Context: an optimization exercise on an open-source flow, tuned for small area. The choices shown serve that exercise and are no tape-out recipe.
At most, simulation tests tie the RTL to the original design; equivalence was not proved.
Some runs may be left out. An edit can pass the tests and still lose a function that they never use.
The RTL of runs 5, 6 and 10 was laid out without a check of its function.

`design.v`:
```
module memory (
    input             clk,
    input      [3:0]  wr_hit,    
    input      [15:0] wdata,
    output     [63:0] heads      
);
    reg [255:0] ring;
    genvar b;
    generate
        for (b = 0; b < 4; b = b + 1) begin : bank
            always @(posedge clk) begin
                ring[b*64 +: 16]      <= ring[b*64 + 16 +: 16];
                ring[b*64 + 16 +: 16] <= ring[b*64 + 32 +: 16];
                ring[b*64 + 32 +: 16] <= ring[b*64 + 48 +: 16];
                ring[b*64 + 48 +: 16] <= wr_hit[b] ? wdata : ring[b*64 +: 16];
            end
            assign heads[b*16 +: 16] = ring[b*64 +: 16];
        end
    endgenerate
endmodule
module module_alu (
    input  [15:0] a,
    input  [15:0] b,
    input         sub,
    output [15:0] sum
);
    assign sum = a + (b ^ {16{sub}}) + {15'd0, sub};
endmodule
module module_mini_cpu (
    input [2:0] opcode,
    input [3:0] addr1,
    input [3:0] addr2,
    input [6:0] addr3OuImm,
    input ligar, enviar, clk,
    input rst,
    output [15:0] result,
    output on,
    output [2:0] estado,
    output reg EN,
    output RW,
    output reg RS,
    output reg [7:0] saidaLCD
);
    localparam OFF = 3'd0, FETCH = 3'd1, DECODE = 3'd2, READ = 3'd3,
               CALC = 3'd4, ESPERA = 3'd5, STORE = 3'd6, SHOW = 3'd7;
    localparam LOAD = 3'd0, ADD = 3'd1, ADDI = 3'd2, SUB = 3'd3,
               SUBI = 3'd4, MUL = 3'd5, CLEAR = 3'd6, DISPLAY = 3'd7;
    assign RW = 1'b0;
    reg [2:0] state, estadoReg;
    reg onReg, ligou, ligarApertou, enviarApertou;
    reg [2:0] opR;
    reg [3:0] a1R, a2R;
    reg [6:0] a3R;
    reg [15:0] resultReg;
    reg [15:0] R;             
    wire done;
    always @(posedge clk) begin
        if (rst) begin
            state <= OFF;
            ligou <= 1'b0;
            ligarApertou <= 1'b0;
            enviarApertou <= 1'b0;
            onReg <= 1'b0;
            estadoReg <= OFF;
            resultReg <= 16'd0;
        end else begin
            onReg <= (state == OFF);
            if (state != ESPERA) estadoReg <= state;
            case (state)
                FETCH:
                    if (~enviar) enviarApertou <= 1'b1;
                    else if (enviarApertou) begin
                        enviarApertou <= 1'b0;
                        opR <= opcode;
                        a1R <= addr1;
                        a2R <= addr2;
                        a3R <= addr3OuImm;
                        state <= DECODE;
                    end
                DECODE: begin
                    ligou <= 1'b0;
                    if (estadoReg == DECODE) state <= READ;
                end
                READ:   if (estadoReg == READ) state <= CALC;
                CALC:   if (estadoReg == CALC) state <= ESPERA;
                ESPERA: state <= STORE;
                STORE:  if (estadoReg == STORE) state <= SHOW;
                SHOW: begin
                    resultReg <= R;
                    if (done) state <= FETCH;
                end
                OFF: resultReg <= 16'd0;
            endcase
            if (~ligar) ligarApertou <= 1'b1;
            else if (ligarApertou) begin
                ligarApertou <= 1'b0;
                if (state == OFF) begin
                    state <= FETCH;
                    ligou <= 1'b1;
                end else state <= OFF;
            end
        end
    end
    assign on = onReg;
    assign estado = estadoReg;
    assign result = resultReg;
    reg [1:0] phase;
    reg [15:0] V;
    wire [63:0] heads;
    wire isLOAD = (opR == LOAD), isADD = (opR == ADD), isADDI = (opR == ADDI),
         isSUB = (opR == SUB), isSUBI = (opR == SUBI), isMUL = (opR == MUL),
         isCLEAR = (opR == CLEAR), isDISP = (opR == DISPLAY);
    wire sDEC = (state == DECODE), sREAD = (state == READ), sCALC = (state == CALC),
         sESP = (state == ESPERA), sSTORE = (state == STORE), sSHOW = (state == SHOW),
         sFETCH = (state == FETCH), sOFF = (state == OFF);
    wire c5 = sCALC & (estadoReg != CALC);
    wire c6 = sCALC & (estadoReg == CALC);
    wire c8 = sSTORE & (estadoReg != STORE);
    wire c9 = sSTORE & (estadoReg == STORE);
    wire W1 = sDEC | sREAD;
    wire W2 = sCALC | sESP | c8;
    wire WS = sCALC | sESP | sSTORE;
    wire hit1 = W1 & (phase == a1R[3:2]);
    wire hit2 = W2 & (phase == a2R[3:2]);
    wire [1:0] rbank = W1 ? a1R[1:0] : a2R[1:0];
    wire [15:0] tap = ligou ? 16'd0 : heads[rbank*16 +: 16];
    wire immk = c5 ? a3R[4] : c6 ? a3R[3] : sESP ? a3R[2] : c8 ? a3R[1] : a3R[0];
    wire zap = sOFF | (ligou & sFETCH);
    reg upd, sub;
    reg [1:0] asel;           
    reg [1:0] bsel;           
    always @* begin
        upd = 1'b0; sub = 1'b0; asel = 2'd1; bsel = 2'd0;
        if (zap) begin upd = 1'b1; asel = 2'd0; end
        else case (opR)
            LOAD, CLEAR: if (c5) begin upd = 1'b1; asel = 2'd0; bsel = isLOAD ? 2'd3 : 2'd0; end
            DISPLAY: if (hit1) begin upd = 1'b1; asel = 2'd0; bsel = 2'd1; end
            ADD, SUB: begin
                if (hit1) begin upd = 1'b1; asel = 2'd0; bsel = 2'd1; end
                else if (hit2) begin upd = 1'b1; asel = 2'd1; bsel = 2'd1; sub = isSUB; end
            end
            ADDI, SUBI: begin
                if (hit1) begin upd = 1'b1; asel = 2'd0; bsel = 2'd1; end
                else if (c5) begin upd = 1'b1; asel = 2'd1; bsel = 2'd3; sub = a3R[6] ^ isSUBI; end
            end
            MUL: begin
                if (hit1) begin upd = 1'b1; asel = 2'd0; sub = a3R[6]; bsel = a3R[5] ? 2'd1 : 2'd0; end
                else if (WS) begin upd = 1'b1; asel = 2'd2; sub = a3R[6]; bsel = immk ? 2'd2 : 2'd0; end
            end
        endcase
    end
    wire [15:0] imm = isLOAD ? {9'd0, a3R} : {10'd0, a3R[5:0]};
    wire [15:0] opa = (asel == 2'd1) ? R : (asel == 2'd2) ? {R[14:0], 1'b0} : 16'd0;
    wire [15:0] opb = (bsel == 2'd1) ? tap : (bsel == 2'd2) ? V : (bsel == 2'd3) ? imm : 16'd0;
    wire [15:0] sum;
    module_alu ula (.a(opa), .b(opb), .sub(sub), .sum(sum));
    wire [15:0] Rnext = sum;
    always @(posedge clk) begin
        R <= Rnext;
        if (hit1) V <= tap;
        phase <= rst ? 2'd0 : phase + 2'd1;
    end
    wire Wwr = c9 | sSHOW | (sFETCH & ~ligou);
    wire clr = sOFF | (ligou & (sFETCH | sDEC)) | (Wwr & isCLEAR);
    wire [3:0] dest = isLOAD ? a1R : (isADD | isSUB) ? a3R[6:3] : a2R;
    wire wen = Wwr & ~isCLEAR & ~isDISP & (phase == dest[3:2]);
    wire [3:0] wr_hit;
    assign wr_hit[0] = clr | (wen & (dest[1:0] == 2'd0));
    assign wr_hit[1] = clr | (wen & (dest[1:0] == 2'd1));
    assign wr_hit[2] = clr | (wen & (dest[1:0] == 2'd2));
    assign wr_hit[3] = clr | (wen & (dest[1:0] == 2'd3));
    memory memoriaRAM (.clk(clk), .wr_hit(wr_hit), .wdata(Rnext), .heads(heads));
    parameter MS = 5;
    reg stateLCD;             
    reg [5:0] instructions;
    reg [2:0] counter;
    reg doneR, doneligou;
    assign done = doneR;
    always @(posedge clk) begin
        if (rst) begin
            stateLCD <= 1'b0;
            instructions <= 6'd0;
            counter <= 3'd0;
            doneR <= 1'b0;
            doneligou <= 1'b0;
        end else if (sOFF | sSHOW | (ligou & sFETCH)) begin
            if (counter == MS - 1) begin
                counter <= 3'd0;
                stateLCD <= ~stateLCD;
                if (stateLCD) begin
                    if (sOFF) instructions <= (instructions <= 6'd1) ? instructions + 6'd1 : 6'd0;
                    else if (instructions < 6'd40) instructions <= instructions + 6'd1;
                    else begin
                        instructions <= 6'd0;
                        if (sSHOW) doneR <= 1'b1;
                        else doneligou <= 1'b1;
                    end
                end
            end else counter <= counter + 3'd1;
        end else if (sFETCH) begin
            doneR <= 1'b0;
            instructions <= 6'd0;
            stateLCD <= 1'b0;
            counter <= 3'd0;
        end else if (sDEC) begin
            doneligou <= 1'b0;
        end
    end
    reg [18:0] X;
    wire [15:0] rmag = resultReg[15] ? (~resultReg + 16'd1) : resultReg;
    reg [8:0] hbcd;
    integer i;
    always @* begin
        hbcd = 9'd0;
        for (i = 14; i >= 8; i = i - 1) begin
            if (hbcd[3:0] >= 5) hbcd[3:0] = hbcd[3:0] + 4'd3;
            if (hbcd[7:4] >= 5) hbcd[7:4] = hbcd[7:4] + 4'd3;
            hbcd = {hbcd[7:0], rmag[i]};
        end
    end
    wire [18:0] Xnext = {resultReg[15], rmag[15], hbcd, rmag[7:0]};
    wire neg = X[18];
    wire special = X[17];
    reg [17:0] bcd;
    always @* begin
        bcd = {9'd0, X[16:8]};
        for (i = 7; i >= 0; i = i - 1) begin
            if (bcd[3:0] >= 5) bcd[3:0] = bcd[3:0] + 4'd3;
            if (bcd[7:4] >= 5) bcd[7:4] = bcd[7:4] + 4'd3;
            if (bcd[11:8] >= 5) bcd[11:8] = bcd[11:8] + 4'd3;
            if (bcd[15:12] >= 5) bcd[15:12] = bcd[15:12] + 4'd3;
            bcd = {bcd[16:0], X[i]};
        end
    end
    wire startup = ligou & ~doneligou;
    reg [3:0] dig;
    reg [7:0] spc;
    always @* begin
        case (instructions[2:0])
            3'd2: begin dig = {2'd0, bcd[17:16]}; spc = 8'h2D; end    
            3'd3: begin dig = bcd[15:12]; spc = 8'h2E; end    
            3'd4: begin dig = bcd[11:8];  spc = 8'h29; end    
            3'd5: begin dig = bcd[7:4];   spc = 8'h2A; end    
            default: begin dig = bcd[3:0]; spc = 8'h28; end   
        endcase
    end
    wire [7:0] digchar = (special & ~startup) ? spc : {4'h3, dig & {4{~startup}}};
    reg [3:0] abit;
    always @* begin
        case (opR)
            ADD, SUB: abit = a3R[6:3];
            ADDI, SUBI, MUL: abit = a2R;
            default: abit = a1R;
        endcase
    end
    wire clrc = isCLEAR & ~startup;    
    reg [7:0] opc;
    always @* begin
        case (instructions[1:0])
            2'd2: case (opR)             
                ADD, ADDI: opc = 8'h41;
                SUB, SUBI: opc = 8'h53;
                MUL: opc = 8'h4D;
                DISPLAY: opc = 8'h44;
                CLEAR: opc = 8'h43;
                default: opc = 8'h4C;
            endcase
            2'd3: case (opR)             
                ADD, ADDI: opc = 8'h44;
                SUB, SUBI, MUL: opc = 8'h55;
                DISPLAY: opc = 8'h50;
                CLEAR: opc = 8'h4C;
                default: opc = 8'h4F;
            endcase
            2'd0: case (opR)             
                ADD, ADDI: opc = 8'h44;
                SUB, SUBI: opc = 8'h42;
                MUL, DISPLAY: opc = 8'h4C;
                CLEAR: opc = 8'h45;
                default: opc = 8'h41;
            endcase
            default: case (opR)          
                ADDI, SUBI: opc = 8'h49;
                CLEAR: opc = 8'h41;
                LOAD: opc = 8'h44;
                default: opc = 8'h20;
            endcase
        endcase
    end
    always @(posedge clk) begin
        if (rst) begin
            X <= 19'd0;
            EN <= 1'b0;
            RS <= 1'b0;
            saidaLCD <= 8'd0;
        end else if (sOFF | sSTORE) begin
            EN <= ~stateLCD;
            if (instructions == 6'd1) begin saidaLCD <= 8'h08; RS <= 1'b0; end
        end else if (startup | sSHOW) begin
            EN <= ~stateLCD;
            if (~startup) X <= Xnext;
            case (instructions)
                1: begin saidaLCD <= 8'h38; RS <= 0; end
                2: begin saidaLCD <= 8'h0E; RS <= 0; end
                3: begin saidaLCD <= 8'h01; RS <= 0; end
                4: begin saidaLCD <= 8'h02; RS <= 0; end
                5: begin saidaLCD <= 8'h06; RS <= 0; end
                6, 7, 8, 9: begin RS <= 1; saidaLCD <= startup ? 8'h2D : opc; end
                10: begin RS <= 1; saidaLCD <= clrc ? 8'h52 : 8'h20; end
                11, 12, 13, 14, 15, 23, 24, 25, 26, 27, 28, 29, 30, 31, 32:
                    begin saidaLCD <= 8'h20; RS <= 1; end
                16: begin RS <= 1; saidaLCD <= clrc ? 8'h20 : 8'h5B; end
                17: begin RS <= 1; saidaLCD <= startup ? 8'h2D : isCLEAR ? 8'h20 : {7'h18, abit[3]}; end
                18: begin RS <= 1; saidaLCD <= startup ? 8'h2D : isCLEAR ? 8'h20 : {7'h18, abit[2]}; end
                19: begin RS <= 1; saidaLCD <= startup ? 8'h2D : isCLEAR ? 8'h20 : {7'h18, abit[1]}; end
                20: begin RS <= 1; saidaLCD <= startup ? 8'h2D : isCLEAR ? 8'h20 : {7'h18, abit[0]}; end
                21: begin RS <= 1; saidaLCD <= clrc ? 8'h20 : 8'h5D; end
                22: begin saidaLCD <= 8'hC0; RS <= 0; end
                33: begin RS <= 1; saidaLCD <= clrc ? 8'h20 : ((neg & ~startup) ? 8'h2D : 8'h2B); end
                34, 35, 36, 37, 38: begin RS <= 1; saidaLCD <= clrc ? 8'h20 : digchar; end
                39: begin saidaLCD <= 8'h0C; RS <= 0; end
                default: ;
            endcase
        end
    end
endmodule
```
`run.sh`:
```
#!/bin/bash
# synth_recipe.tcl (not shown) runs the flow's synth.tcl, then flattens the netlist and writes it again
# the make line also repeats each setting of config.mk as NAME=value (left out here)
make -C /OpenROAD-flow-scripts/flow DESIGN_CONFIG=/design/flow/config.mk WORK_HOME=/design/flow/orfs CLKGATE_MAP_FILE= SYNTH_SCRIPT=/design/flow/synth_recipe.tcl finish
```
`config.mk`:
```
export PLATFORM = sky130hd
export DESIGN_NAME = module_mini_cpu
export DESIGN_NICKNAME = module_mini_cpu
export VERILOG_FILES = /design/flow/design.v
export SDC_FILE = /design/flow/constraint.sdc
export NUM_CORES = 4
export LEC_CHECK = 0
export ABC_AREA = 1
export CAP_MARGIN = 20
export CORE_MARGIN = 2
export CORE_UTILIZATION = 60
export SLEW_MARGIN = 20
```
`constraint.sdc`:
```
create_clock -name core_clock -period 12.0 [get_ports {clk}]
set_input_delay 2.4000 -clock core_clock [delete_from_list [all_inputs] [get_ports {clk}]]
set_output_delay 2.4000 -clock core_clock [all_outputs]
set_load 0.01 [all_outputs]
```
### Floorplan with the power grid, run 1

Pins as bars on the die edge.
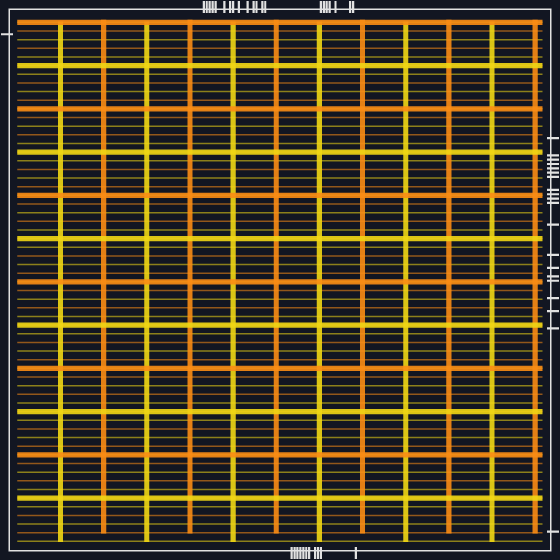
Key: orange = VDD; yellow = VSS
12 straps on met5. 12 straps on met4. 61 met1 rails follow the rows.
Core Box Area: 0.0270 mm2
Die Width: 170 um

### Cell classes on the final placement, run 1

The bar under the picture is 50 um long.
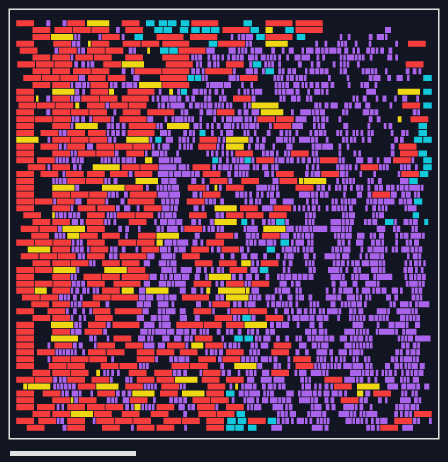
Key: yellow = clock drivers and dummy loads [cells 69, share of their area 7.0%]; red = registers [cells 375, share of their area 43%]; cyan = remaining buffers and delay cells [cells 60, share of their area 3.2%]; purple = remaining logic cells [cells 1627, share of their area 47%]
Final Cell Area: 0.0186 mm2
final core utilization: 0.690

==> impl_metrics.csv, run 1 <==
group,metric,value,unit
timing,timing.final.ws_setup,5.00,ns
synthesis,synth_seq_cells,375,
critical_path,crit_buf_inv,11,
route,drt-initial-drc-count,1053,
synthesis,yosys.area.top_type,"dfxtp_1",
layout,multi_input_area,0.00739,mm2
synthesis,synthTopCellsByArea,"dfxtp_1, nand2_1, inv_1",
route,antenna_left,0,
layout,buffer_area_frac,0.0308,
global_routing,grt_pass1_wl,64.2,mm
critical_path,worst_setup_path_end_kind,"register",
layout,n_all_buffers,60,
clock_network,clk_pin_slew,0.06,ns
place,port-buffer-count,51,
clock_network,root_buffer,"clkbuf_16",
route,wl_met1,17.3,mm
route,met2_length,18.9,mm
timing,worst_slew_pin_slew,1.04,ns
run_status,status,"finished clean",
floorplan,num_rows,60,
critical_path,cpMaxStageDelayCell,"dfxtp_1",
timing,slew_headroom,0.305,
floorplan,dieArea,0.0288,mm2
critical_path,start_kind,"register",
clock_network,ctsLongestPathBuffers,3,
floorplan,initial_core_util,0.612,
layout,multi_input_cells,1340,
timing,drv_slew,0,
### Clock wires, drivers and flops, run 1

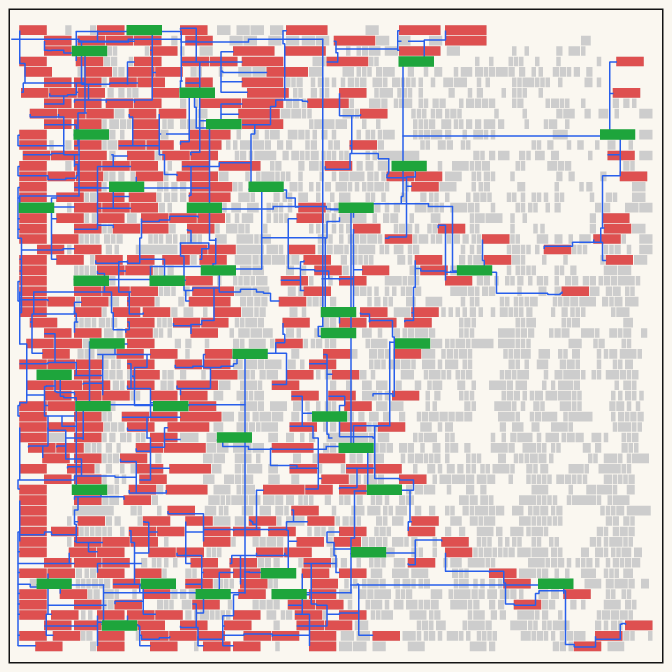
Key: red = flip-flops [count 375]; blue = clock wires [length 4020 um]; green = clock-net drivers [count 38]
There are 39 routed clock nets.
clock latency (worst-skew pair): 0.54 ns
Worst Clk Skew: 0.0219 ns

### Signal wires by layer, run 1

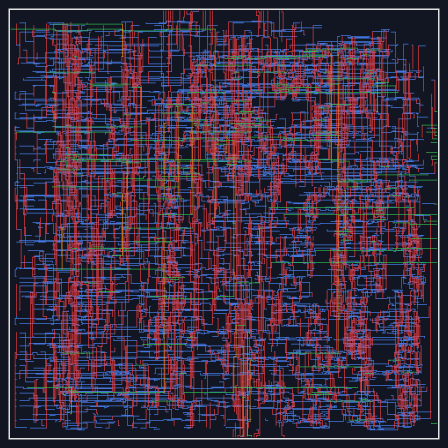
Key: green = M3 [wire length 1950 um]; orange = M4 [wire length 799 um]; red = M2 [wire length 18900 um]; blue = M1 [wire length 17300 um]
DR vias: 13.6k
Wirelength per Cell: 15.7 um

-- run 1: cell usage after synthesis (all sizes together), types with 20 or more instances --
| master | n |
|---|---|
| nand2 | 486 |
| xnor2 | 23 |
| clkbuf | 40 |
| inv | 283 |
| dfxtp | 341 |
| o22ai | 20 |
| o21ai | 162 |
| a21oi | 121 |
| xor2 | 42 |
| nor3 | 33 |
| ha | 60 |
| nor2 | 123 |
| nand4 | 22 |
| edfxtp | 34 |
| nand3 | 129 |
-- run 1: cells by family after synthesis --
family | after synthesis | share of synthesized area
buffers and inverters | 333 | 0.0765
AOI/OAI and AO/OA | 392 | 0.139
other | 1 | 0.000227
xor gates and xnor gates | 65 | 0.0350
DFF | 375 | 0.476
and+or+nand+nor | 820 | 0.226
muxes | 1 | 0.000607
adders and majority gates | 61 | 0.0467
-- run 1: final timing paths --
| check | startpoint | end | slack [ns] | cells after the start |
|---|---|---|---|---|
| worst max-delay path | X[8] | saidaLCD[1] | 5.00 | 53 |
| worst min-delay path | memoriaRAM.ring[191] | memoriaRAM.ring[175] | 0.31 | 0 |
| worst max register to register | X[8] | saidaLCD[1] | 5.00 | 53 |
| worst min register to register | memoriaRAM.ring[191] | memoriaRAM.ring[175] | 0.31 | 0 |
--- run 2 (diff from run 1) ---
--- a/config.mk
+++ b/config.mk
@@ -11,2 +11,4 @@
 export CORE_UTILIZATION = 60
+export CTS_BUF_LIST = sky130_fd_sc_hd__clkbuf_4
+export CTS_CLUSTER_SIZE = 30
 export SLEW_MARGIN = 20
### Signal wires by layer, run 2

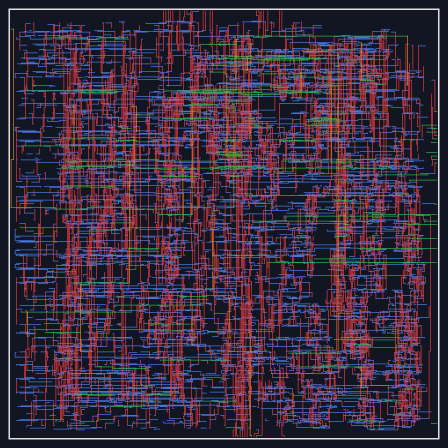
Key: orange = M4 [wire length 702 um]; red = M2 [wire length 18000 um]; green = M3 [wire length 2160 um]; blue = M1 [wire length 17000 um]
DR vias: 13.8k
WL final: 37.9 mm
Wirelength per Cell: 14.8 um

### Clock wires, drivers and flops, run 2

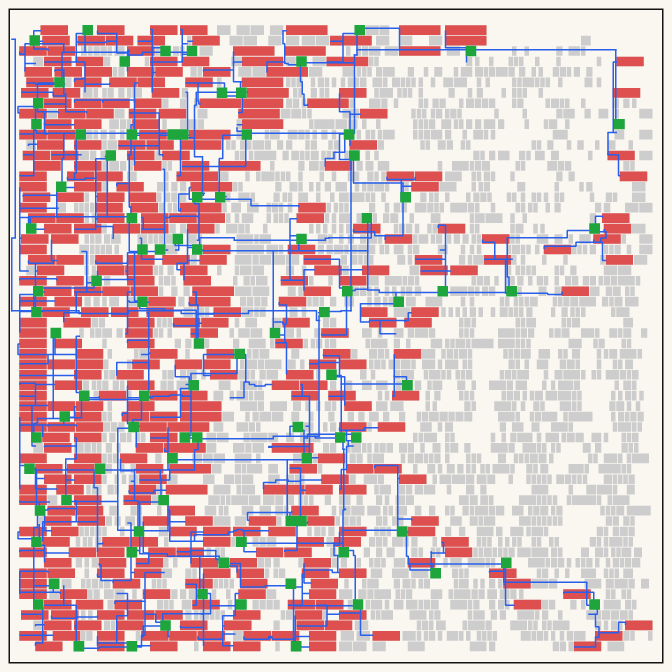
Key: green = clock-net drivers [count 90]; red = flip-flops [count 375]; blue = clock wires [length 4430 um]
There are 91 routed clock nets.
clock latency (worst-skew pair): 0.71 ns

==> run 2 against run 1 <==
First-iteration DRC count is 17% lower. Design area shrank 0.63%. Sequential cell count stayed put. Via count up 1.1%. Die area unchanged. Critical path type unchanged. Critical endpoint unchanged. Largest cell class unchanged. Highest routed layer unchanged.
==> impl_metrics.csv, run 2 <==
group,metric,value,unit
floorplan,die_h,170,um
timing,rsz0062_at_grt,"false",
route,vias_per_cell,5.37,
floorplan,initial_core_util,0.612,
timing,fin_skew,0.0597,ns
timing,whs,0.295,ns
place,port-buffer-count,51,
timing,finalHoldViolCount,0,
floorplan,dieArea,0.0288,mm2
layout,n_sequential_cell,375,
clock_network,ctsLongestPathBuffers,3,
synthesis,synth_seq_cells,375,
global_routing,grt-ovfl-total,0,
clock_network,htree_levels,3,
timing,slew_headroom,0.347,
synthesis,synth.most_common_cell,"nand2_1",
min_path,whs_path_depth,0,
floorplan,core_area,0.0270,mm2
critical_path,cpMaxStageDelayCell,"dfxtp_1",
min_path,min_to,"memoriaRAM.ring[200]",
layout,multi_input_cells,1340,
synthesis,async_flop_share,0,
route,wl_met1,17.0,mm
run_status,status,"finished clean",
global_routing,grt_pass1_wl,62.9,mm
timing,worst_slew_pin_slew,0.978,ns
critical_path,ff2ff_path_depth,54,
critical_path,r2r-end,"saidaLCD[1]",
floorplan,die_w,170,um
global_routing,track_usage,0.268,
synthesis,synth_fa_ha_area_frac,0.0467,
synthesis,synth_top_family_by_area,"simple AND/OR/NAND/NOR gates",
timing,drv_slew,0,
layout,n_all_buffers,60,
synthesis,synth-simple-area-share,0.226,
critical_path,crit_top_cell,"nand2_1",
layout,buffer_area_frac,0.0310,
critical_path,worst_setup_path_end_kind,"register",
critical_path,ff2ff_setup_slack,5.03,ns
route,top_layer,"met4",
timing,timing.final.ws_setup,5.03,ns
synthesis,synthTopCellsByArea,"dfxtp_1, nand2_1, inv_1",
synthesis,synth-xor-area-share,0.0350,
critical_path,start_kind,"register",
min_path,worstHoldStart,"memoriaRAM.ring[216]",
route,antenna_left,0,
synthesis,synth_commonest_cells,"nand2_1, dfxtp_1, inv_1, o21ai_0, nor2_1",
synthesis,synth-compound-area-share,0.139,
layout,multi_input_area,0.00739,mm2
synthesis,synthMuxAreaShare,0.000607,
synthesis,synth_seq_area_share,0.476,
synthesis,yosys.area.top_type,"dfxtp_1",
route,drt-initial-drc-count,870,
clock_network,root_buffer,"clkbuf_4",
clock_network,clk_pin_slew,0.06,ns
route,met2_length,18.0,mm
critical_path,rr_startpoint,"X[8]",
clock_network,cts_tree,"done",
### Cell classes on the final placement, run 2

The bar under the picture is 50 um long.
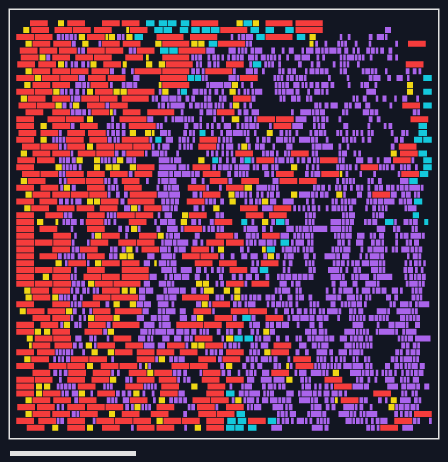
Key: cyan = remaining buffers and delay cells [cells 60, share of their area 3.2%]; yellow = clock drivers and dummy loads [cells 159, share of their area 6.4%]; purple = remaining logic cells [cells 1627, share of their area 47%]; red = registers [cells 375, share of their area 44%]
Seq area share: 0.425
Final Cell Area: 0.0185 mm2
Rows: 60
final core utilization: 0.685

run 2: worst max-delay path by stage:
stage	from	to	slack, ns	cells past startpoint
2_1_floorplan	X[8]	saidaLCD[1]	6.09	53
3_3_place_gp	X[8]	saidaLCD[1]	5.64	53
3_5_place_dp	X[8]	saidaLCD[1]	5.12	53
4_1_cts	X[12]	saidaLCD[1]	5.09	53
5_1_grt	X[8]	saidaLCD[1]	4.15	53
6_report	X[8]	saidaLCD[1]	5.03	54
run 2: critical path, delay by kind of cell, from the launching register on:
family | cells | cell delay [ns]
buf+inv | 11 | 0.86
xor+xnor | 2 | 0.59
fa+ha+maj | 8 | 1.56
flops | 1 | 0.36
compound gates | 6 | 0.94
simple gates | 27 | 2.47
run 2: kinds of logic after synthesis:
group	count (synthesis)
compound gates	392
xor+xnor	65
fa+ha+maj	61
buf+inv	333
flops	375
mux	1
other cells	1
simple gates	820
--- run 3 (diff from run 2) ---
--- a/config.mk
+++ b/config.mk
@@ -11,4 +11,5 @@
 export CORE_UTILIZATION = 60
-export CTS_BUF_LIST = sky130_fd_sc_hd__clkbuf_4
-export CTS_CLUSTER_SIZE = 30
+export CTS_BUF_LIST = sky130_fd_sc_hd__clkbuf_16
+export CTS_CLUSTER_DIAMETER = 150
+export CTS_CLUSTER_SIZE = 22
 export SLEW_MARGIN = 20
### Clock wires, drivers and flops, run 3

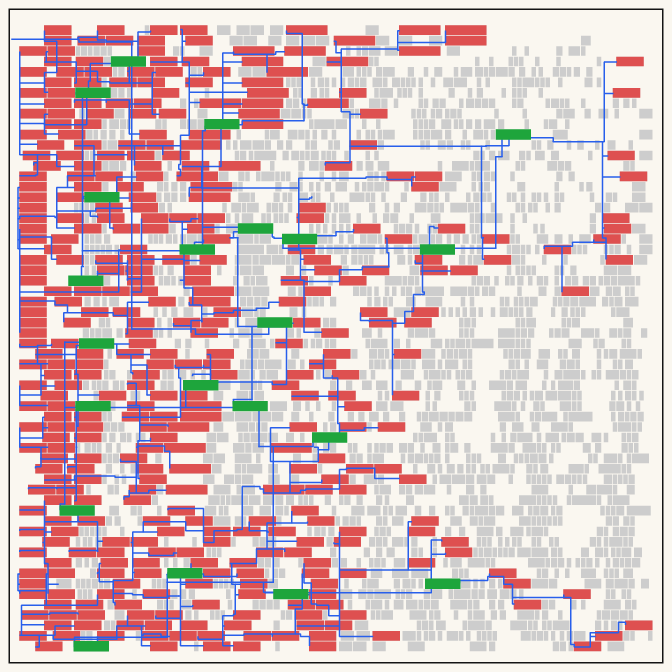
Key: green = clock-net drivers [count 21]; blue = clock wires [length 3580 um]; red = flip-flops [count 375]
There are 22 routed clock nets.
Worst Clk Skew: 0.0289 ns
clock latency (worst-skew pair): 0.53 ns

### Cell classes on the final placement, run 3

The bar under the picture is 50 um long.
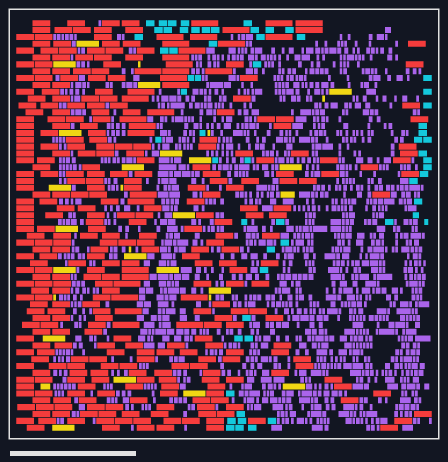
Key: cyan = remaining buffers and delay cells [cells 60, share of their area 3.3%]; yellow = clock drivers and dummy loads [cells 30, share of their area 3.3%]; red = registers [cells 375, share of their area 45%]; purple = remaining logic cells [cells 1627, share of their area 48%]
Final Cell Area: 0.0179 mm2
final core utilization: 0.664
Seq area share: 0.439

==> run 3 against run 2 <==
Design area decreased by 3.1%. Non-clock buffer count unchanged. Synthesized cell count unchanged. Setup slack got worse by 0.014 ns. Critical endpoint unchanged. Routed wire length shrank 1.8%. Hold slack gained 0.026 ns. Still clean on timing, DRC and antenna. First-iteration DRC count fell by 0.57%. Critical path depth decreased by 1. Via count is 3.0% lower.
==> impl_metrics.csv, run 3 <==
group,metric,value,unit
synthesis,synthTopCellsByArea,"dfxtp_1, nand2_1, inv_1",
synthesis,synth-simple-area-share,0.226,
min_path,min_to,"memoriaRAM.ring[207]",
critical_path,crit_top_cell,"nand2_1",
timing,rsz0062_at_grt,"false",
min_path,worstHoldStart,"memoriaRAM.ring[223]",
synthesis,synth_seq_area_share,0.476,
route,vias_per_cell,5.49,
synthesis,synth-xor-area-share,0.0350,
critical_path,start_kind,"register",
synthesis,synth.most_common_cell,"nand2_1",
route,drt-initial-drc-count,865,
floorplan,num_rows,60,
clock_network,root_buffer,"clkbuf_16",
timing,whs,0.321,ns
clock_network,clk_pin_slew,0.11,ns
floorplan,die_h,170,um
min_path,whs_path_depth,0,
synthesis,yosys.area.top_type,"dfxtp_1",
critical_path,worst_setup_path_end_kind,"register",
clock_network,ctsLongestPathBuffers,3,
route,wl_met1,16.9,mm
timing,worst_slew_pin_slew,0.980,ns
route,met2_length,17.8,mm
floorplan,dieArea,0.0288,mm2
timing,timing.final.ws_setup,5.02,ns
floorplan,die_w,170,um
synthesis,synth-compound-area-share,0.139,
clock_network,htree_levels,1,
run_status,status,"finished clean",
synthesis,synth_fa_ha_area_frac,0.0467,
synthesis,async_flop_share,0,
critical_path,cp_top_family,"simple AND/OR/NAND/NOR gates",
place,port-buffer-count,51,
synthesis,synth_seq_cells,375,
route,top_layer,"met4",
floorplan,initial_core_util,0.612,
synthesis,synth_commonest_cells,"nand2_1, dfxtp_1, inv_1, o21ai_0, nor2_1",
critical_path,ff2ff_path_depth,53,
critical_path,cpMaxStageDelayCell,"dfxtp_1",
global_routing,grt-ovfl-total,0,
### Signal wires by layer, run 3

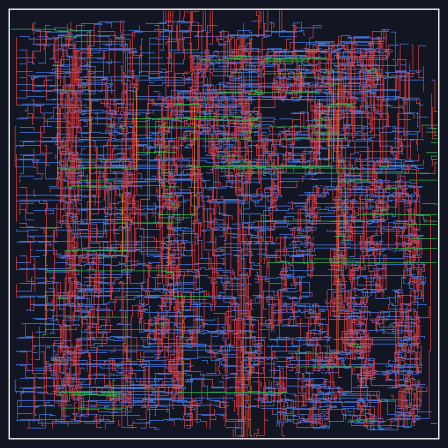
Key: orange = M4 [wire length 775 um]; red = M2 [wire length 17800 um]; blue = M1 [wire length 16900 um]; green = M3 [wire length 1790 um]
DR vias: 13.4k
Total GRT Usage: 0.262
WL final: 37.3 mm
Wirelength per Cell: 15.3 um

## run 3: cell types whose count changed in the layout (fill, tap and decap cells not counted)
cell / delta
clkbuf_16: +21
inv_6: -3
clkinv_4: -2
clkbuf_4: -137
clkinv_1: -13
clkinv_2: -3
clkinv_8: +1
diode_2: -2
inv_1: +7
## run 3: final cells by class
class	count	area [um2]	area share
sequential	375	7850	0.439
multi-input combinational	1340	7390	0.413
inverter	287	1080	0.0602
timing repair buffer	60	573	0.0320
clock buffer	21	526	0.0294
tap	341	427	0.0238
clock inverter	9	53.8	0.00301
## run 3: worst max-delay path by stage
stage | from | end | depth (start not counted)
after floorplan | X[8] | saidaLCD[1] | 53
after global placement | X[8] | saidaLCD[1] | 53
after detailed placement | X[8] | saidaLCD[1] | 53
after CTS | X[8] | saidaLCD[1] | 53
after global routing | X[8] | saidaLCD[1] | 53
final | X[8] | saidaLCD[1] | 53
--- run 4 (diff from run 3) ---
--- a/config.mk
+++ b/config.mk
@@ -13,3 +13,3 @@
 export CTS_CLUSTER_DIAMETER = 150
-export CTS_CLUSTER_SIZE = 22
+export CTS_CLUSTER_SIZE = 27
 export SLEW_MARGIN = 20
### Clock wires, drivers and flops, run 4

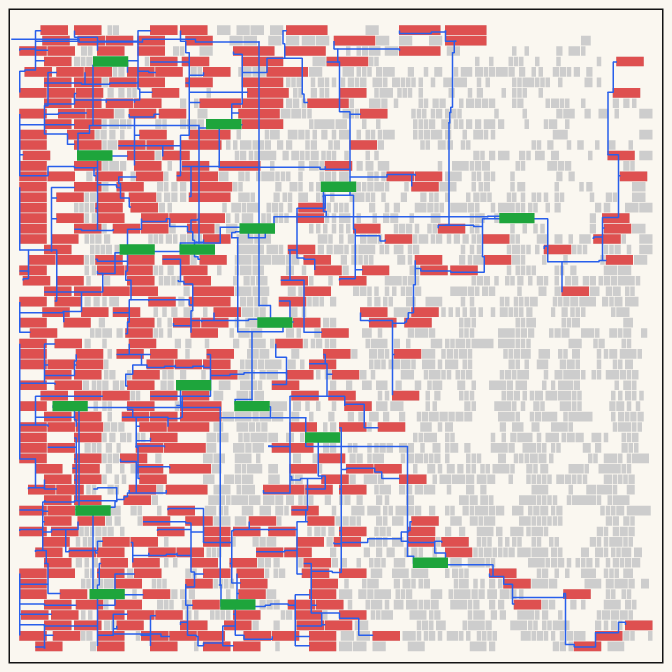
Key: red = flip-flops [count 375]; blue = clock wires [length 3350 um]; green = clock-net drivers [count 17]
There are 18 routed clock nets.
clock latency (worst-skew pair): 0.51 ns

### Path with the least slack, run 4

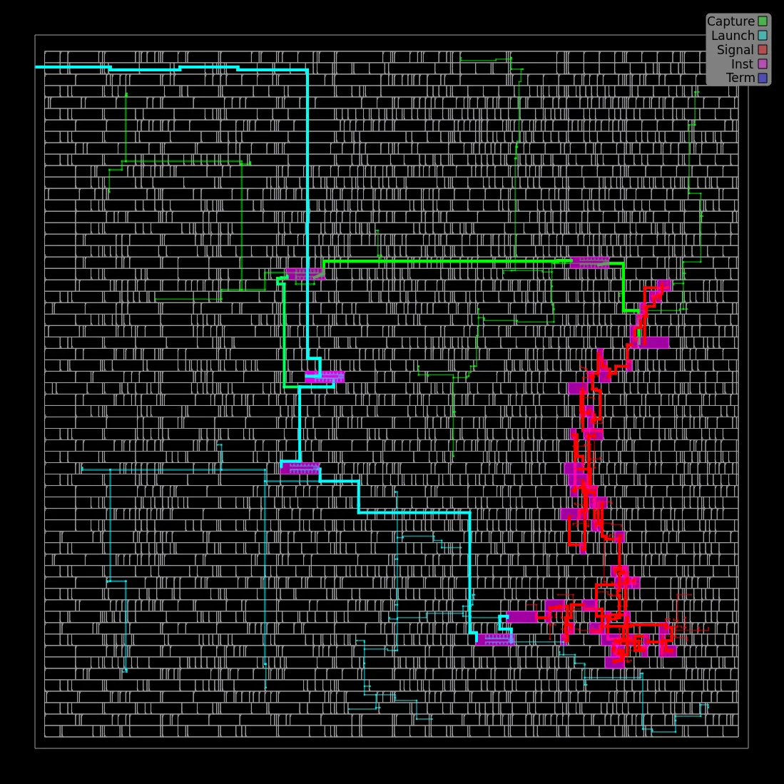
Setup TNS: 0 ns
final worst slack: 5.00 ns
Tmin final: 7.00 ns

==> run 4 against run 3 <==
Still clean on timing, DRC and antenna. Routed wire length decreased by 0.79%. Setup slack lost 0.017 ns. Non-clock buffer count did not move. Clock-buffer cell count fell by 4. Sequential cell count unchanged. Critical endpoint unchanged. Highest routed layer unchanged.
==> impl_metrics.csv, run 4 <==
group,metric,value,unit
synthesis,synth_fa_ha_area_frac,0.0467,
route,drt-initial-drc-count,822,
timing,whs,0.321,ns
synthesis,synth_commonest_cells,"nand2_1, dfxtp_1, inv_1, o21ai_0, nor2_1",
timing,fin_skew,0.0210,ns
critical_path,ff2ff_path_depth,53,
synthesis,syn-cell-area,0.0165,mm2
floorplan,die_h,170,um
timing,finalHoldViolCount,0,
synthesis,synthMuxAreaShare,0.000607,
timing,drv_slew,0,
place,port-buffer-count,51,
global_routing,track_usage,0.259,
floorplan,core_area,0.0270,mm2
synthesis,synthTopCellsByArea,"dfxtp_1, nand2_1, inv_1",
route,vias_per_cell,5.50,
timing,worst_slew_pin_slew,0.960,ns
route,wl,37.0,mm
critical_path,cpMaxStageDelayCell,"dfxtp_1",
floorplan,initial_core_util,0.612,
layout,regMostFlops,"memoriaRAM.ring",
synthesis,synth_top_family_by_area,"simple AND/OR/NAND/NOR gates",
synthesis,yosys.area.top_type,"dfxtp_1",
timing,slew_headroom,0.360,
critical_path,worst_setup_path_end_kind,"register",
synthesis,async_flop_share,0,
synthesis,synth.most_common_cell,"nand2_1",
critical_path,r2r-end,"saidaLCD[1]",
route,wire_per_inst,15.2,um
synthesis,synth_seq_cells,375,
timing,rsz0062_at_grt,"false",
global_routing,grt_pass1_wl,61.2,mm
clock_network,clk_pin_slew,0.11,ns
run_status,status,"finished clean",
critical_path,cp-endpoint,"saidaLCD[1]",
clock_network,root_buffer,"clkbuf_16",
min_path,min_to,"memoriaRAM.ring[207]",
synthesis,synth_seq_area_share,0.476,
synthesis,synth-xor-area-share,0.0350,
critical_path,crit_top_cell,"nand2_1",
min_path,whs_path_depth,0,
floorplan,dieArea,0.0288,mm2
route,antenna_left,0,
critical_path,cp-startpoint,"X[8]",
global_routing,antenna_found_initial,0,
floorplan,die_w,170,um
floorplan,num_rows,60,
clock_network,ctsLongestPathBuffers,3,
global_routing,grt-ovfl-total,0,
synthesis,synth-simple-area-share,0.226,
route,drc,0,
place,dp_hpwl,27.6,mm
clock_network,htree_levels,1,
clock_network,cts_tree,"done",
route,via_count,13365,
layout,layout_commonest_cell,"nand2_1",
### Cell classes on the final placement, run 4

The bar under the picture is 50 um long.
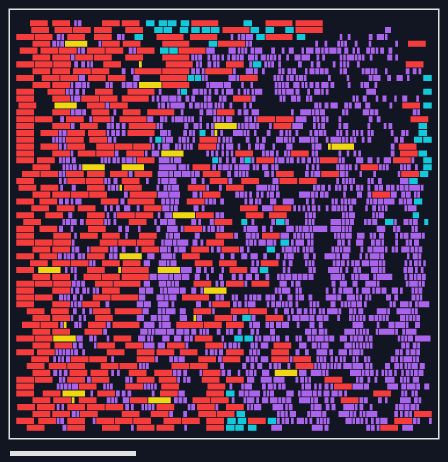
Key: yellow = clock drivers and dummy loads [cells 25, share of their area 2.6%]; red = registers [cells 375, share of their area 45%]; cyan = remaining buffers and delay cells [cells 60, share of their area 3.3%]; purple = remaining logic cells [cells 1627, share of their area 49%]
Final Cell Area: 0.0178 mm2
final core utilization: 0.659
Seq area share: 0.442

[run 4: cell types whose count changed in the layout (fill, tap and decap cells not counted)]
cell	change
clkinv_8	-1
clkinv_1	+1
inv_8	-1
clkbuf_16	-4
[run 4: cell type report]
class	instances	area (um2)
fillers	2253	9180
flip-flops and latches	375	7850
multi-input cells	1340	7390
inverters	287	1080
repair buffers	60	573
well taps	341	427
clock buffers	17	425
clock inverters	8	30.0
[run 4: layer usage]
layer  GRT usage  part of all wire  vias up
met1       0.342              0.45     6251
li1            -                 -     6752
met2       0.459              0.48      310
met3      0.0224             0.046       52
met4      0.0691             0.022        0
met5           0                 0        -
[run 4: critical path, delay by kind of cell (launching register included)]
family | cells | cell delay, ns
fa+ha+maj | 7 | 1.38
flops | 1 | 0.39
buf+inv | 11 | 0.82
xor+xnor | 2 | 0.60
compound gates | 7 | 1.31
simple gates | 26 | 2.36
--- run 5 (diff from run 4) ---
--- a/design.v
+++ b/design.v
@@ -132,9 +132,9 @@
     always @* begin
-        upd = 1'b0; sub = 1'b0; asel = 2'd1; bsel = 2'd0;
-        if (zap) begin upd = 1'b1; asel = 2'd0; end
+        upd = 1'b0; sub = 1'b0; asel = 2'd0; bsel = 2'd0;
+        if (zap) upd = 1'b1;
         else case (opR)
-            LOAD, CLEAR: if (c5) begin upd = 1'b1; asel = 2'd0; bsel = isLOAD ? 2'd3 : 2'd0; end
-            DISPLAY: if (hit1) begin upd = 1'b1; asel = 2'd0; bsel = 2'd1; end
+            LOAD, CLEAR: if (c5) begin upd = 1'b1; bsel = isLOAD ? 2'd3 : 2'd0; end
+            DISPLAY: if (hit1) begin upd = 1'b1; bsel = 2'd1; end
             ADD, SUB: begin
-                if (hit1) begin upd = 1'b1; asel = 2'd0; bsel = 2'd1; end
+                if (hit1) begin upd = 1'b1; bsel = 2'd1; end
                 else if (hit2) begin upd = 1'b1; asel = 2'd1; bsel = 2'd1; sub = isSUB; end
@@ -142,3 +142,3 @@
             ADDI, SUBI: begin
-                if (hit1) begin upd = 1'b1; asel = 2'd0; bsel = 2'd1; end
+                if (hit1) begin upd = 1'b1; bsel = 2'd1; end
                 else if (c5) begin upd = 1'b1; asel = 2'd1; bsel = 2'd3; sub = a3R[6] ^ isSUBI; end
@@ -146,4 +146,5 @@
             MUL: begin
-                if (hit1) begin upd = 1'b1; asel = 2'd0; sub = a3R[6]; bsel = a3R[5] ? 2'd1 : 2'd0; end
-                else if (WS) begin upd = 1'b1; asel = 2'd2; sub = a3R[6]; bsel = immk ? 2'd2 : 2'd0; end
+                sub = a3R[6];
+                if (hit1) begin upd = 1'b1; bsel = a3R[5] ? 2'd1 : 2'd0; end
+                else if (WS) begin upd = 1'b1; asel = 2'd2; bsel = immk ? 2'd2 : 2'd0; end
             end
@@ -156,3 +157,3 @@
     module_alu ula (.a(opa), .b(opb), .sub(sub), .sum(sum));
-    wire [15:0] Rnext = sum;
+    wire [15:0] Rnext = upd ? sum : R;
     always @(posedge clk) begin
--- a/config.mk
+++ b/config.mk
@@ -11,5 +11,2 @@
 export CORE_UTILIZATION = 60
-export CTS_BUF_LIST = sky130_fd_sc_hd__clkbuf_16
-export CTS_CLUSTER_DIAMETER = 150
-export CTS_CLUSTER_SIZE = 27
 export SLEW_MARGIN = 20
### Cell classes on the final placement, run 5

The bar under the picture is 50 um long.
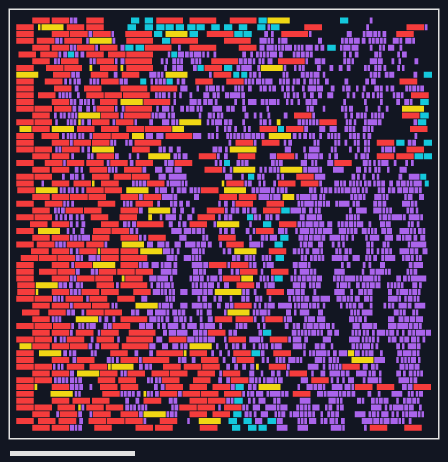
Key: purple = remaining logic cells [cells 1718, share of their area 48%]; red = registers [cells 375, share of their area 43%]; cyan = remaining buffers and delay cells [cells 63, share of their area 3.2%]; yellow = clock drivers and dummy loads [cells 66, share of their area 6.6%]
final core utilization: 0.683
Final Cell Area: 0.0189 mm2

### Signal wires by layer, run 5

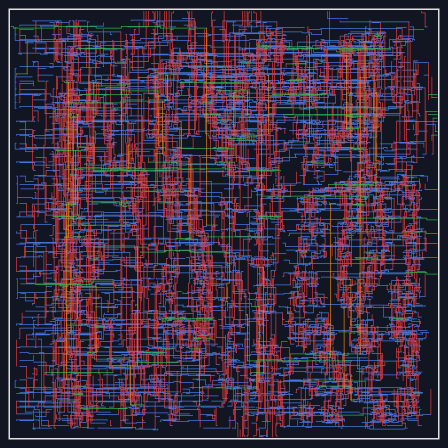
Key: red = M2 [wire length 19400 um]; blue = M1 [wire length 17900 um]; orange = M4 [wire length 1400 um]; green = M3 [wire length 2060 um]
WL final: 40.7 mm
Total GRT Usage: 0.280

==> run 5 against run 4 <==
Global-route usage up 2.0 points. Maximum frequency fell by 2.8%. Sequential cell count did not move. Still clean on timing, DRC and antenna. Highest routed layer unchanged.
==> impl_metrics.csv, run 5 <==
group,metric,value,unit
run_status,status,"finished clean",
critical_path,cp.depth,56,
route,via_count,14311,
clock_network,clk_pin_slew,0.07,ns
min_path,worstHoldStart,"memoriaRAM.ring[91]",
timing,slew_headroom,0.439,
critical_path,r2r-end,"saidaLCD[1]",
synthesis,synth.most_common_cell,"nand2_1",
route,antenna_left,0,
clock_network,ctsLongestPathBuffers,3,
layout,layout_commonest_cell,"nand2_1",
route,drc,0,
synthesis,syn-cell-area,0.0168,mm2
min_path,whs_path_depth,0,
place,dp_hpwl,29.3,mm
global_routing,grt.met3_usage,0.0382,
route,routed-wl-met3,2.06,mm
global_routing,antenna_found_initial,0,
timing,drv_slew,0,
global_routing,busiest_layer,"met2",
global_routing,met1_usage,0.357,
timing,fin_crit,7.20,ns
layout,regMostFlops,"memoriaRAM.ring",
timing,worst_slew_pin_slew,0.836,ns
clock_network,root_buffer,"clkbuf_16",
timing,finalHoldViolCount,0,
global_routing,grt-ovfl-total,0,
critical_path,ff2ff_setup_slack,4.80,ns
route,vias_per_cell,5.50,
route,wire_per_inst,15.7,um
timing,setup_tns,0,ns
synthesis,synthTopCellsByArea,"dfxtp_1, nand2_1, inv_1",
floorplan,dieArea,0.0294,mm2
synthesis,synth_seq_cells,375,
critical_path,cp-endpoint,"saidaLCD[1]",
critical_path,crit_top_cell,"nand2_1",
critical_path,start_kind,"register",
### Clock wires, drivers and flops, run 5

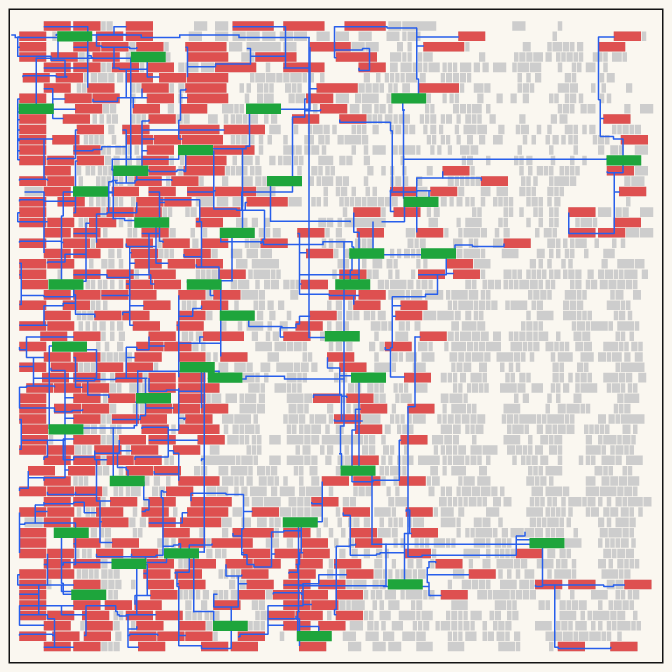
Key: blue = clock wires [length 4060 um]; red = flip-flops [count 375]; green = clock-net drivers [count 37]
There are 38 routed clock nets.
clock latency (worst-skew pair): 0.54 ns
Worst Clk Skew: 0.0282 ns

-- run 5: cell types whose count changed after synthesis, moves of 9 or more --
cell / change
nand2_1: +46
o21ai_0: -22
o21ai_1: +20
xnor2_1: -18
inv_1: +16
nor2_1: +14
nand2_2: +11
o221ai_1: +9
-- run 5: area by class of cell --
cell class              count  area [um2]
inverters                 312        1170
multi-input cells        1406        7620
fillers                  2255        8780
repair buffers             63         596
clock buffers              61        1140
well taps                 378         473
clock inverters             5        77.6
flip-flops and latches    375        7850
-- run 5: cells by family (layout without fill, tap and decap cells) --
logic type / after synthesis / after routing / share of synthesized area
and+or+nand+nor: 907 / 907 / 0.244
AOI/OAI and AO/OA: 389 / 389 / 0.136
DFF: 375 / 375 / 0.466
buffers and inverters: 363 / 441 / 0.0821
adders and majority gates: 61 / 61 / 0.0458
xor gates and xnor gates: 47 / 47 / 0.0249
other: 1 / 1 / 0.000223
muxes: 1 / 1 / 0.000595
--- run 6 (diff from run 5) ---
--- a/config.mk
+++ b/config.mk
@@ -7,6 +7,5 @@
 export LEC_CHECK = 0
-export ABC_AREA = 1
 export CAP_MARGIN = 20
 export CORE_MARGIN = 2
-export CORE_UTILIZATION = 60
+export CORE_UTILIZATION = 40
 export SLEW_MARGIN = 20
### Path with the least slack, run 6

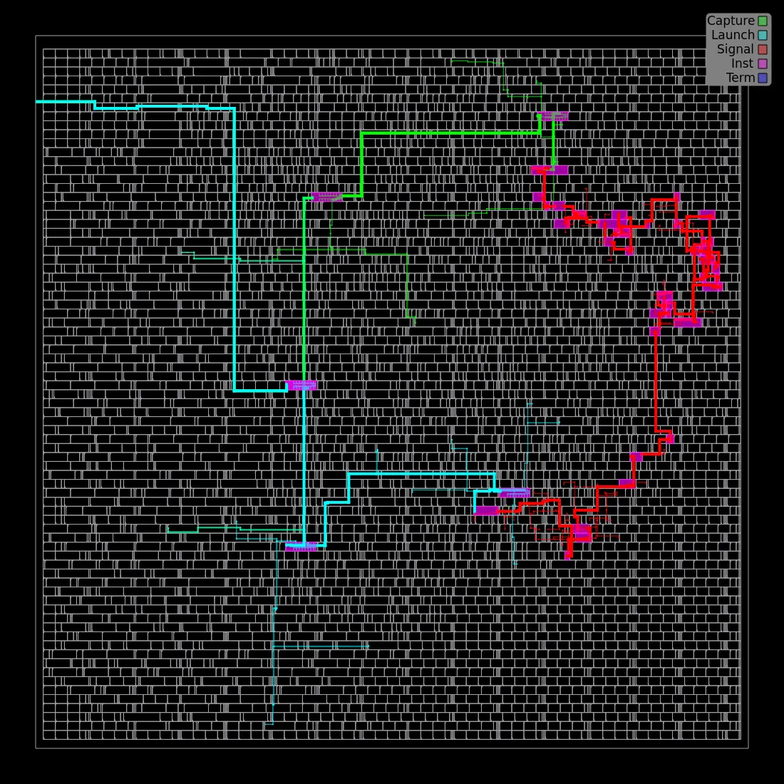
final worst slack: 3.33 ns
final non-filler cell total: 2488
Tmin final: 8.67 ns
final core utilization: 0.459

### Cell classes on the final placement, run 6

The bar under the picture is 50 um long.
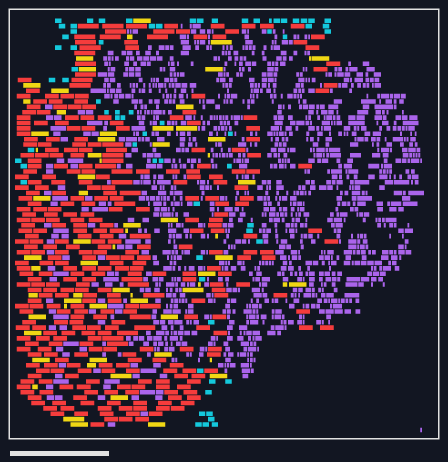
Key: purple = remaining logic cells [cells 1388, share of their area 50%]; yellow = clock drivers and dummy loads [cells 66, share of their area 6.7%]; red = registers [cells 375, share of their area 40%]; cyan = remaining buffers and delay cells [cells 67, share of their area 3.2%]
Core Box Area: 0.0443 mm2
Final Cell Area: 0.0203 mm2

==> run 6 against run 5 <==
Still clean on timing, DRC and antenna. Global-route usage down 9.7 points. Cell count down 4.3%. Maximum frequency fell by 17%. Register-to-register slack worse by 1.5 ns. Routed wire length is 5.9% higher. Setup slack got worse by 1.5 ns. Via count is 3.3% lower.
==> impl_metrics.csv, run 6 <==
group,metric,value,unit
critical_path,rr_startpoint,"X[8]",
layout,clock_buffers,50,
critical_path,r2r-end,"saidaLCD[2]",
timing,finalHoldViolCount,0,
layout,layout_commonest_cell,"dfxtp_1",
clock_network,clk_pin_slew,0.07,ns
synthesis,synth-simple-area-share,0.149,
synthesis,synth_top_family_by_area,"compound AO/OA/AOI/OAI gates",
global_routing,grt_pass1_wl,70.4,mm
synthesis,synthTopCellsByArea,"dfxtp_1, edfxtp_1, mux2_2",
timing,drv_slew,0,
synthesis,synth_commonest_cells,"dfxtp_1, nor2_1, nand2_1, a21oi_1, o21ai_0",
floorplan,die_h,216,um
critical_path,cp-startpoint,"X[8]",
synthesis,synth.most_common_cell,"dfxtp_1",
route,vias_per_cell,5.56,
run_status,status,"finished clean",
route,via_count,13836,
global_routing,grt.met3_usage,0.0244,
floorplan,tap_cells,592,
route,top_layer,"met5",
layout,largest_class,"multi-input gates",
layout,n_all_buffers,67,
global_routing,antenna_found_initial,1,
clock_network,htree_levels,2,
layout,multi_input_area_share,0.468,
place,port-buffer-count,51,
critical_path,cp_top_family,"compound AO/OA/AOI/OAI gates",
synthesis,synth-xor-area-share,0.0392,
global_routing,met1_usage,0.246,
floorplan,initial_core_util,0.406,
critical_path,cp-endpoint,"saidaLCD[2]",
synthesis,synthMuxAreaShare,0.0869,
critical_path,crit_buf_inv,8,
layout,fill_cells,4240,
critical_path,cp.depth,42,
min_path,whs_path_depth,0,
### Clock wires, drivers and flops, run 6

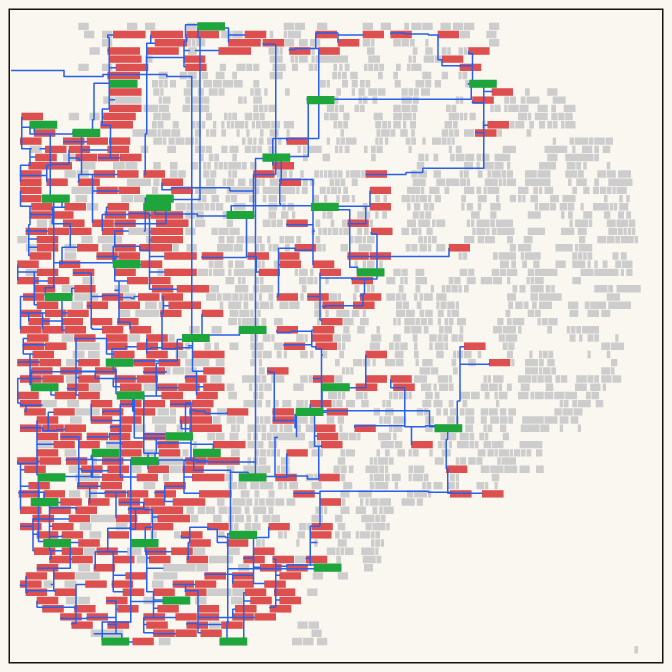
Key: red = flip-flops [count 375]; blue = clock wires [length 4270 um]; green = clock-net drivers [count 37]
There are 38 routed clock nets.
clock latency (worst-skew pair): 0.55 ns

==> run 6: worst min-delay path by stage <==
stage                    startpoint                   end  slack [ns]
2_1_floorplan   memoriaRAM.ring[16]    memoriaRAM.ring[0]        0.31
3_3_place_gp    memoriaRAM.ring[97]   memoriaRAM.ring[81]        0.31
3_5_place_dp   memoriaRAM.ring[146]  memoriaRAM.ring[130]        0.31
4_1_cts        memoriaRAM.ring[170]  memoriaRAM.ring[154]        0.32
5_1_grt        memoriaRAM.ring[147]  memoriaRAM.ring[131]        0.32
6_report       memoriaRAM.ring[170]  memoriaRAM.ring[154]        0.32
==> run 6: through the flow <==
step	hold WS, ns	setup WS [ns]	cells
detailed placement	0.312	3.45	2422
CTS	0.319	3.37	2488
floorplan	0.310	4.48	1862
global route	0.323	2.49	2488
finish	0.317	3.33	2488
global placement	0.310	3.87	2422
==> run 6: kinds of logic after synthesis <==
group                    Yosys count
flip-flops                       375
adder cells (fa/ha/maj)           61
XOR/XNOR                          73
AND/OR/NAND/NOR                  534
other                              1
AO/OA/AOI/OAI                    519
buffers and inverters            175
multiplexers                     124
--- run 7 (diff from run 6) ---
--- a/design.v
+++ b/design.v
@@ -132,9 +132,9 @@
     always @* begin
-        upd = 1'b0; sub = 1'b0; asel = 2'd0; bsel = 2'd0;
-        if (zap) upd = 1'b1;
+        upd = 1'b0; sub = 1'b0; asel = 2'd1; bsel = 2'd0;
+        if (zap) begin upd = 1'b1; asel = 2'd0; end
         else case (opR)
-            LOAD, CLEAR: if (c5) begin upd = 1'b1; bsel = isLOAD ? 2'd3 : 2'd0; end
-            DISPLAY: if (hit1) begin upd = 1'b1; bsel = 2'd1; end
+            LOAD, CLEAR: if (c5) begin upd = 1'b1; asel = 2'd0; bsel = isLOAD ? 2'd3 : 2'd0; end
+            DISPLAY: if (hit1) begin upd = 1'b1; asel = 2'd0; bsel = 2'd1; end
             ADD, SUB: begin
-                if (hit1) begin upd = 1'b1; bsel = 2'd1; end
+                if (hit1) begin upd = 1'b1; asel = 2'd0; bsel = 2'd1; end
                 else if (hit2) begin upd = 1'b1; asel = 2'd1; bsel = 2'd1; sub = isSUB; end
@@ -142,3 +142,3 @@
             ADDI, SUBI: begin
-                if (hit1) begin upd = 1'b1; bsel = 2'd1; end
+                if (hit1) begin upd = 1'b1; asel = 2'd0; bsel = 2'd1; end
                 else if (c5) begin upd = 1'b1; asel = 2'd1; bsel = 2'd3; sub = a3R[6] ^ isSUBI; end
@@ -146,5 +146,4 @@
             MUL: begin
-                sub = a3R[6];
-                if (hit1) begin upd = 1'b1; bsel = a3R[5] ? 2'd1 : 2'd0; end
-                else if (WS) begin upd = 1'b1; asel = 2'd2; bsel = immk ? 2'd2 : 2'd0; end
+                if (hit1) begin upd = 1'b1; asel = 2'd0; sub = a3R[6]; bsel = a3R[5] ? 2'd1 : 2'd0; end
+                else if (WS) begin upd = 1'b1; asel = 2'd2; sub = a3R[6]; bsel = immk ? 2'd2 : 2'd0; end
             end
@@ -157,3 +156,3 @@
     module_alu ula (.a(opa), .b(opb), .sub(sub), .sum(sum));
-    wire [15:0] Rnext = upd ? sum : R;
+    wire [15:0] Rnext = sum;
     always @(posedge clk) begin
==> flow/run.sh (new file) <==
#!/bin/bash
# Layout flow: the standard ORFS flow with two changes:
#  - synthesis maps logic with flow/area.abc (via flow/abc_wrap.tcl); all other
#    synthesis steps, and so all registers, are those of synth_recipe.tcl;
#  - port buffers use the smallest buffer cell.
set -euo pipefail
W=$PWD
export FLOW_ABC_SCRIPT=$W/flow/area.abc
# synth_recipe.tcl with the ABC wrapper loaded before ORFS's synth.tcl
sed "s#^source \$::env(SCRIPTS_DIR)/synth.tcl#source $W/flow/abc_wrap.tcl\n&#" synth_recipe.tcl > $W/flow_synth.tcl
grep -q abc_wrap $W/flow_synth.tcl
# standard.sh with that synthesis script and extra settings
sed -e "s#SYNTH_SCRIPT=[^ ]*synth_recipe.tcl#SYNTH_SCRIPT=$W/flow_synth.tcl#" \
    -e "s#\"\${@:-finish}\"#BUFFER_PORTS_ARGS='-buffer_cell sky130_fd_sc_hd__buf_1' \"\${@:-finish}\"#" \
    standard.sh > $W/flow_standard.sh
grep -q flow_synth.tcl $W/flow_standard.sh
grep -q BUFFER_PORTS_ARGS $W/flow_standard.sh
bash $W/flow_standard.sh > $W/flow_make.log 2>&1
==> flow/abc_wrap.tcl (new file) <==
# Map the combinational logic with an area-oriented ABC script instead of the
# one ORFS picks; every other synthesis step is ORFS's own (synth_recipe.tcl).
proc abc {args} {
  set i [lsearch -exact $args -script]
  if { $i >= 0 } {
    lset args [expr { $i + 1 }] $::env(FLOW_ABC_SCRIPT)
  }
  yosys abc {*}$args
}
==> flow/area.abc (new file) <==
strash
dch
amap
strash
dch
amap
topo
==> standard.sh (new file) <==
#!/bin/bash
# synth_recipe.tcl (not shown) runs the flow's synth.tcl, then flattens the netlist and writes it again
# the make line also repeats each setting of config.mk as NAME=value (left out here)
make -C /OpenROAD-flow-scripts/flow DESIGN_CONFIG=/design/flow/config.mk WORK_HOME=/design/flow/orfs CLKGATE_MAP_FILE= SYNTH_SCRIPT=/design/flow/synth_recipe.tcl "${@:-finish}"
--- a/config.mk
+++ b/config.mk
@@ -7,5 +7,6 @@
 export LEC_CHECK = 0
+export ABC_AREA = 1
 export CAP_MARGIN = 20
 export CORE_MARGIN = 2
-export CORE_UTILIZATION = 40
+export CORE_UTILIZATION = 60
 export SLEW_MARGIN = 20
removed: run.sh
### Floorplan with the power grid, run 7

Pins as bars on the die edge.
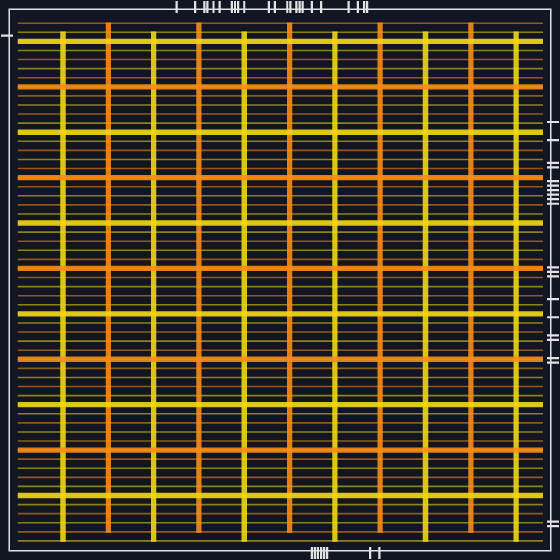
Key: yellow = VSS; orange = VDD
11 straps on met4. 53 signal pins sit on the boundary. 58 met1 rails follow the rows.
Die Height: 162 um
Die Width: 162 um
Core Box Area: 0.0244 mm2

### Signal wires by layer, run 7

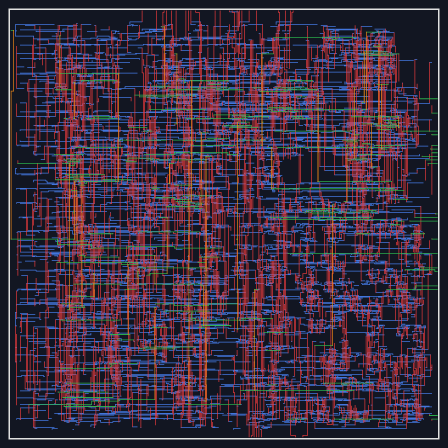
Key: blue = M1 [wire length 16400 um]; green = M3 [wire length 2180 um]; orange = M4 [wire length 1160 um]; red = M2 [wire length 17400 um]
DR vias: 12.6k
Total GRT Usage: 0.283
WL final: 37.1 mm
Wirelength per Cell: 17.1 um

==> run 7 against run 6 <==
Synthesized area decreased by 17%. Hold slack improved by 0.0049 ns. Via count decreased by 9.2%. Sequential cell count unchanged. Cell count decreased by 13%. Design area decreased by 17%. Setup slack got worse by 0.77 ns. Synthesized cell count decreased by 7.7%. First-iteration DRC count decreased by 10%.
==> impl_metrics.csv, run 7 <==
group,metric,value,unit
synthesis,synth-simple-area-share,0.136,
place,dp_hpwl,25.3,mm
clock_network,root_buffer,"clkbuf_16",
place,port-buffer-count,51,
run_status,status,"finished clean",
route,drt-initial-drc-count,910,
place,preCtsSetupSlack,2.65,ns
synthesis,synthMuxAreaShare,0,
synthesis,synth_seq_cells,375,
floorplan,initial_core_util,0.612,
synthesis,synth-xor-area-share,0.000587,
clock_network,cts_tree,"done",
route,drc,0,
critical_path,crit_buf_inv,12,
min_path,whs_path_depth,0,
layout,stdcell_count,2172,
critical_path,cp.depth,52,
synthesis,synth-compound-area-share,0.218,
synthesis,syn-cell-area,0.0149,mm2
timing,drv_slew,0,
timing,timing.final.ws_setup,2.56,ns
global_routing,use_met2,0.485,
route,wl_met1,16.4,mm
timing,fin_skew,0.0189,ns
timing,rsz0062_at_grt,"false",
synthesis,synth_commonest_cells,"dfxtp_1, clkinv_1, nor2_1, a21oi_1, o22ai_1",
clock_network,clk_pin_slew,0.06,ns
timing,slew_headroom,0.369,
global_routing,grt.met3_usage,0.0424,
global_routing,grt_pass1_wl,60.0,mm
clock_network,htree_levels,2,
global_routing,grt-ovfl-total,0,
timing,fin_crit,9.44,ns
synthesis,synthTopCellsByArea,"dfxtp_1, edfxtp_1, clkinv_1",
synthesis,synth_seq_area_share,0.526,
critical_path,start_kind,"register",
route,top_layer,"met4",
global_routing,antenna_found_initial,0,
critical_path,worst_setup_path_end_kind,"register",
critical_path,crit_top_cell,"clkinv_1",
layout,regMostFlops,"memoriaRAM.ring",
route,met2_length,17.4,mm
clock_network,ctsLongestPathBuffers,3,
route,vias_per_cell,5.79,
### Cell classes on the final placement, run 7

The bar under the picture is 50 um long.
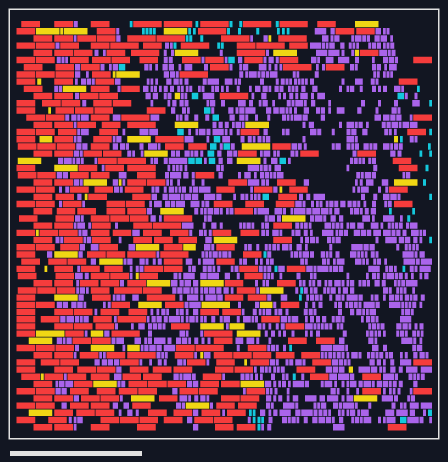
Key: cyan = remaining buffers and delay cells [cells 68, share of their area 1.9%]; yellow = clock drivers and dummy loads [cells 65, share of their area 7.3%]; red = registers [cells 375, share of their area 48%]; purple = remaining logic cells [cells 1340, share of their area 43%]
Final Cell Area: 0.0168 mm2
Rows: 57
Seq area share: 0.466
final core utilization: 0.691

## run 7: cell types whose count changed after synthesis, moves of 32 or more
cell,delta
xnor2_1,-32
mux2_2,-75
clkinv_1,+262
nor2_1,+99
xor2_1,-33
clkbuf_1,-73
inv_1,-69
o21ai_0,+38
o22ai_1,+101
## run 7: path summary, 6_finish.rpt
kind	start	endpoint	slack (ns)
max	X[8]	saidaLCD[1]	2.56
min	memoriaRAM.ring[47]	memoriaRAM.ring[31]	0.32
max reg2reg	X[8]	saidaLCD[1]	2.56
min reg2reg	memoriaRAM.ring[47]	memoriaRAM.ring[31]	0.32
## run 7: layout make-up
class                      count  area [um2]
sequential                   375        7850
timing repair buffer          68         320
fill                        1860        7540
multi-input combinational   1075        6080
tap                          324         405
inverter                     265         995
clock buffer                  56        1070
clock inverter                 9         133
--- run 8 (diff from run 7) ---
--- a/design.v
+++ b/design.v
@@ -208,4 +208,21 @@
     end
+    function [3:0] add3;
+        input [3:0] d;
+        begin
+            add3[3] = d[3] | (d[2] & d[0]) | (d[2] & d[1]);
+            add3[2] = (d[3] & d[0]) | (d[2] & ~d[1] & ~d[0]);
+            add3[1] = (d[3] & ~d[0]) | (~d[2] & d[1]) | (d[1] & d[0]);
+            add3[0] = (d[3] & ~d[0]) | (~d[3] & ~d[2] & d[0]) | (d[2] & d[1] & ~d[0]);
+        end
+    endfunction
     reg [18:0] X;
-    wire [15:0] rmag = resultReg[15] ? (~resultReg + 16'd1) : resultReg;
+    wire [15:0] lowset;       
+    assign lowset[0] = 1'b0;
+    genvar g;
+    generate
+        for (g = 1; g < 16; g = g + 1) begin : absg
+            assign lowset[g] = lowset[g-1] | resultReg[g-1];
+        end
+    endgenerate
+    wire [15:0] rmag = resultReg ^ ({16{resultReg[15]}} & lowset);
     reg [8:0] hbcd;
@@ -215,4 +232,4 @@
         for (i = 14; i >= 8; i = i - 1) begin
-            if (hbcd[3:0] >= 5) hbcd[3:0] = hbcd[3:0] + 4'd3;
-            if (hbcd[7:4] >= 5) hbcd[7:4] = hbcd[7:4] + 4'd3;
+            hbcd[3:0] = add3(hbcd[3:0]);
+            hbcd[7:4] = add3(hbcd[7:4]);
             hbcd = {hbcd[7:0], rmag[i]};
@@ -227,6 +244,6 @@
         for (i = 7; i >= 0; i = i - 1) begin
-            if (bcd[3:0] >= 5) bcd[3:0] = bcd[3:0] + 4'd3;
-            if (bcd[7:4] >= 5) bcd[7:4] = bcd[7:4] + 4'd3;
-            if (bcd[11:8] >= 5) bcd[11:8] = bcd[11:8] + 4'd3;
-            if (bcd[15:12] >= 5) bcd[15:12] = bcd[15:12] + 4'd3;
+            bcd[3:0] = add3(bcd[3:0]);
+            bcd[7:4] = add3(bcd[7:4]);
+            bcd[11:8] = add3(bcd[11:8]);
+            bcd[15:12] = add3(bcd[15:12]);
             bcd = {bcd[16:0], X[i]};
--- a/config.mk
+++ b/config.mk
@@ -11,2 +11,5 @@
 export CORE_UTILIZATION = 60
+export CTS_BUF_LIST = sky130_fd_sc_hd__clkbuf_16
+export CTS_CLUSTER_DIAMETER = 150
+export CTS_CLUSTER_SIZE = 27
 export SLEW_MARGIN = 20
### Path with the least slack, run 8

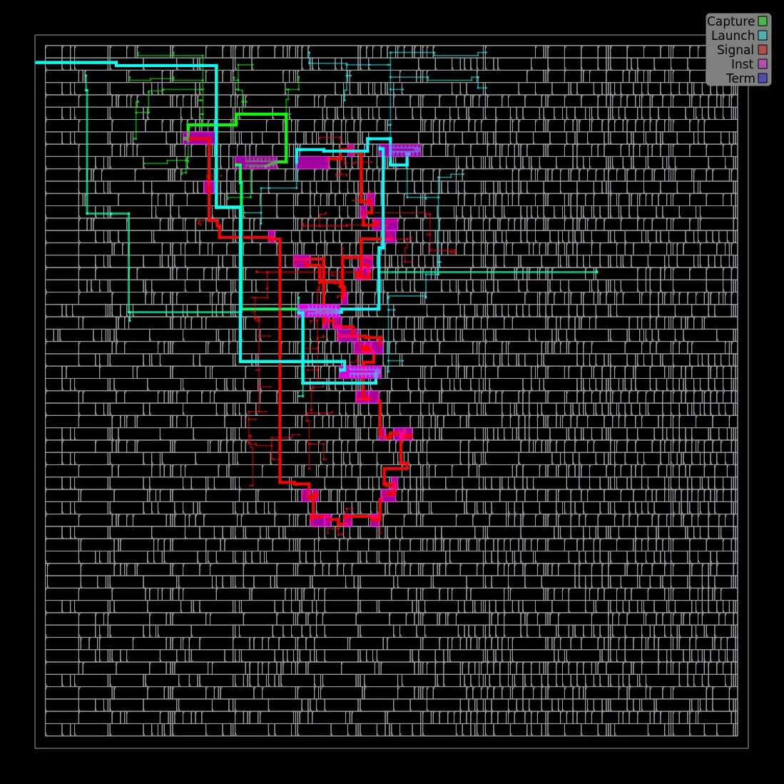
final non-filler cell total: 2008
final worst slack: 4.81 ns

### Signal wires by layer, run 8

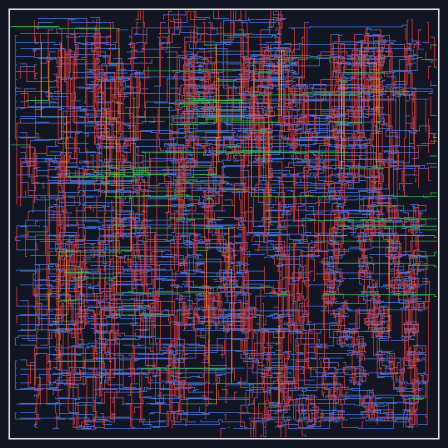
Key: orange = M4 [wire length 995 um]; green = M3 [wire length 1880 um]; red = M2 [wire length 16000 um]; blue = M1 [wire length 15200 um]
Wirelength per Cell: 17.0 um
DR vias: 11.6k
WL final: 34.1 mm
Total GRT Usage: 0.270

==> run 8 against run 7 <==
Still clean. Routed wire length is 8.1% lower. Cell count down 7.6%. Clock skew is essentially flat. Clock-buffer cell count decreased by 39. Global-route usage fell by 1.3 points. Critical path depth shrank 21. Setup slack gained 2.2 ns. Sequential share of layout area is 4.9 points higher. Sequential cell count is the same.
==> impl_metrics.csv, run 8 <==
group,metric,value,unit
timing,drv_slew,0,
timing,finalHoldViolCount,0,
run_status,status,"finished clean",
synthesis,synth_seq_cells,375,
timing,setup_tns,0,ns
global_routing,grt.met3_usage,0.0432,
floorplan,initial_core_util,0.607,
timing,fin_crit,7.19,ns
floorplan,die_w,157,um
floorplan,dieArea,0.0248,mm2
global_routing,met1_usage,0.349,
timing,rsz0062_at_grt,"false",
place,dp_hpwl,24.6,mm
synthesis,synth_seq_area_share,0.556,
critical_path,crit_buf_inv,4,
synthesis,async_flop_share,0,
critical_path,cp_top_family,"compound AO/OA/AOI/OAI gates",
place,preCtsSetupSlack,4.97,ns
layout,regMostFlops,"memoriaRAM.ring",
place,port-buffer-count,51,
timing,whs,0.326,ns
### Cell classes on the final placement, run 8

The bar under the picture is 50 um long.
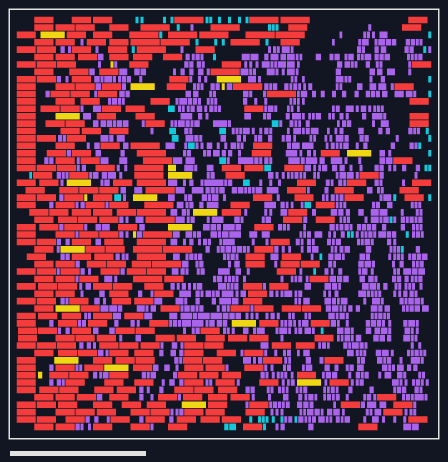
Key: purple = remaining logic cells [cells 1228, share of their area 42%]; red = registers [cells 375, share of their area 53%]; yellow = clock drivers and dummy loads [cells 23, share of their area 3.1%]; cyan = remaining buffers and delay cells [cells 63, share of their area 1.9%]
final core utilization: 0.655
Core Box Area: 0.0233 mm2
Rows: 56
Seq area share: 0.515

run 8: cell types whose count changed in the layout (fill, tap and decap cells not counted), sizes merged, moves of 9 or more:
cell,previous run,this run
a22oi,23,40
nor3,40,49
nor2,259,281
o22ai,126,81
a21oi,140,86
ha,60,21
o21ai,122,140
clkinv,271,180
clkbuf,57,18
nand2,110,148
run 8: final timing paths:
kind / from / end / depth (start not counted)
setup / recovery: state[1] / memoriaRAM.ring[191] / 31
hold / removal: memoriaRAM.ring[107] / memoriaRAM.ring[91] / 0
setup reg to reg: state[1] / memoriaRAM.ring[191] / 31
hold reg to reg: memoriaRAM.ring[107] / memoriaRAM.ring[91] / 0
run 8: final cells by class:
class	count	area, um2	area share
multi-input cells	1049	5590	0.367
inverters	179	672	0.0441
repair buffers	63	283	0.0185
flip-flops and latches	375	7850	0.515
clock buffers	17	425	0.0279
well taps	319	399	0.0262
clock inverters	6	28.8	0.00189
run 8: cell families (layout without fill, tap and decap cells):
logic type      after synthesis  count (layout)  share of synthesized area
simple gates                559             559                      0.166
compound gates              467             467                      0.208
flops                       375             375                      0.556
other cells                   1               1                   0.000266
fa+ha+maj                    22              22                     0.0200
buf+inv                     182             265                     0.0492
--- run 9 (diff from run 8) ---
--- a/design.v
+++ b/design.v
@@ -159,3 +159,5 @@
         R <= Rnext;
-        if (hit1) V <= tap;
+        if (cld) V <= {rmag[11:0], 4'd0};
+        else if (cbusy) V <= {V[13:0], 2'd0};
+        else if (hit1) V <= tap;
         phase <= rst ? 2'd0 : phase + 2'd1;
@@ -208,3 +210,3 @@
     end
-    function [3:0] add3;
+    function [3:0] add3;      
         input [3:0] d;
@@ -217,3 +219,7 @@
     endfunction
-    reg [18:0] X;
+    function [17:0] dab;      
+        input [17:0] d;
+        input b;
+        dab = {d[16], add3(d[15:12]), add3(d[11:8]), add3(d[7:4]), add3(d[3:0]), b};
+    endfunction
     wire [15:0] lowset;       
@@ -227,24 +233,37 @@
     wire [15:0] rmag = resultReg ^ ({16{resultReg[15]}} & lowset);
-    reg [8:0] hbcd;
+    wire isSmall = (rmag[15:7] == 9'd0);
+    reg [8:0] sbcd;           
     integer i;
     always @* begin
-        hbcd = 9'd0;
-        for (i = 14; i >= 8; i = i - 1) begin
-            hbcd[3:0] = add3(hbcd[3:0]);
-            hbcd[7:4] = add3(hbcd[7:4]);
-            hbcd = {hbcd[7:0], rmag[i]};
+        sbcd = 9'd0;
+        for (i = 6; i >= 0; i = i - 1) begin
+            sbcd[7:4] = add3(sbcd[7:4]);
+            sbcd[3:0] = add3(sbcd[3:0]);
+            sbcd = {sbcd[7:0], rmag[i]};
         end
     end
-    wire [18:0] Xnext = {resultReg[15], rmag[15], hbcd, rmag[7:0]};
-    wire neg = X[18];
-    wire special = X[17];
-    reg [17:0] bcd;
-    always @* begin
-        bcd = {9'd0, X[16:8]};
-        for (i = 7; i >= 0; i = i - 1) begin
-            bcd[3:0] = add3(bcd[3:0]);
-            bcd[7:4] = add3(bcd[7:4]);
-            bcd[11:8] = add3(bcd[11:8]);
-            bcd[15:12] = add3(bcd[15:12]);
-            bcd = {bcd[16:0], X[i]};
+    reg [17:0] D;             
+    reg neg, special;         
+    reg [2:0] ccnt;           
+    reg sh1;                  
+    wire cld = sSHOW & ((estadoReg != SHOW) | sh1);
+    wire cbusy = (ccnt != 3'd0);
+    always @(posedge clk) begin
+        if (rst) begin
+            D <= 18'd0;
+            neg <= 1'b0;
+            special <= 1'b0;
+            ccnt <= 3'd0;
+            sh1 <= 1'b0;
+        end else begin
+            sh1 <= sSHOW & (estadoReg != SHOW);
+            if (cld) begin
+                neg <= resultReg[15];
+                special <= rmag[15];
+                D <= isSmall ? {9'd0, sbcd} : {15'd0, rmag[14:12]};
+                ccnt <= isSmall ? 3'd0 : 3'd6;
+            end else if (cbusy) begin
+                D <= dab(dab(D, V[15]), V[14]);
+                ccnt <= ccnt - 3'd1;
+            end
         end
@@ -256,7 +275,7 @@
         case (instructions[2:0])
-            3'd2: begin dig = {2'd0, bcd[17:16]}; spc = 8'h2D; end    
-            3'd3: begin dig = bcd[15:12]; spc = 8'h2E; end    
-            3'd4: begin dig = bcd[11:8];  spc = 8'h29; end    
-            3'd5: begin dig = bcd[7:4];   spc = 8'h2A; end    
-            default: begin dig = bcd[3:0]; spc = 8'h28; end   
+            3'd2: begin dig = {2'd0, D[17:16]}; spc = 8'h2D; end    
+            3'd3: begin dig = D[15:12]; spc = 8'h2E; end    
+            3'd4: begin dig = D[11:8];  spc = 8'h29; end    
+            3'd5: begin dig = D[7:4];   spc = 8'h2A; end    
+            default: begin dig = D[3:0]; spc = 8'h28; end   
         endcase
@@ -308,3 +327,2 @@
         if (rst) begin
-            X <= 19'd0;
             EN <= 1'b0;
@@ -317,3 +335,2 @@
             EN <= ~stateLCD;
-            if (~startup) X <= Xnext;
             case (instructions)
### Path with the least slack, run 9

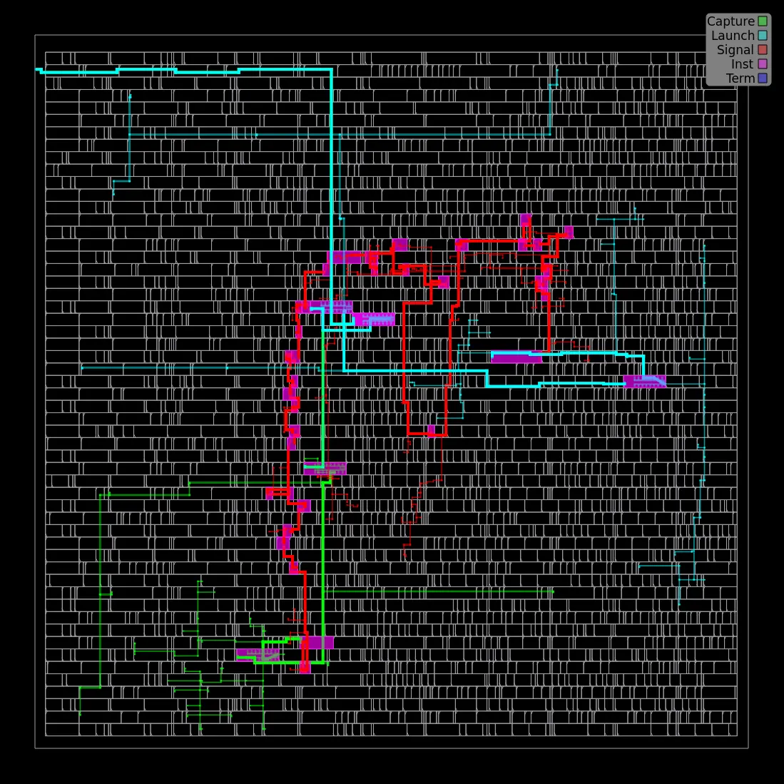
final worst slack: 5.41 ns
Tmin final: 6.59 ns
final non-filler cell total: 1911

### Floorplan with the power grid, run 9

Pins as bars on the die edge.
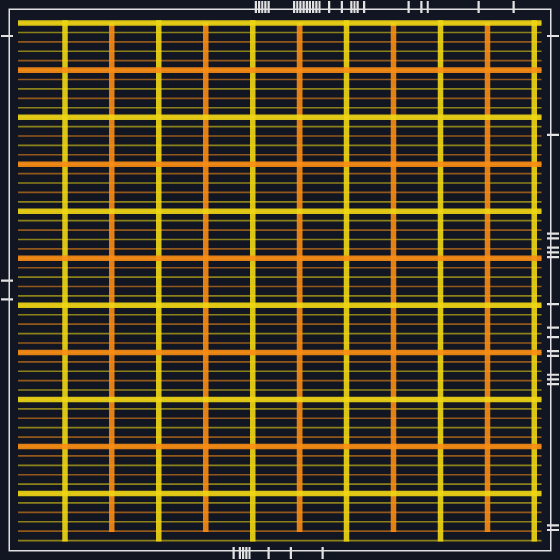
Key: orange = VDD; yellow = VSS
53 signal pins sit on the boundary. 56 met1 rails follow the rows. The core has 55 rows.
Core Box Area: 0.0226 mm2
Die Width: 156 um

==> run 9 against run 8 <==
Cell count down 4.8%. Maximum frequency rose by 9.1%. Clock-buffer cell count increased by 2. Clock skew increased by 0.018 ns. Synthesized area decreased by 1.7%. Via count shrank 1.6%. Highest routed layer unchanged.
==> impl_metrics.csv, run 9 <==
group,metric,value,unit
clock_network,htree_levels,1,
route,wl_met1,15.0,mm
global_routing,track_usage,0.288,
synthesis,synth-simple-area-share,0.128,
timing,rsz0062_at_grt,"false",
route,top_layer,"met4",
global_routing,grt.met3_usage,0.0439,
route,vias_per_cell,5.95,
synthesis,synth_commonest_cells,"dfxtp_1, clkinv_1, nor2_1, o22ai_1, nand2_1",
critical_path,crit_top_cell,"nor2_1",
clock_network,root_buffer,"clkbuf_16",
clock_network,cts_tree,"done",
synthesis,synth_fa_ha_area_frac,0.0222,
synthesis,synthMuxAreaShare,0,
route,met2_length,16.8,mm
critical_path,start_kind,"register",
floorplan,tap_cells,285,
synthesis,synth_top_family_by_area,"compound AO/OA/AOI/OAI gates",
route,drc,0,
synthesis,syn-cell-area,0.0139,mm2
global_routing,met1_usage,0.368,
layout,n_sequential_cell,380,
layout,multi_input_area_share,0.337,
critical_path,ff2ff_setup_slack,5.41,ns
critical_path,ff2ff_path_depth,34,
global_routing,busiest_layer,"met2",
synthesis,synth-xor-area-share,0,
global_routing,grt-ovfl-total,0,
timing,drv_slew,0,
layout,clock_area_frac,0.0350,
route,wire_per_inst,18.5,um
timing,finalHoldViolCount,0,
place,dp_cells,1885,
critical_path,worst_setup_path_end_kind,"register",
layout,register_area,0.00791,mm2
floorplan,dieArea,0.0244,mm2
layout,final_util,0.666,
layout,n_all_buffers,67,
place,preCtsSetupSlack,5.65,ns
layout,layout_commonest_cell,"dfxtp_1",
global_routing,grt_pass1_wl,55.8,mm
route,antenna_left,0,
clock_network,ctsLongestPathBuffers,3,
layout,fill_cells,1835,
synthesis,synth_seq_area_share,0.570,
place,port-buffer-count,51,
run_status,status,"finished clean",
min_path,min_to,"memoriaRAM.ring[138]",
clock_network,clk_pin_slew,0.11,ns
timing,slew_headroom,0.349,
route,drt-initial-drc-count,957,
route,routed-wl-met3,2.26,mm
min_path,worstHoldStart,"memoriaRAM.ring[154]",
### Clock wires, drivers and flops, run 9

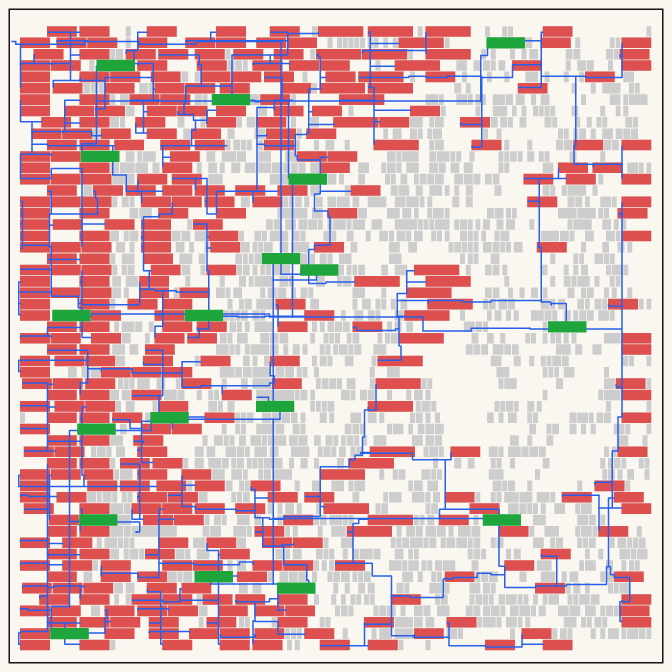
Key: red = flip-flops [count 380]; blue = clock wires [length 3400 um]; green = clock-net drivers [count 18]
There are 19 routed clock nets. Position of the flops: spread over the die.
clock latency (worst-skew pair): 0.52 ns

[run 9: changes by cell type in the layout (fill, tap and decap cells not counted), moves of 19 or more]
cell and change:
nor2_1 -77, clkinv_1 +59, o22ai_1 +43, o21ai_0 -38, nand2_1 -30, a22oi_1 -19
[run 9: worst max-delay path, delay by kind of cell (launching register included)]
kind	cells	cell delay, ns
adder cells (fa/ha/maj)	1	0.40
AO/OA/AOI/OAI	15	2.56
buffers and inverters	4	0.75
AND/OR/NAND/NOR	14	2.25
flip-flops	1	0.46
[run 9: how the worst max path moves through the flow]
stage	depth (start not counted)	to	slack [ns]	start
floorplan	31	memoriaRAM.ring[62]	5.10	state[0]
global placement	34	memoriaRAM.ring[62]	5.92	opR[0]
detailed placement	36	memoriaRAM.ring[62]	5.65	opR[0]
CTS	36	memoriaRAM.ring[62]	5.59	opR[0]
global route	34	memoriaRAM.ring[126]	4.73	opR[0]
finish	34	memoriaRAM.ring[62]	5.41	opR[0]
[run 9: cells by family after synthesis]
| kind of cell | count (synthesis) |
|---|---|
| and+or+nand+nor | 424 |
| buffers and inverters | 240 |
| adders and majority gates | 24 |
| AOI/OAI and AO/OA | 466 |
| other | 1 |
| DFF | 380 |
--- run 10 (diff from run 9) ---
--- a/design.v
+++ b/design.v
@@ -125,4 +125,3 @@
     wire [1:0] rbank = W1 ? a1R[1:0] : a2R[1:0];
-    wire [15:0] tap = ligou ? 16'd0 : heads[rbank*16 +: 16];
-    wire immk = c5 ? a3R[4] : c6 ? a3R[3] : sESP ? a3R[2] : c8 ? a3R[1] : a3R[0];
+    wire immk = c6 ? a3R[3] : sESP ? a3R[2] : c8 ? a3R[1] : a3R[0];
     wire zap = sOFF | (ligou & sFETCH);
@@ -146,3 +145,4 @@
             MUL: begin
-                if (hit1) begin upd = 1'b1; asel = 2'd0; sub = a3R[6]; bsel = a3R[5] ? 2'd1 : 2'd0; end
+                if (hit1) begin upd = 1'b1; asel = 2'd0; sub = a3R[6]; bsel = 2'd1; end
+                else if (c5) begin upd = 1'b1; asel = a3R[5] ? 2'd2 : 2'd0; sub = a3R[6]; bsel = a3R[4] ? 2'd2 : 2'd0; end
                 else if (WS) begin upd = 1'b1; asel = 2'd2; sub = a3R[6]; bsel = immk ? 2'd2 : 2'd0; end
@@ -153,3 +153,7 @@
     wire [15:0] opa = (asel == 2'd1) ? R : (asel == 2'd2) ? {R[14:0], 1'b0} : 16'd0;
-    wire [15:0] opb = (bsel == 2'd1) ? tap : (bsel == 2'd2) ? V : (bsel == 2'd3) ? imm : 16'd0;
+    wire selTap = (bsel == 2'd1) & ~ligou;
+    wire [3:0] selH = {4{selTap}} & {rbank == 2'd3, rbank == 2'd2, rbank == 2'd1, rbank == 2'd0};
+    wire [15:0] opb = ({16{selH[0]}} & heads[15:0]) | ({16{selH[1]}} & heads[31:16])
+                    | ({16{selH[2]}} & heads[47:32]) | ({16{selH[3]}} & heads[63:48])
+                    | ({16{bsel == 2'd2}} & V) | ({16{bsel == 2'd3}} & imm);
     wire [15:0] sum;
@@ -161,3 +165,3 @@
         else if (cbusy) V <= {V[13:0], 2'd0};
-        else if (hit1) V <= tap;
+        else if (hit1) V <= opb;
         phase <= rst ? 2'd0 : phase + 2'd1;
@@ -325,2 +329,26 @@
     end
+    wire chValid = (instructions != 6'd0) & (instructions < 6'd40);
+    reg [7:0] ch;
+    reg chRS;
+    always @* begin
+        chRS = 1'b1;
+        ch = 8'h20;
+        case (instructions)
+            1: begin ch = 8'h38; chRS = 1'b0; end
+            2: begin ch = 8'h0E; chRS = 1'b0; end
+            3: begin ch = 8'h01; chRS = 1'b0; end
+            4: begin ch = 8'h02; chRS = 1'b0; end
+            5: begin ch = 8'h06; chRS = 1'b0; end
+            22: begin ch = 8'hC0; chRS = 1'b0; end
+            39: begin ch = 8'h0C; chRS = 1'b0; end
+            6, 7, 8, 9: ch = startup ? 8'h2D : opc;
+            10: ch = clrc ? 8'h52 : 8'h20;
+            16: ch = clrc ? 8'h20 : 8'h5B;
+            17, 18, 19, 20: ch = startup ? 8'h2D : isCLEAR ? 8'h20 : {7'h18, abit[2'd0 - instructions[1:0]]};
+            21: ch = clrc ? 8'h20 : 8'h5D;
+            33: ch = clrc ? 8'h20 : ((neg & ~startup) ? 8'h2D : 8'h2B);
+            34, 35, 36, 37, 38: ch = clrc ? 8'h20 : digchar;
+            default: ;
+        endcase
+    end
     always @(posedge clk) begin
@@ -335,24 +363,3 @@
             EN <= ~stateLCD;
-            case (instructions)
-                1: begin saidaLCD <= 8'h38; RS <= 0; end
-                2: begin saidaLCD <= 8'h0E; RS <= 0; end
-                3: begin saidaLCD <= 8'h01; RS <= 0; end
-                4: begin saidaLCD <= 8'h02; RS <= 0; end
-                5: begin saidaLCD <= 8'h06; RS <= 0; end
-                6, 7, 8, 9: begin RS <= 1; saidaLCD <= startup ? 8'h2D : opc; end
-                10: begin RS <= 1; saidaLCD <= clrc ? 8'h52 : 8'h20; end
-                11, 12, 13, 14, 15, 23, 24, 25, 26, 27, 28, 29, 30, 31, 32:
-                    begin saidaLCD <= 8'h20; RS <= 1; end
-                16: begin RS <= 1; saidaLCD <= clrc ? 8'h20 : 8'h5B; end
-                17: begin RS <= 1; saidaLCD <= startup ? 8'h2D : isCLEAR ? 8'h20 : {7'h18, abit[3]}; end
-                18: begin RS <= 1; saidaLCD <= startup ? 8'h2D : isCLEAR ? 8'h20 : {7'h18, abit[2]}; end
-                19: begin RS <= 1; saidaLCD <= startup ? 8'h2D : isCLEAR ? 8'h20 : {7'h18, abit[1]}; end
-                20: begin RS <= 1; saidaLCD <= startup ? 8'h2D : isCLEAR ? 8'h20 : {7'h18, abit[0]}; end
-                21: begin RS <= 1; saidaLCD <= clrc ? 8'h20 : 8'h5D; end
-                22: begin saidaLCD <= 8'hC0; RS <= 0; end
-                33: begin RS <= 1; saidaLCD <= clrc ? 8'h20 : ((neg & ~startup) ? 8'h2D : 8'h2B); end
-                34, 35, 36, 37, 38: begin RS <= 1; saidaLCD <= clrc ? 8'h20 : digchar; end
-                39: begin saidaLCD <= 8'h0C; RS <= 0; end
-                default: ;
-            endcase
+            if (chValid) begin saidaLCD <= ch; RS <= chRS; end
         end
--- a/config.mk
+++ b/config.mk
@@ -11,5 +11,5 @@
 export CORE_UTILIZATION = 60
-export CTS_BUF_LIST = sky130_fd_sc_hd__clkbuf_16
+export CTS_BUF_LIST = sky130_fd_sc_hd__clkbuf_8
 export CTS_CLUSTER_DIAMETER = 150
-export CTS_CLUSTER_SIZE = 27
+export CTS_CLUSTER_SIZE = 14
 export SLEW_MARGIN = 20
### Cell classes on the final placement, run 10

The bar under the picture is 50 um long.
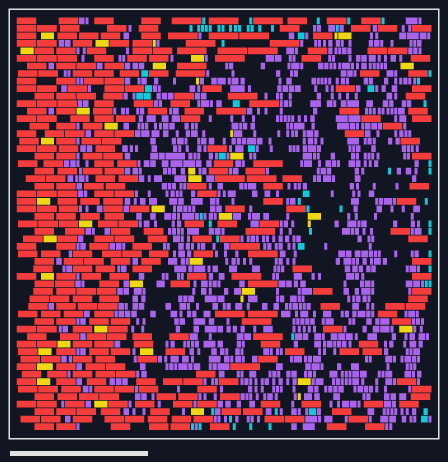
Key: cyan = remaining buffers and delay cells [cells 64, share of their area 2.0%]; yellow = clock drivers and dummy loads [cells 40, share of their area 3.3%]; purple = remaining logic cells [cells 1111, share of their area 40%]; red = registers [cells 380, share of their area 55%]
Rows: 55
Core Box Area: 0.0225 mm2
Final Cell Area: 0.0148 mm2
final core utilization: 0.657
Seq area share: 0.535

### Path with the least slack, run 10

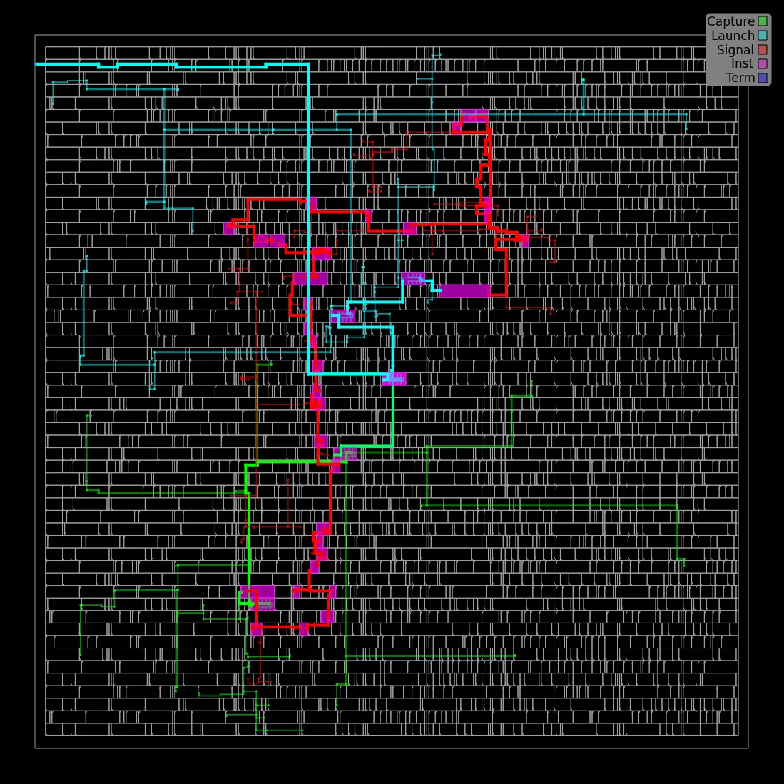
final non-filler cell total: 1880
Tmin final: 6.83 ns
final worst slack: 5.17 ns

==> run 10 against run 9 <==
Global-route usage is 0.58 points higher. Synthesized area is 1.6% lower. Via count is 2.4% lower. Synthesized cell count is 2.7% lower. Cell count is 1.6% lower. Sequential cell count stayed put. Routed wire length is 0.19% higher. Register-to-register slack worse by 0.24 ns. Non-clock buffer count is 3 lower. First-iteration DRC count is 9.3% lower.
==> impl_metrics.csv, run 10 <==
group,metric,value,unit
floorplan,initial_core_util,0.607,
global_routing,grt_pass1_wl,56.3,mm
place,dp_cells,1840,
critical_path,worst_setup_path_end_kind,"register",
route,drt-initial-drc-count,868,
timing,finalHoldViolCount,0,
layout,fill_cells,1847,
critical_path,ff2ff_setup_slack,5.17,ns
synthesis,yosys.area.top_type,"dfxtp_1",
timing,slew_headroom,0.278,
min_path,whs_path_depth,0,
route,wl,35.4,mm
clock_network,cts_tree,"done",
clock_network,root_buffer,"clkbuf_8",
synthesis,syn-cell-area,0.0137,mm2
floorplan,dieArea,0.0240,mm2
min_path,worstHoldStart,"memoriaRAM.ring[165]",
timing,whs,0.298,ns
route,wire_per_inst,18.9,um
run_status,status,"finished clean",
synthesis,synth_commonest_cells,"dfxtp_1, clkinv_1, nor2_1, o22ai_1, nand2_1",
place,port-buffer-count,51,
critical_path,cp-endpoint,"memoriaRAM.ring[190]",
synthesis,synthTopCellsByArea,"dfxtp_1, clkinv_1, edfxtp_1",
timing,setup_tns,0,ns
synthesis,synth-simple-area-share,0.129,
clock_network,clock_latency,0.64,ns
synthesis,synth_seq_cells,380,
place,dp_hpwl,26.3,mm
critical_path,start_kind,"register",
min_path,min_to,"memoriaRAM.ring[149]",
critical_path,rr_startpoint,"opR[0]",
critical_path,r2r-end,"memoriaRAM.ring[190]",
timing,fin_skew,0.0519,ns
synthesis,synth-xor-area-share,0.000641,
timing,drv_slew,0,
synthesis,synth-compound-area-share,0.201,
clock_network,ctsLongestPathBuffers,3,
timing,worst_slew_pin_slew,1.06,ns
synthesis,async_flop_share,0,
route,via_count,11098,
clock_network,htree_levels,1,
clock_network,clk_pin_slew,0.10,ns
### Floorplan with the power grid, run 10

Pins as bars on the die edge.
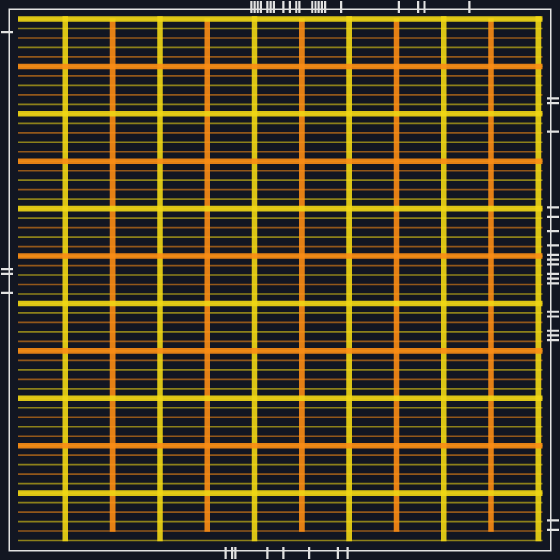
Key: yellow = VSS; orange = VDD
11 straps on met5. The core has 55 rows. 56 met1 rails follow the rows. 53 signal pins sit on the boundary.
Die Height: 155 um
Die Width: 155 um

run 10: changes by cell type after synthesis, moves of 9 or more:
cell / before / now
a2111oi_0: 3 / 12
a211oi_1: 5 / 15
a21oi_1: 81 / 66
a221oi_1: 38 / 9
nand2_1: 118 / 103
o21ai_0: 108 / 75
o22ai_1: 124 / 144
run 10: critical path: cells and delay by family (launching register included):
kind	cells	cell delay [ns]
buffers and inverters	2	0.57
adder cells (fa/ha/maj)	1	0.41
AND/OR/NAND/NOR	12	1.89
AO/OA/AOI/OAI	18	3.32
flip-flops	1	0.50
run 10: cell type report:
class	instances	area (um2)	area share
well taps	285	357	0.0241
clock inverters	9	50.0	0.00338
flip-flops and latches	380	7910	0.535
repair buffers	64	290	0.0196
multi-input cells	867	4840	0.327
clock buffers	31	427	0.0289
inverters	244	916	0.0619
run 10: per-layer routing:
metal / wire length (um) / up-vias / global-route usage
met2: 16400 / 384 / 0.483
met3: 2150 / 70 / 0.0421
met4: 819 / 0 / 0.0869
li1: - / 5431 / -
met1: 16100 / 5213 / 0.407
met5: 0 / - / 0
--- run 11 (diff from run 10) ---
--- a/design.v
+++ b/design.v
@@ -168,5 +168,13 @@
     end
+    reg [3:0] abit;
+    always @* begin
+        case (opR)
+            ADD, SUB: abit = a3R[6:3];
+            ADDI, SUBI, MUL: abit = a2R;
+            default: abit = a1R;
+        endcase
+    end
     wire Wwr = c9 | sSHOW | (sFETCH & ~ligou);
     wire clr = sOFF | (ligou & (sFETCH | sDEC)) | (Wwr & isCLEAR);
-    wire [3:0] dest = isLOAD ? a1R : (isADD | isSUB) ? a3R[6:3] : a2R;
+    wire [3:0] dest = abit;    
     wire wen = Wwr & ~isCLEAR & ~isDISP & (phase == dest[3:2]);
@@ -287,10 +295,2 @@
     wire [7:0] digchar = (special & ~startup) ? spc : {4'h3, dig & {4{~startup}}};
-    reg [3:0] abit;
-    always @* begin
-        case (opR)
-            ADD, SUB: abit = a3R[6:3];
-            ADDI, SUBI, MUL: abit = a2R;
-            default: abit = a1R;
-        endcase
-    end
     wire clrc = isCLEAR & ~startup;    
==> flow/area.abc (replaced) <==
strash
dch
amap
strash
dch
amap
strash
dch
amap
strash
dch
amap
strash
dch
amap
strash
dch
amap
topo
--- a/config.mk
+++ b/config.mk
@@ -14,2 +14,3 @@
 export CTS_CLUSTER_SIZE = 14
+export GPL_TIMING_DRIVEN = 0
 export SLEW_MARGIN = 20
### Signal wires by layer, run 11

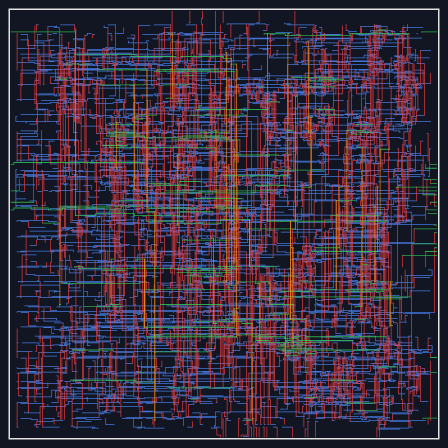
Key: red = M2 [wire length 15300 um]; orange = M4 [wire length 1400 um]; green = M3 [wire length 2140 um]; blue = M1 [wire length 14900 um]
Total GRT Usage: 0.285
DR vias: 10.7k
Wirelength per Cell: 18.4 um
WL final: 33.7 mm

### Floorplan with the power grid, run 11

Pins as bars on the die edge.
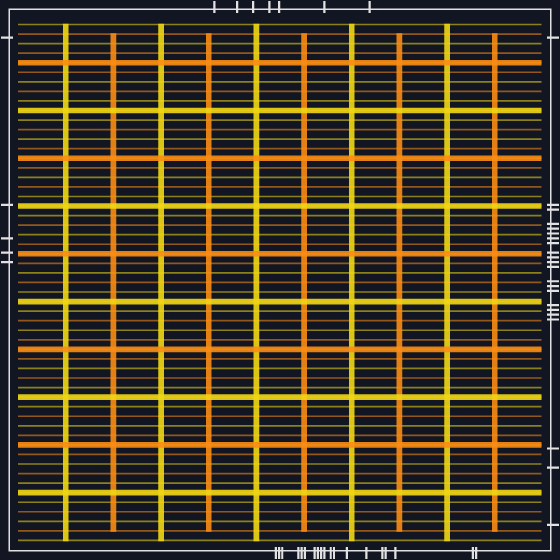
Key: orange = VDD; yellow = VSS
55 met1 rails follow the rows. The core has 54 rows.
Core Box Area: 0.0219 mm2

==> run 11 against run 10 <==
Maximum frequency shrank 25%. Global-route usage shrank 0.90 points. Hold slack gained 0.014 ns. Routed wire length shrank 4.9%. Design area shrank 1.1%. Synthesized cell count shrank 2.8%. Clock skew shrank 0.0058 ns. Utilization grew 1.1 points. Setup slack lost 2.3 ns. Clock-buffer cell count is the same. Critical endpoint is now memoriaRAM.ring[191].
==> impl_metrics.csv, run 11 <==
group,metric,value,unit
floorplan,dieArea,0.0236,mm2
layout,regMostFlops,"memoriaRAM.ring",
global_routing,grt-ovfl-total,0,
clock_network,clk_pin_slew,0.10,ns
critical_path,cp-startpoint,"state[2]",
synthesis,synth.most_common_cell,"dfxtp_1",
timing,slew_headroom,0.406,
place,preCtsSetupSlack,3.13,ns
synthesis,synth_commonest_cells,"dfxtp_1, nor2_1, clkinv_1, nand2_1, o21ai_0",
synthesis,synth-xor-area-share,0,
floorplan,num_rows,54,
critical_path,ff2ff_setup_slack,2.92,ns
critical_path,worst_setup_path_end_kind,"register",
floorplan,die_w,154,um
floorplan,die_h,154,um
run_status,status,"finished clean",
synthesis,synthMuxAreaShare,0,
timing,drv_slew,0,
route,drc,0,
synthesis,synth_seq_area_share,0.588,
synthesis,synthTopCellsByArea,"dfxtp_1, edfxtp_1, nor2_1",
critical_path,start_kind,"register",
timing,setup_tns,0,ns
timing,worst_slew_pin_slew,0.886,ns
global_routing,grt_pass1_wl,53.7,mm
synthesis,syn-cell-area,0.0135,mm2
min_path,min_to,"memoriaRAM.ring[154]",
synthesis,synth-simple-area-share,0.137,
global_routing,antenna_found_initial,0,
layout,fill_cells,1846,
layout,stdcell_count,1831,
clock_network,clock_latency,0.64,ns
route,drt-initial-drc-count,858,
critical_path,rr_startpoint,"state[2]",
layout,layout_commonest_cell,"dfxtp_1",
synthesis,async_flop_share,0,
layout,register_area,0.00791,mm2
critical_path,crit_top_cell,"nor2_1",
synthesis,yosys.area.top_type,"dfxtp_1",
clock_network,htree_levels,1,
place,port-buffer-count,51,
min_path,worstHoldStart,"memoriaRAM.ring[170]",
layout,final_util,0.668,
floorplan,initial_core_util,0.614,
### Clock wires, drivers and flops, run 11

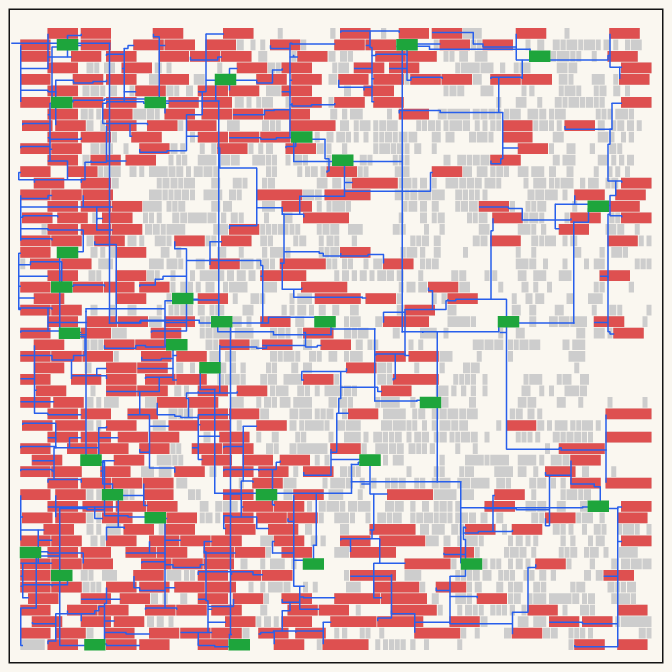
Key: blue = clock wires [length 3820 um]; red = flip-flops [count 380]; green = clock-net drivers [count 31]
There are 32 routed clock nets. Position of the flops: spread over the die.
Worst Clk Skew: 0.0461 ns

[run 11: cell type report]
| class | count | share of cell area |
|---|---|---|
| inverters | 182 | 0.0467 |
| flip-flops and latches | 380 | 0.541 |
| repair buffers | 60 | 0.0203 |
| clock buffers | 31 | 0.0292 |
| multi-input cells | 887 | 0.334 |
| plain buffers | 2 | 0.00103 |
| well taps | 280 | 0.0240 |
| clock inverters | 9 | 0.00368 |
[run 11: per-layer routing]
layer  GRT usage  up-vias  wire length, um
met4       0.118        0             1400
met2       0.467      361            15300
met5           0        -                0
met1       0.380     5016            14900
li1            -     5284                -
met3      0.0417       87             2140
[run 11: worst max-delay path, delay by kind of cell, from the launching register on]
family                     cells  cell delay [ns]
AOI/OAI and AO/OA             13             3.26
adders and majority gates      1             0.37
and+or+nand+nor               19             3.17
DFF                            1             0.46
buffers and inverters          4             1.65
--- run 12 (diff from run 11) ---
==> flow/area.abc (replaced) <==
strash
dch
amap
strash
dch
amap
topo
--- a/config.mk
+++ b/config.mk
@@ -14,3 +14,2 @@
 export CTS_CLUSTER_SIZE = 14
-export GPL_TIMING_DRIVEN = 0
 export SLEW_MARGIN = 20
### Cell classes on the final placement, run 12

The bar under the picture is 50 um long.
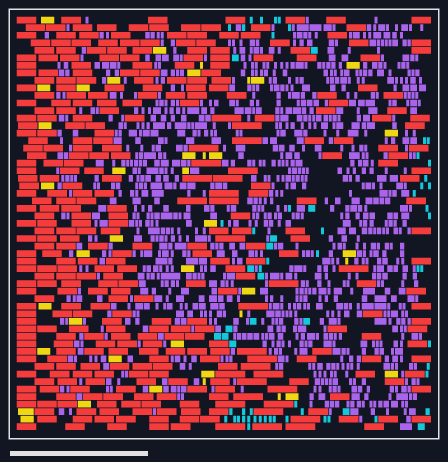
Key: cyan = remaining buffers and delay cells [cells 66, share of their area 2.1%]; yellow = clock drivers and dummy loads [cells 40, share of their area 3.3%]; red = registers [cells 380, share of their area 55%]; purple = remaining logic cells [cells 1104, share of their area 40%]
final core utilization: 0.657
Final Cell Area: 0.0147 mm2
Core Box Area: 0.0224 mm2
Seq area share: 0.536

### Clock wires, drivers and flops, run 12

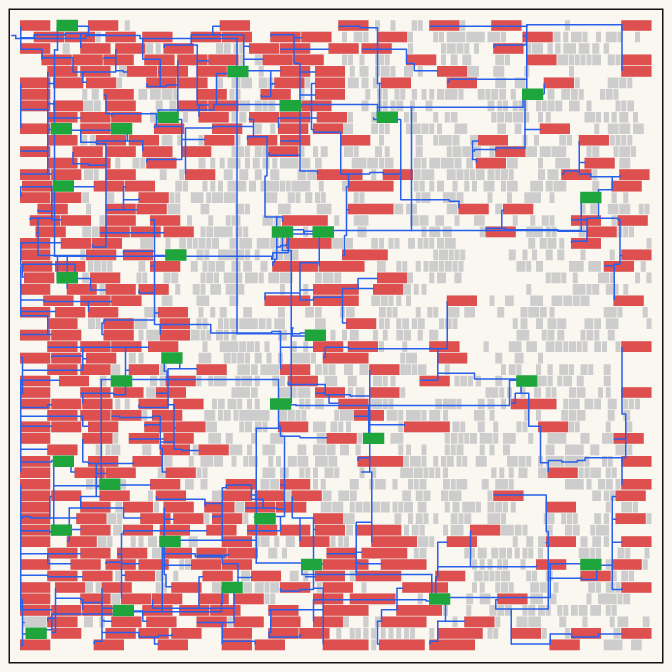
Key: red = flip-flops [count 380]; blue = clock wires [length 3840 um]; green = clock-net drivers [count 31]
There are 32 routed clock nets.
Worst Clk Skew: 0.0437 ns
clock latency (worst-skew pair): 0.62 ns

==> run 12 against run 11 <==
First-iteration DRC count rose by 4.3%. Sequential cell count did not move. Register-to-register slack improved by 1.9 ns. Synthesized area rose by 1.2%. Still clean.
==> impl_metrics.csv, run 12 <==
group,metric,value,unit
clock_network,htree_levels,1,
timing,rsz0062_at_grt,"false",
floorplan,num_rows,55,
synthesis,synth_top_family_by_area,"compound AO/OA/AOI/OAI gates",
synthesis,synth_seq_area_share,0.581,
layout,stdcell_count,1875,
clock_network,clk_pin_slew,0.11,ns
critical_path,cp-startpoint,"opR[0]",
layout,multi_input_area,0.00484,mm2
run_status,status,"finished clean",
global_routing,grt-ovfl-total,0,
critical_path,ff2ff_setup_slack,4.82,ns
timing,finalHoldViolCount,0,
critical_path,r2r-end,"memoriaRAM.ring[190]",
clock_network,cts_tree,"done",
synthesis,synth_fa_ha_area_frac,0.0226,
critical_path,rr_startpoint,"opR[0]",
layout,regMostFlops,"memoriaRAM.ring",
layout,register_area,0.00791,mm2
min_path,min_to,"memoriaRAM.ring[101]",
global_routing,antenna_found_initial,0,
critical_path,worst_setup_path_end_kind,"register",
global_routing,grt.met3_usage,0.0381,
timing,whs,0.313,ns
synthesis,synth-compound-area-share,0.206,
### Signal wires by layer, run 12

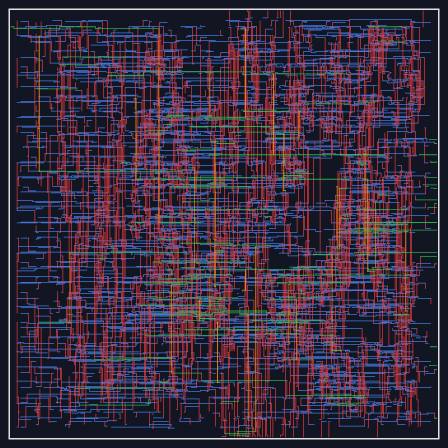
Key: blue = M1 [wire length 15200 um]; red = M2 [wire length 16100 um]; orange = M4 [wire length 801 um]; green = M3 [wire length 1980 um]
DR vias: 11.0k
Wirelength per Cell: 18.2 um

run 12: cell count changes after synthesis, moves of 5 or more:
| cell | before | now |
|---|---|---|
| nor3_1 | 38 | 46 |
| o22ai_1 | 69 | 100 |
| a222oi_1 | 18 | 4 |
| clkinv_1 | 182 | 227 |
| o21ai_0 | 133 | 121 |
| a22oi_1 | 26 | 36 |
| nand4_1 | 3 | 8 |
| or3_1 | 12 | 3 |
| nand2_1 | 148 | 118 |
run 12: final cells by class:
cell class,count,share of cell area
timing repair buffer,66,0.0207
sequential,380,0.536
clock buffer,31,0.0289
multi-input combinational,877,0.328
tap,285,0.0242
inverter,227,0.0578
clock inverter,9,0.00340
run 12: worst max-delay path, delay by kind of cell, from the launching register on:
kind	cells	cell delay, ns
AOI/OAI and AO/OA	14	3.06
adders and majority gates	1	0.46
and+or+nand+nor	16	2.12
DFF	1	0.51
buffers and inverters	4	0.84
run 12: metal layers:
| metal | vias up | wire length [um] |
|---|---|---|
| met5 | - | 0 |
| met4 | 0 | 801 |
| met3 | 61 | 1980 |
| li1 | 5413 | - |
| met2 | 339 | 16100 |
| met1 | 5168 | 15200 |
--- run 13 (diff from run 12) ---
==> flow/area.abc (replaced) <==
strash
dch
amap
strash
dch
amap
strash
dch
amap
strash
dch
amap
strash
dch
amap
strash
dch
amap
topo
### Cell classes on the final placement, run 13

The bar under the picture is 50 um long.
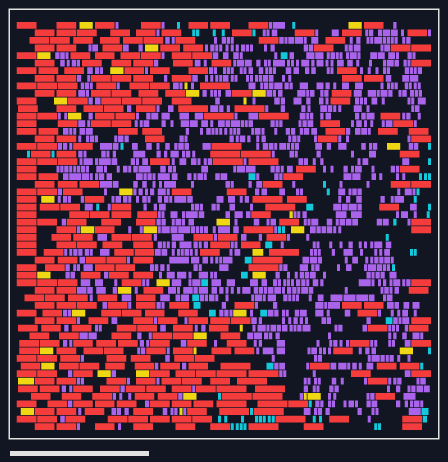
Key: red = registers [cells 380, share of their area 56%]; purple = remaining logic cells [cells 1069, share of their area 39%]; cyan = remaining buffers and delay cells [cells 65, share of their area 2.1%]; yellow = clock drivers and dummy loads [cells 40, share of their area 3.4%]
Core Box Area: 0.0219 mm2
Rows: 54

### Clock wires, drivers and flops, run 13

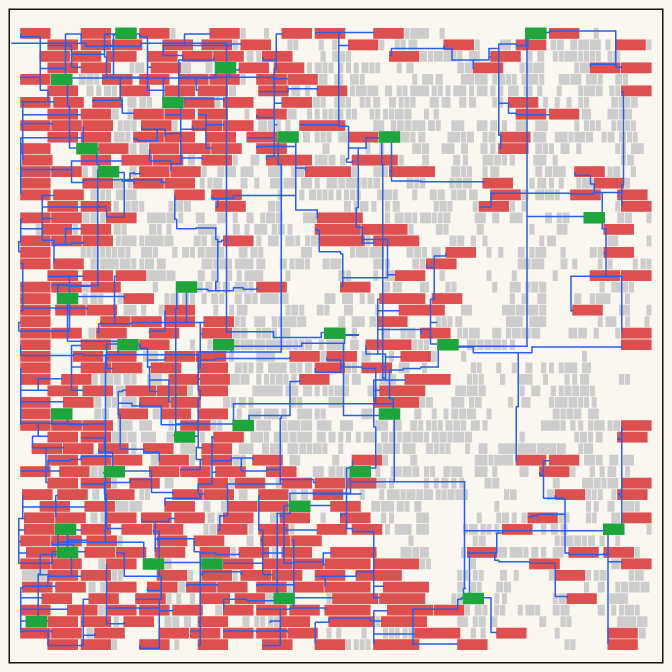
Key: green = clock-net drivers [count 31]; blue = clock wires [length 3960 um]; red = flip-flops [count 380]
There are 32 routed clock nets. Position of the flops: spread over the die.
clock latency (worst-skew pair): 0.65 ns
Worst Clk Skew: 0.0602 ns

==> run 13 against run 12 <==
Synthesized cell count decreased by 2.4%. First-iteration DRC count grew 16%. Non-clock buffer count fell by 1. Critical path depth unchanged. Register-to-register slack got worse by 0.45 ns. Setup slack got worse by 0.45 ns. Die area down 1.2%. Largest cell class unchanged. Sequential cell count unchanged. Design area is 1.2% lower. Clock skew up 0.016 ns.
==> impl_metrics.csv, run 13 <==
group,metric,value,unit
global_routing,grt.met3_usage,0.0482,
place,dp_cells,1794,
synthesis,synth-simple-area-share,0.137,
route,drc,0,
place,port-buffer-count,51,
clock_network,cts_tree,"done",
critical_path,cp-endpoint,"memoriaRAM.ring[191]",
synthesis,synth-xor-area-share,0,
timing,rsz0062_at_grt,"false",
route,routed-wl-met3,2.18,mm
synthesis,yosys.area.top_type,"dfxtp_1",
synthesis,synth.most_common_cell,"dfxtp_1",
min_path,min_to,"memoriaRAM.ring[200]",
place,preCtsSetupSlack,4.55,ns
place,dp_hpwl,25.5,mm
critical_path,worst_setup_path_end_kind,"register",
critical_path,cpMaxStageDelayCell,"clkinv_1",
critical_path,r2r-end,"memoriaRAM.ring[191]",
synthesis,async_flop_share,0,
route,top_layer,"met4",
min_path,worstHoldStart,"memoriaRAM.ring[216]",
critical_path,crit_buf_inv,3,
critical_path,start_kind,"register",
run_status,status,"finished clean",
route,met2_length,15.7,mm
global_routing,met1_usage,0.384,
layout,layout_commonest_cell,"dfxtp_1",
clock_network,clk_pin_slew,0.11,ns
synthesis,synth_fa_ha_area_frac,0.0229,
synthesis,synth_commonest_cells,"dfxtp_1, nor2_1, clkinv_1, nand2_1, o21ai_0",
route,vias_per_cell,5.89,
route,wl_met1,15.2,mm
critical_path,rr_startpoint,"state[2]",
clock_network,root_buffer,"clkbuf_8",
clock_network,htree_levels,1,
floorplan,die_h,154,um
synthesis,synth_seq_cells,380,
timing,whs,0.292,ns
floorplan,initial_core_util,0.614,
route,antenna_left,0,
critical_path,cp_top_family,"compound AO/OA/AOI/OAI gates",
global_routing,track_usage,0.290,
timing,drv_slew,0,
### Path with the least slack, run 13

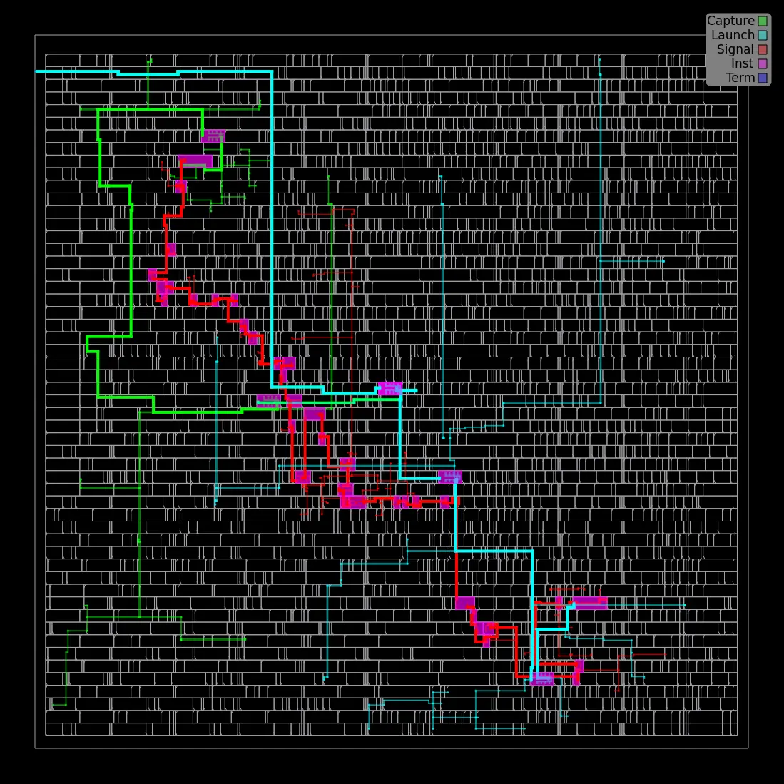
final worst slack: 4.37 ns
final non-filler cell total: 1834
final core utilization: 0.666
Tmin final: 7.63 ns

run 13: changes by cell type in the layout (fill, tap and decap cells not counted), moves of 5 or more:
cell | previous run | this run
nor3_1 | 46 | 37
o21ai_0 | 119 | 131
a22oi_1 | 36 | 26
or3_1 | 3 | 12
o22ai_1 | 100 | 69
a222oi_1 | 4 | 18
nand4_1 | 8 | 3
nand2_1 | 118 | 148
clkinv_1 | 227 | 182
run 13: cell families (layout without fill, tap and decap cells):
family / Yosys count / count (layout)
adder cells (fa/ha/maj): 24 / 24
other: 1 / 1
flip-flops: 380 / 380
AND/OR/NAND/NOR: 442 / 442
buffers and inverters: 184 / 287
AO/OA/AOI/OAI: 420 / 420
run 13: cell type report:
| class | count | area [um2] |
|---|---|---|
| fill | 1753 | 7320 |
| clock inverter | 9 | 53.8 |
| sequential | 380 | 7910 |
| tap | 280 | 350 |
| timing repair buffer | 65 | 298 |
| clock buffer | 31 | 427 |
| multi-input combinational | 887 | 4850 |
| inverter | 182 | 683 |
run 13: worst reg2reg max path: cells and delay by family (launching register included):
kind                       cells  cell delay (ns)
DFF                            1             0.45
buffers and inverters          3             0.83
and+or+nand+nor               16             2.24
adders and majority gates      1             0.31
AOI/OAI and AO/OA             15             3.61
--- run 14 (diff from run 13) ---
--- a/config.mk
+++ b/config.mk
@@ -10,3 +10,3 @@
 export CORE_MARGIN = 2
-export CORE_UTILIZATION = 60
+export CORE_UTILIZATION = 72
 export CTS_BUF_LIST = sky130_fd_sc_hd__clkbuf_8
### Clock wires, drivers and flops, run 14

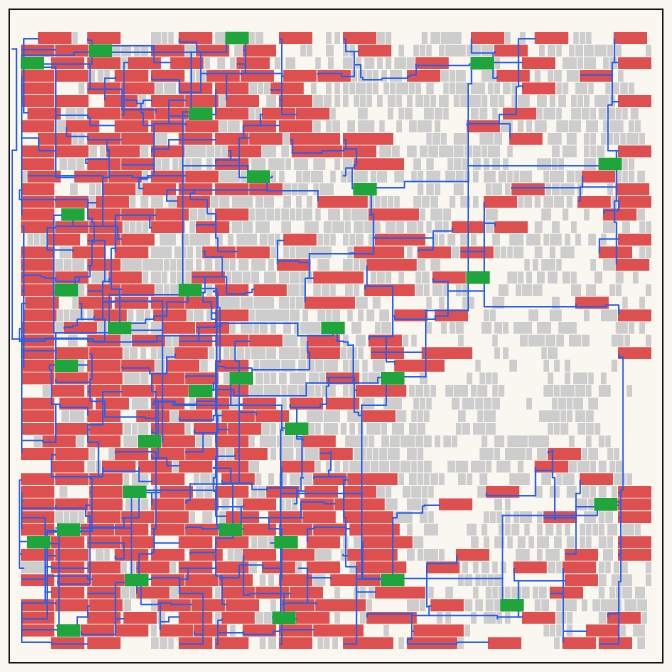
Key: green = clock-net drivers [count 31]; red = flip-flops [count 380]; blue = clock wires [length 3910 um]
Position of the flops: spread over the die.
clock latency (worst-skew pair): 0.64 ns
Worst Clk Skew: 0.0486 ns

### Signal wires by layer, run 14

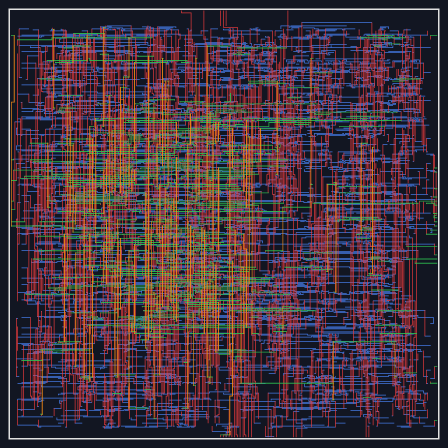
Key: green = M3 [wire length 3910 um]; red = M2 [wire length 18400 um]; blue = M1 [wire length 14600 um]; orange = M4 [wire length 2990 um]
Total GRT Usage: 0.401
WL final: 39.8 mm
Wirelength per Cell: 22.3 um
DR vias: 11.8k

==> run 14 against run 13 <==
Synthesized area did not move. Clock skew is 0.012 ns lower. Synthesized cell count unchanged. First-iteration DRC count grew 55%. Critical path type unchanged. Critical path depth rose by 2. Highest routed layer unchanged. Hold slack improved by 0.031 ns. Still clean. Critical endpoint unchanged.
==> impl_metrics.csv, run 14 <==
group,metric,value,unit
timing,slew_headroom,0.215,
synthesis,synth_commonest_cells,"dfxtp_1, nor2_1, clkinv_1, nand2_1, o21ai_0",
critical_path,rr_startpoint,"state[2]",
clock_network,clk_pin_slew,0.10,ns
critical_path,r2r-end,"memoriaRAM.ring[191]",
floorplan,num_rows,49,
route,vias_per_cell,6.61,
place,port-buffer-count,51,
global_routing,antenna_found_initial,0,
clock_network,htree_levels,1,
synthesis,synth_seq_cells,380,
layout,multi_input_area,0.00485,mm2
synthesis,yosys.area.top_type,"dfxtp_1",
floorplan,core_area,0.0181,mm2
global_routing,use_met2,0.664,
route,drt-initial-drc-count,1601,
synthesis,syn-cell-area,0.0135,mm2
timing,rsz0062_at_grt,"false",
global_routing,grt-ovfl-total,0,
critical_path,worst_setup_path_end_kind,"register",
min_path,worstHoldStart,"memoriaRAM.ring[89]",
route,antenna_left,0,
global_routing,busiest_layer,"met2",
global_routing,grt.met3_usage,0.0757,
place,dp_cells,1744,
clock_network,root_buffer,"clkbuf_8",
route,drc,0,
layout,regMostFlops,"memoriaRAM.ring",
critical_path,cpMaxStageDelayCell,"nand4_1",
run_status,status,"finished clean",
critical_path,start_kind,"register",
critical_path,ff2ff_path_depth,37,
### Path with the least slack, run 14

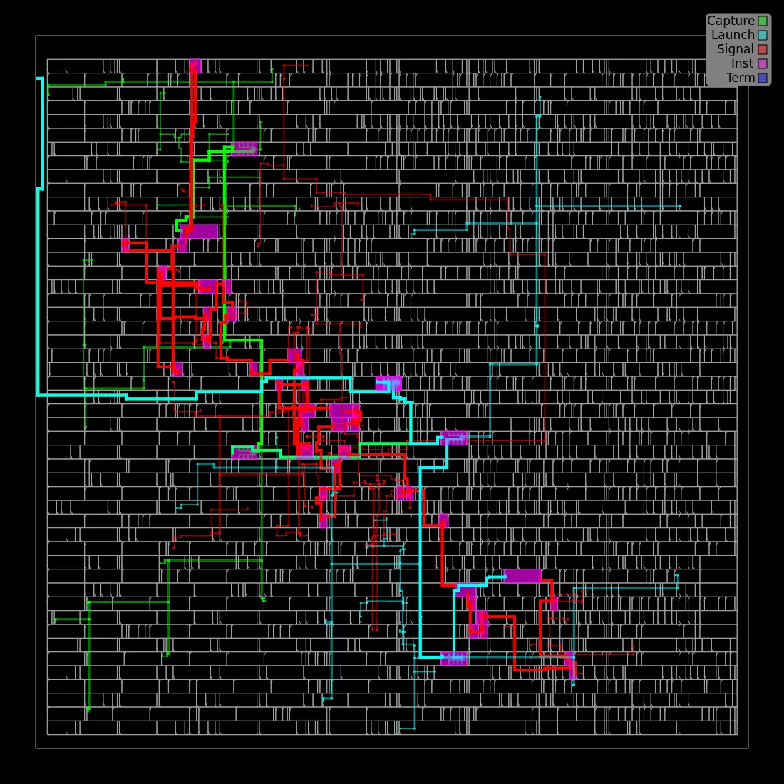
final non-filler cell total: 1785
final worst slack: 3.22 ns
Tmin final: 8.78 ns
final core utilization: 0.800

run 14: cell counts after synthesis:
No cell type changed its count.
run 14: layout make-up:
| type | instances | area share |
|---|---|---|
| flip-flops and latches | 380 | 0.545 |
| clock inverters | 10 | 0.00396 |
| multi-input cells | 887 | 0.334 |
| clock buffers | 31 | 0.0294 |
| well taps | 229 | 0.0197 |
| inverters | 182 | 0.0471 |
| repair buffers | 66 | 0.0210 |
run 14: cells by family (layout without fill, tap and decap cells):
family / after synthesis / after routing / share of synthesized area
AO/OA/AOI/OAI: 420 / 420 / 0.200
adder cells (fa/ha/maj): 24 / 24 / 0.0229
buffers and inverters: 184 / 289 / 0.0519
flip-flops: 380 / 380 / 0.588
other: 1 / 1 / 0.000279
AND/OR/NAND/NOR: 442 / 442 / 0.137
run 14: worst max-delay path by stage:
stage,startpoint,end,depth (start not counted)
finish,state[2],memoriaRAM.ring[191],37
global route,state[2],memoriaRAM.ring[191],37
CTS,state[2],memoriaRAM.ring[191],35
detailed placement,state[2],memoriaRAM.ring[191],35
global placement,state[2],memoriaRAM.ring[191],35
floorplan,state[2],memoriaRAM.ring[191],35

-- afterwards: timing with drivers on the ports --
The flow's constraints put no driver on any port. The routed layouts listed below were extracted and timed again, unchanged, in two steps.
Step 1: set_driving_cell puts a clkbuf_16 on clk and a buf_2 on each other input, an assumption about the parent block.
Step 2 also shifts input and output timing later by t, the mid clock arrival at the registers, as if the neighbouring blocks saw the same clock.
Three values: no drivers, after step 1, after step 2; two values: the first two.
run	t, ns	slack for setup (ns)	worst register clock-pin slew, ns	worst slew at a driven data input, ns	cell pins on the clock port's net
run 1	0.581	5.003 / 5.003 / 5.003	0.07 / 0.07	0.05	1
run 2	0.718	5.034 / 5.034 / 5.034	0.07 / 0.07	0.05	1
run 3	0.565	5.020 / 5.020 / 5.020	0.11 / 0.11	0.05	1
run 4	0.547	5.003 / 5.003 / 5.003	0.11 / 0.11	0.05	1
run 5	0.572	4.803 / 4.803 / 4.803	0.07 / 0.07	0.05	1
run 6	0.587	3.328 / 3.328 / 3.328	0.07 / 0.07	0.09	1
run 7	0.570	2.563 / 2.563 / 2.563	0.07 / 0.07	0.04	1
run 8	0.546	4.811 / 4.811 / 4.811	0.11 / 0.11	0.04	1
run 9	0.549	5.410 / 5.410 / 5.410	0.12 / 0.12	0.04	1
run 10	0.658	5.173 / 5.173 / 5.173	0.11 / 0.11	0.04	1
run 11	0.661	2.918 / 2.918 / 2.918	0.11 / 0.11	0.04	1
run 12	0.643	4.820 / 4.820 / 4.820	0.11 / 0.11	0.04	1
run 13	0.665	4.374 / 4.374 / 4.374	0.11 / 0.11	0.04	1
run 14	0.664	3.218 / 3.218 / 3.218	0.11 / 0.11	0.04	1
After both steps every run listed still meets setup and hold.
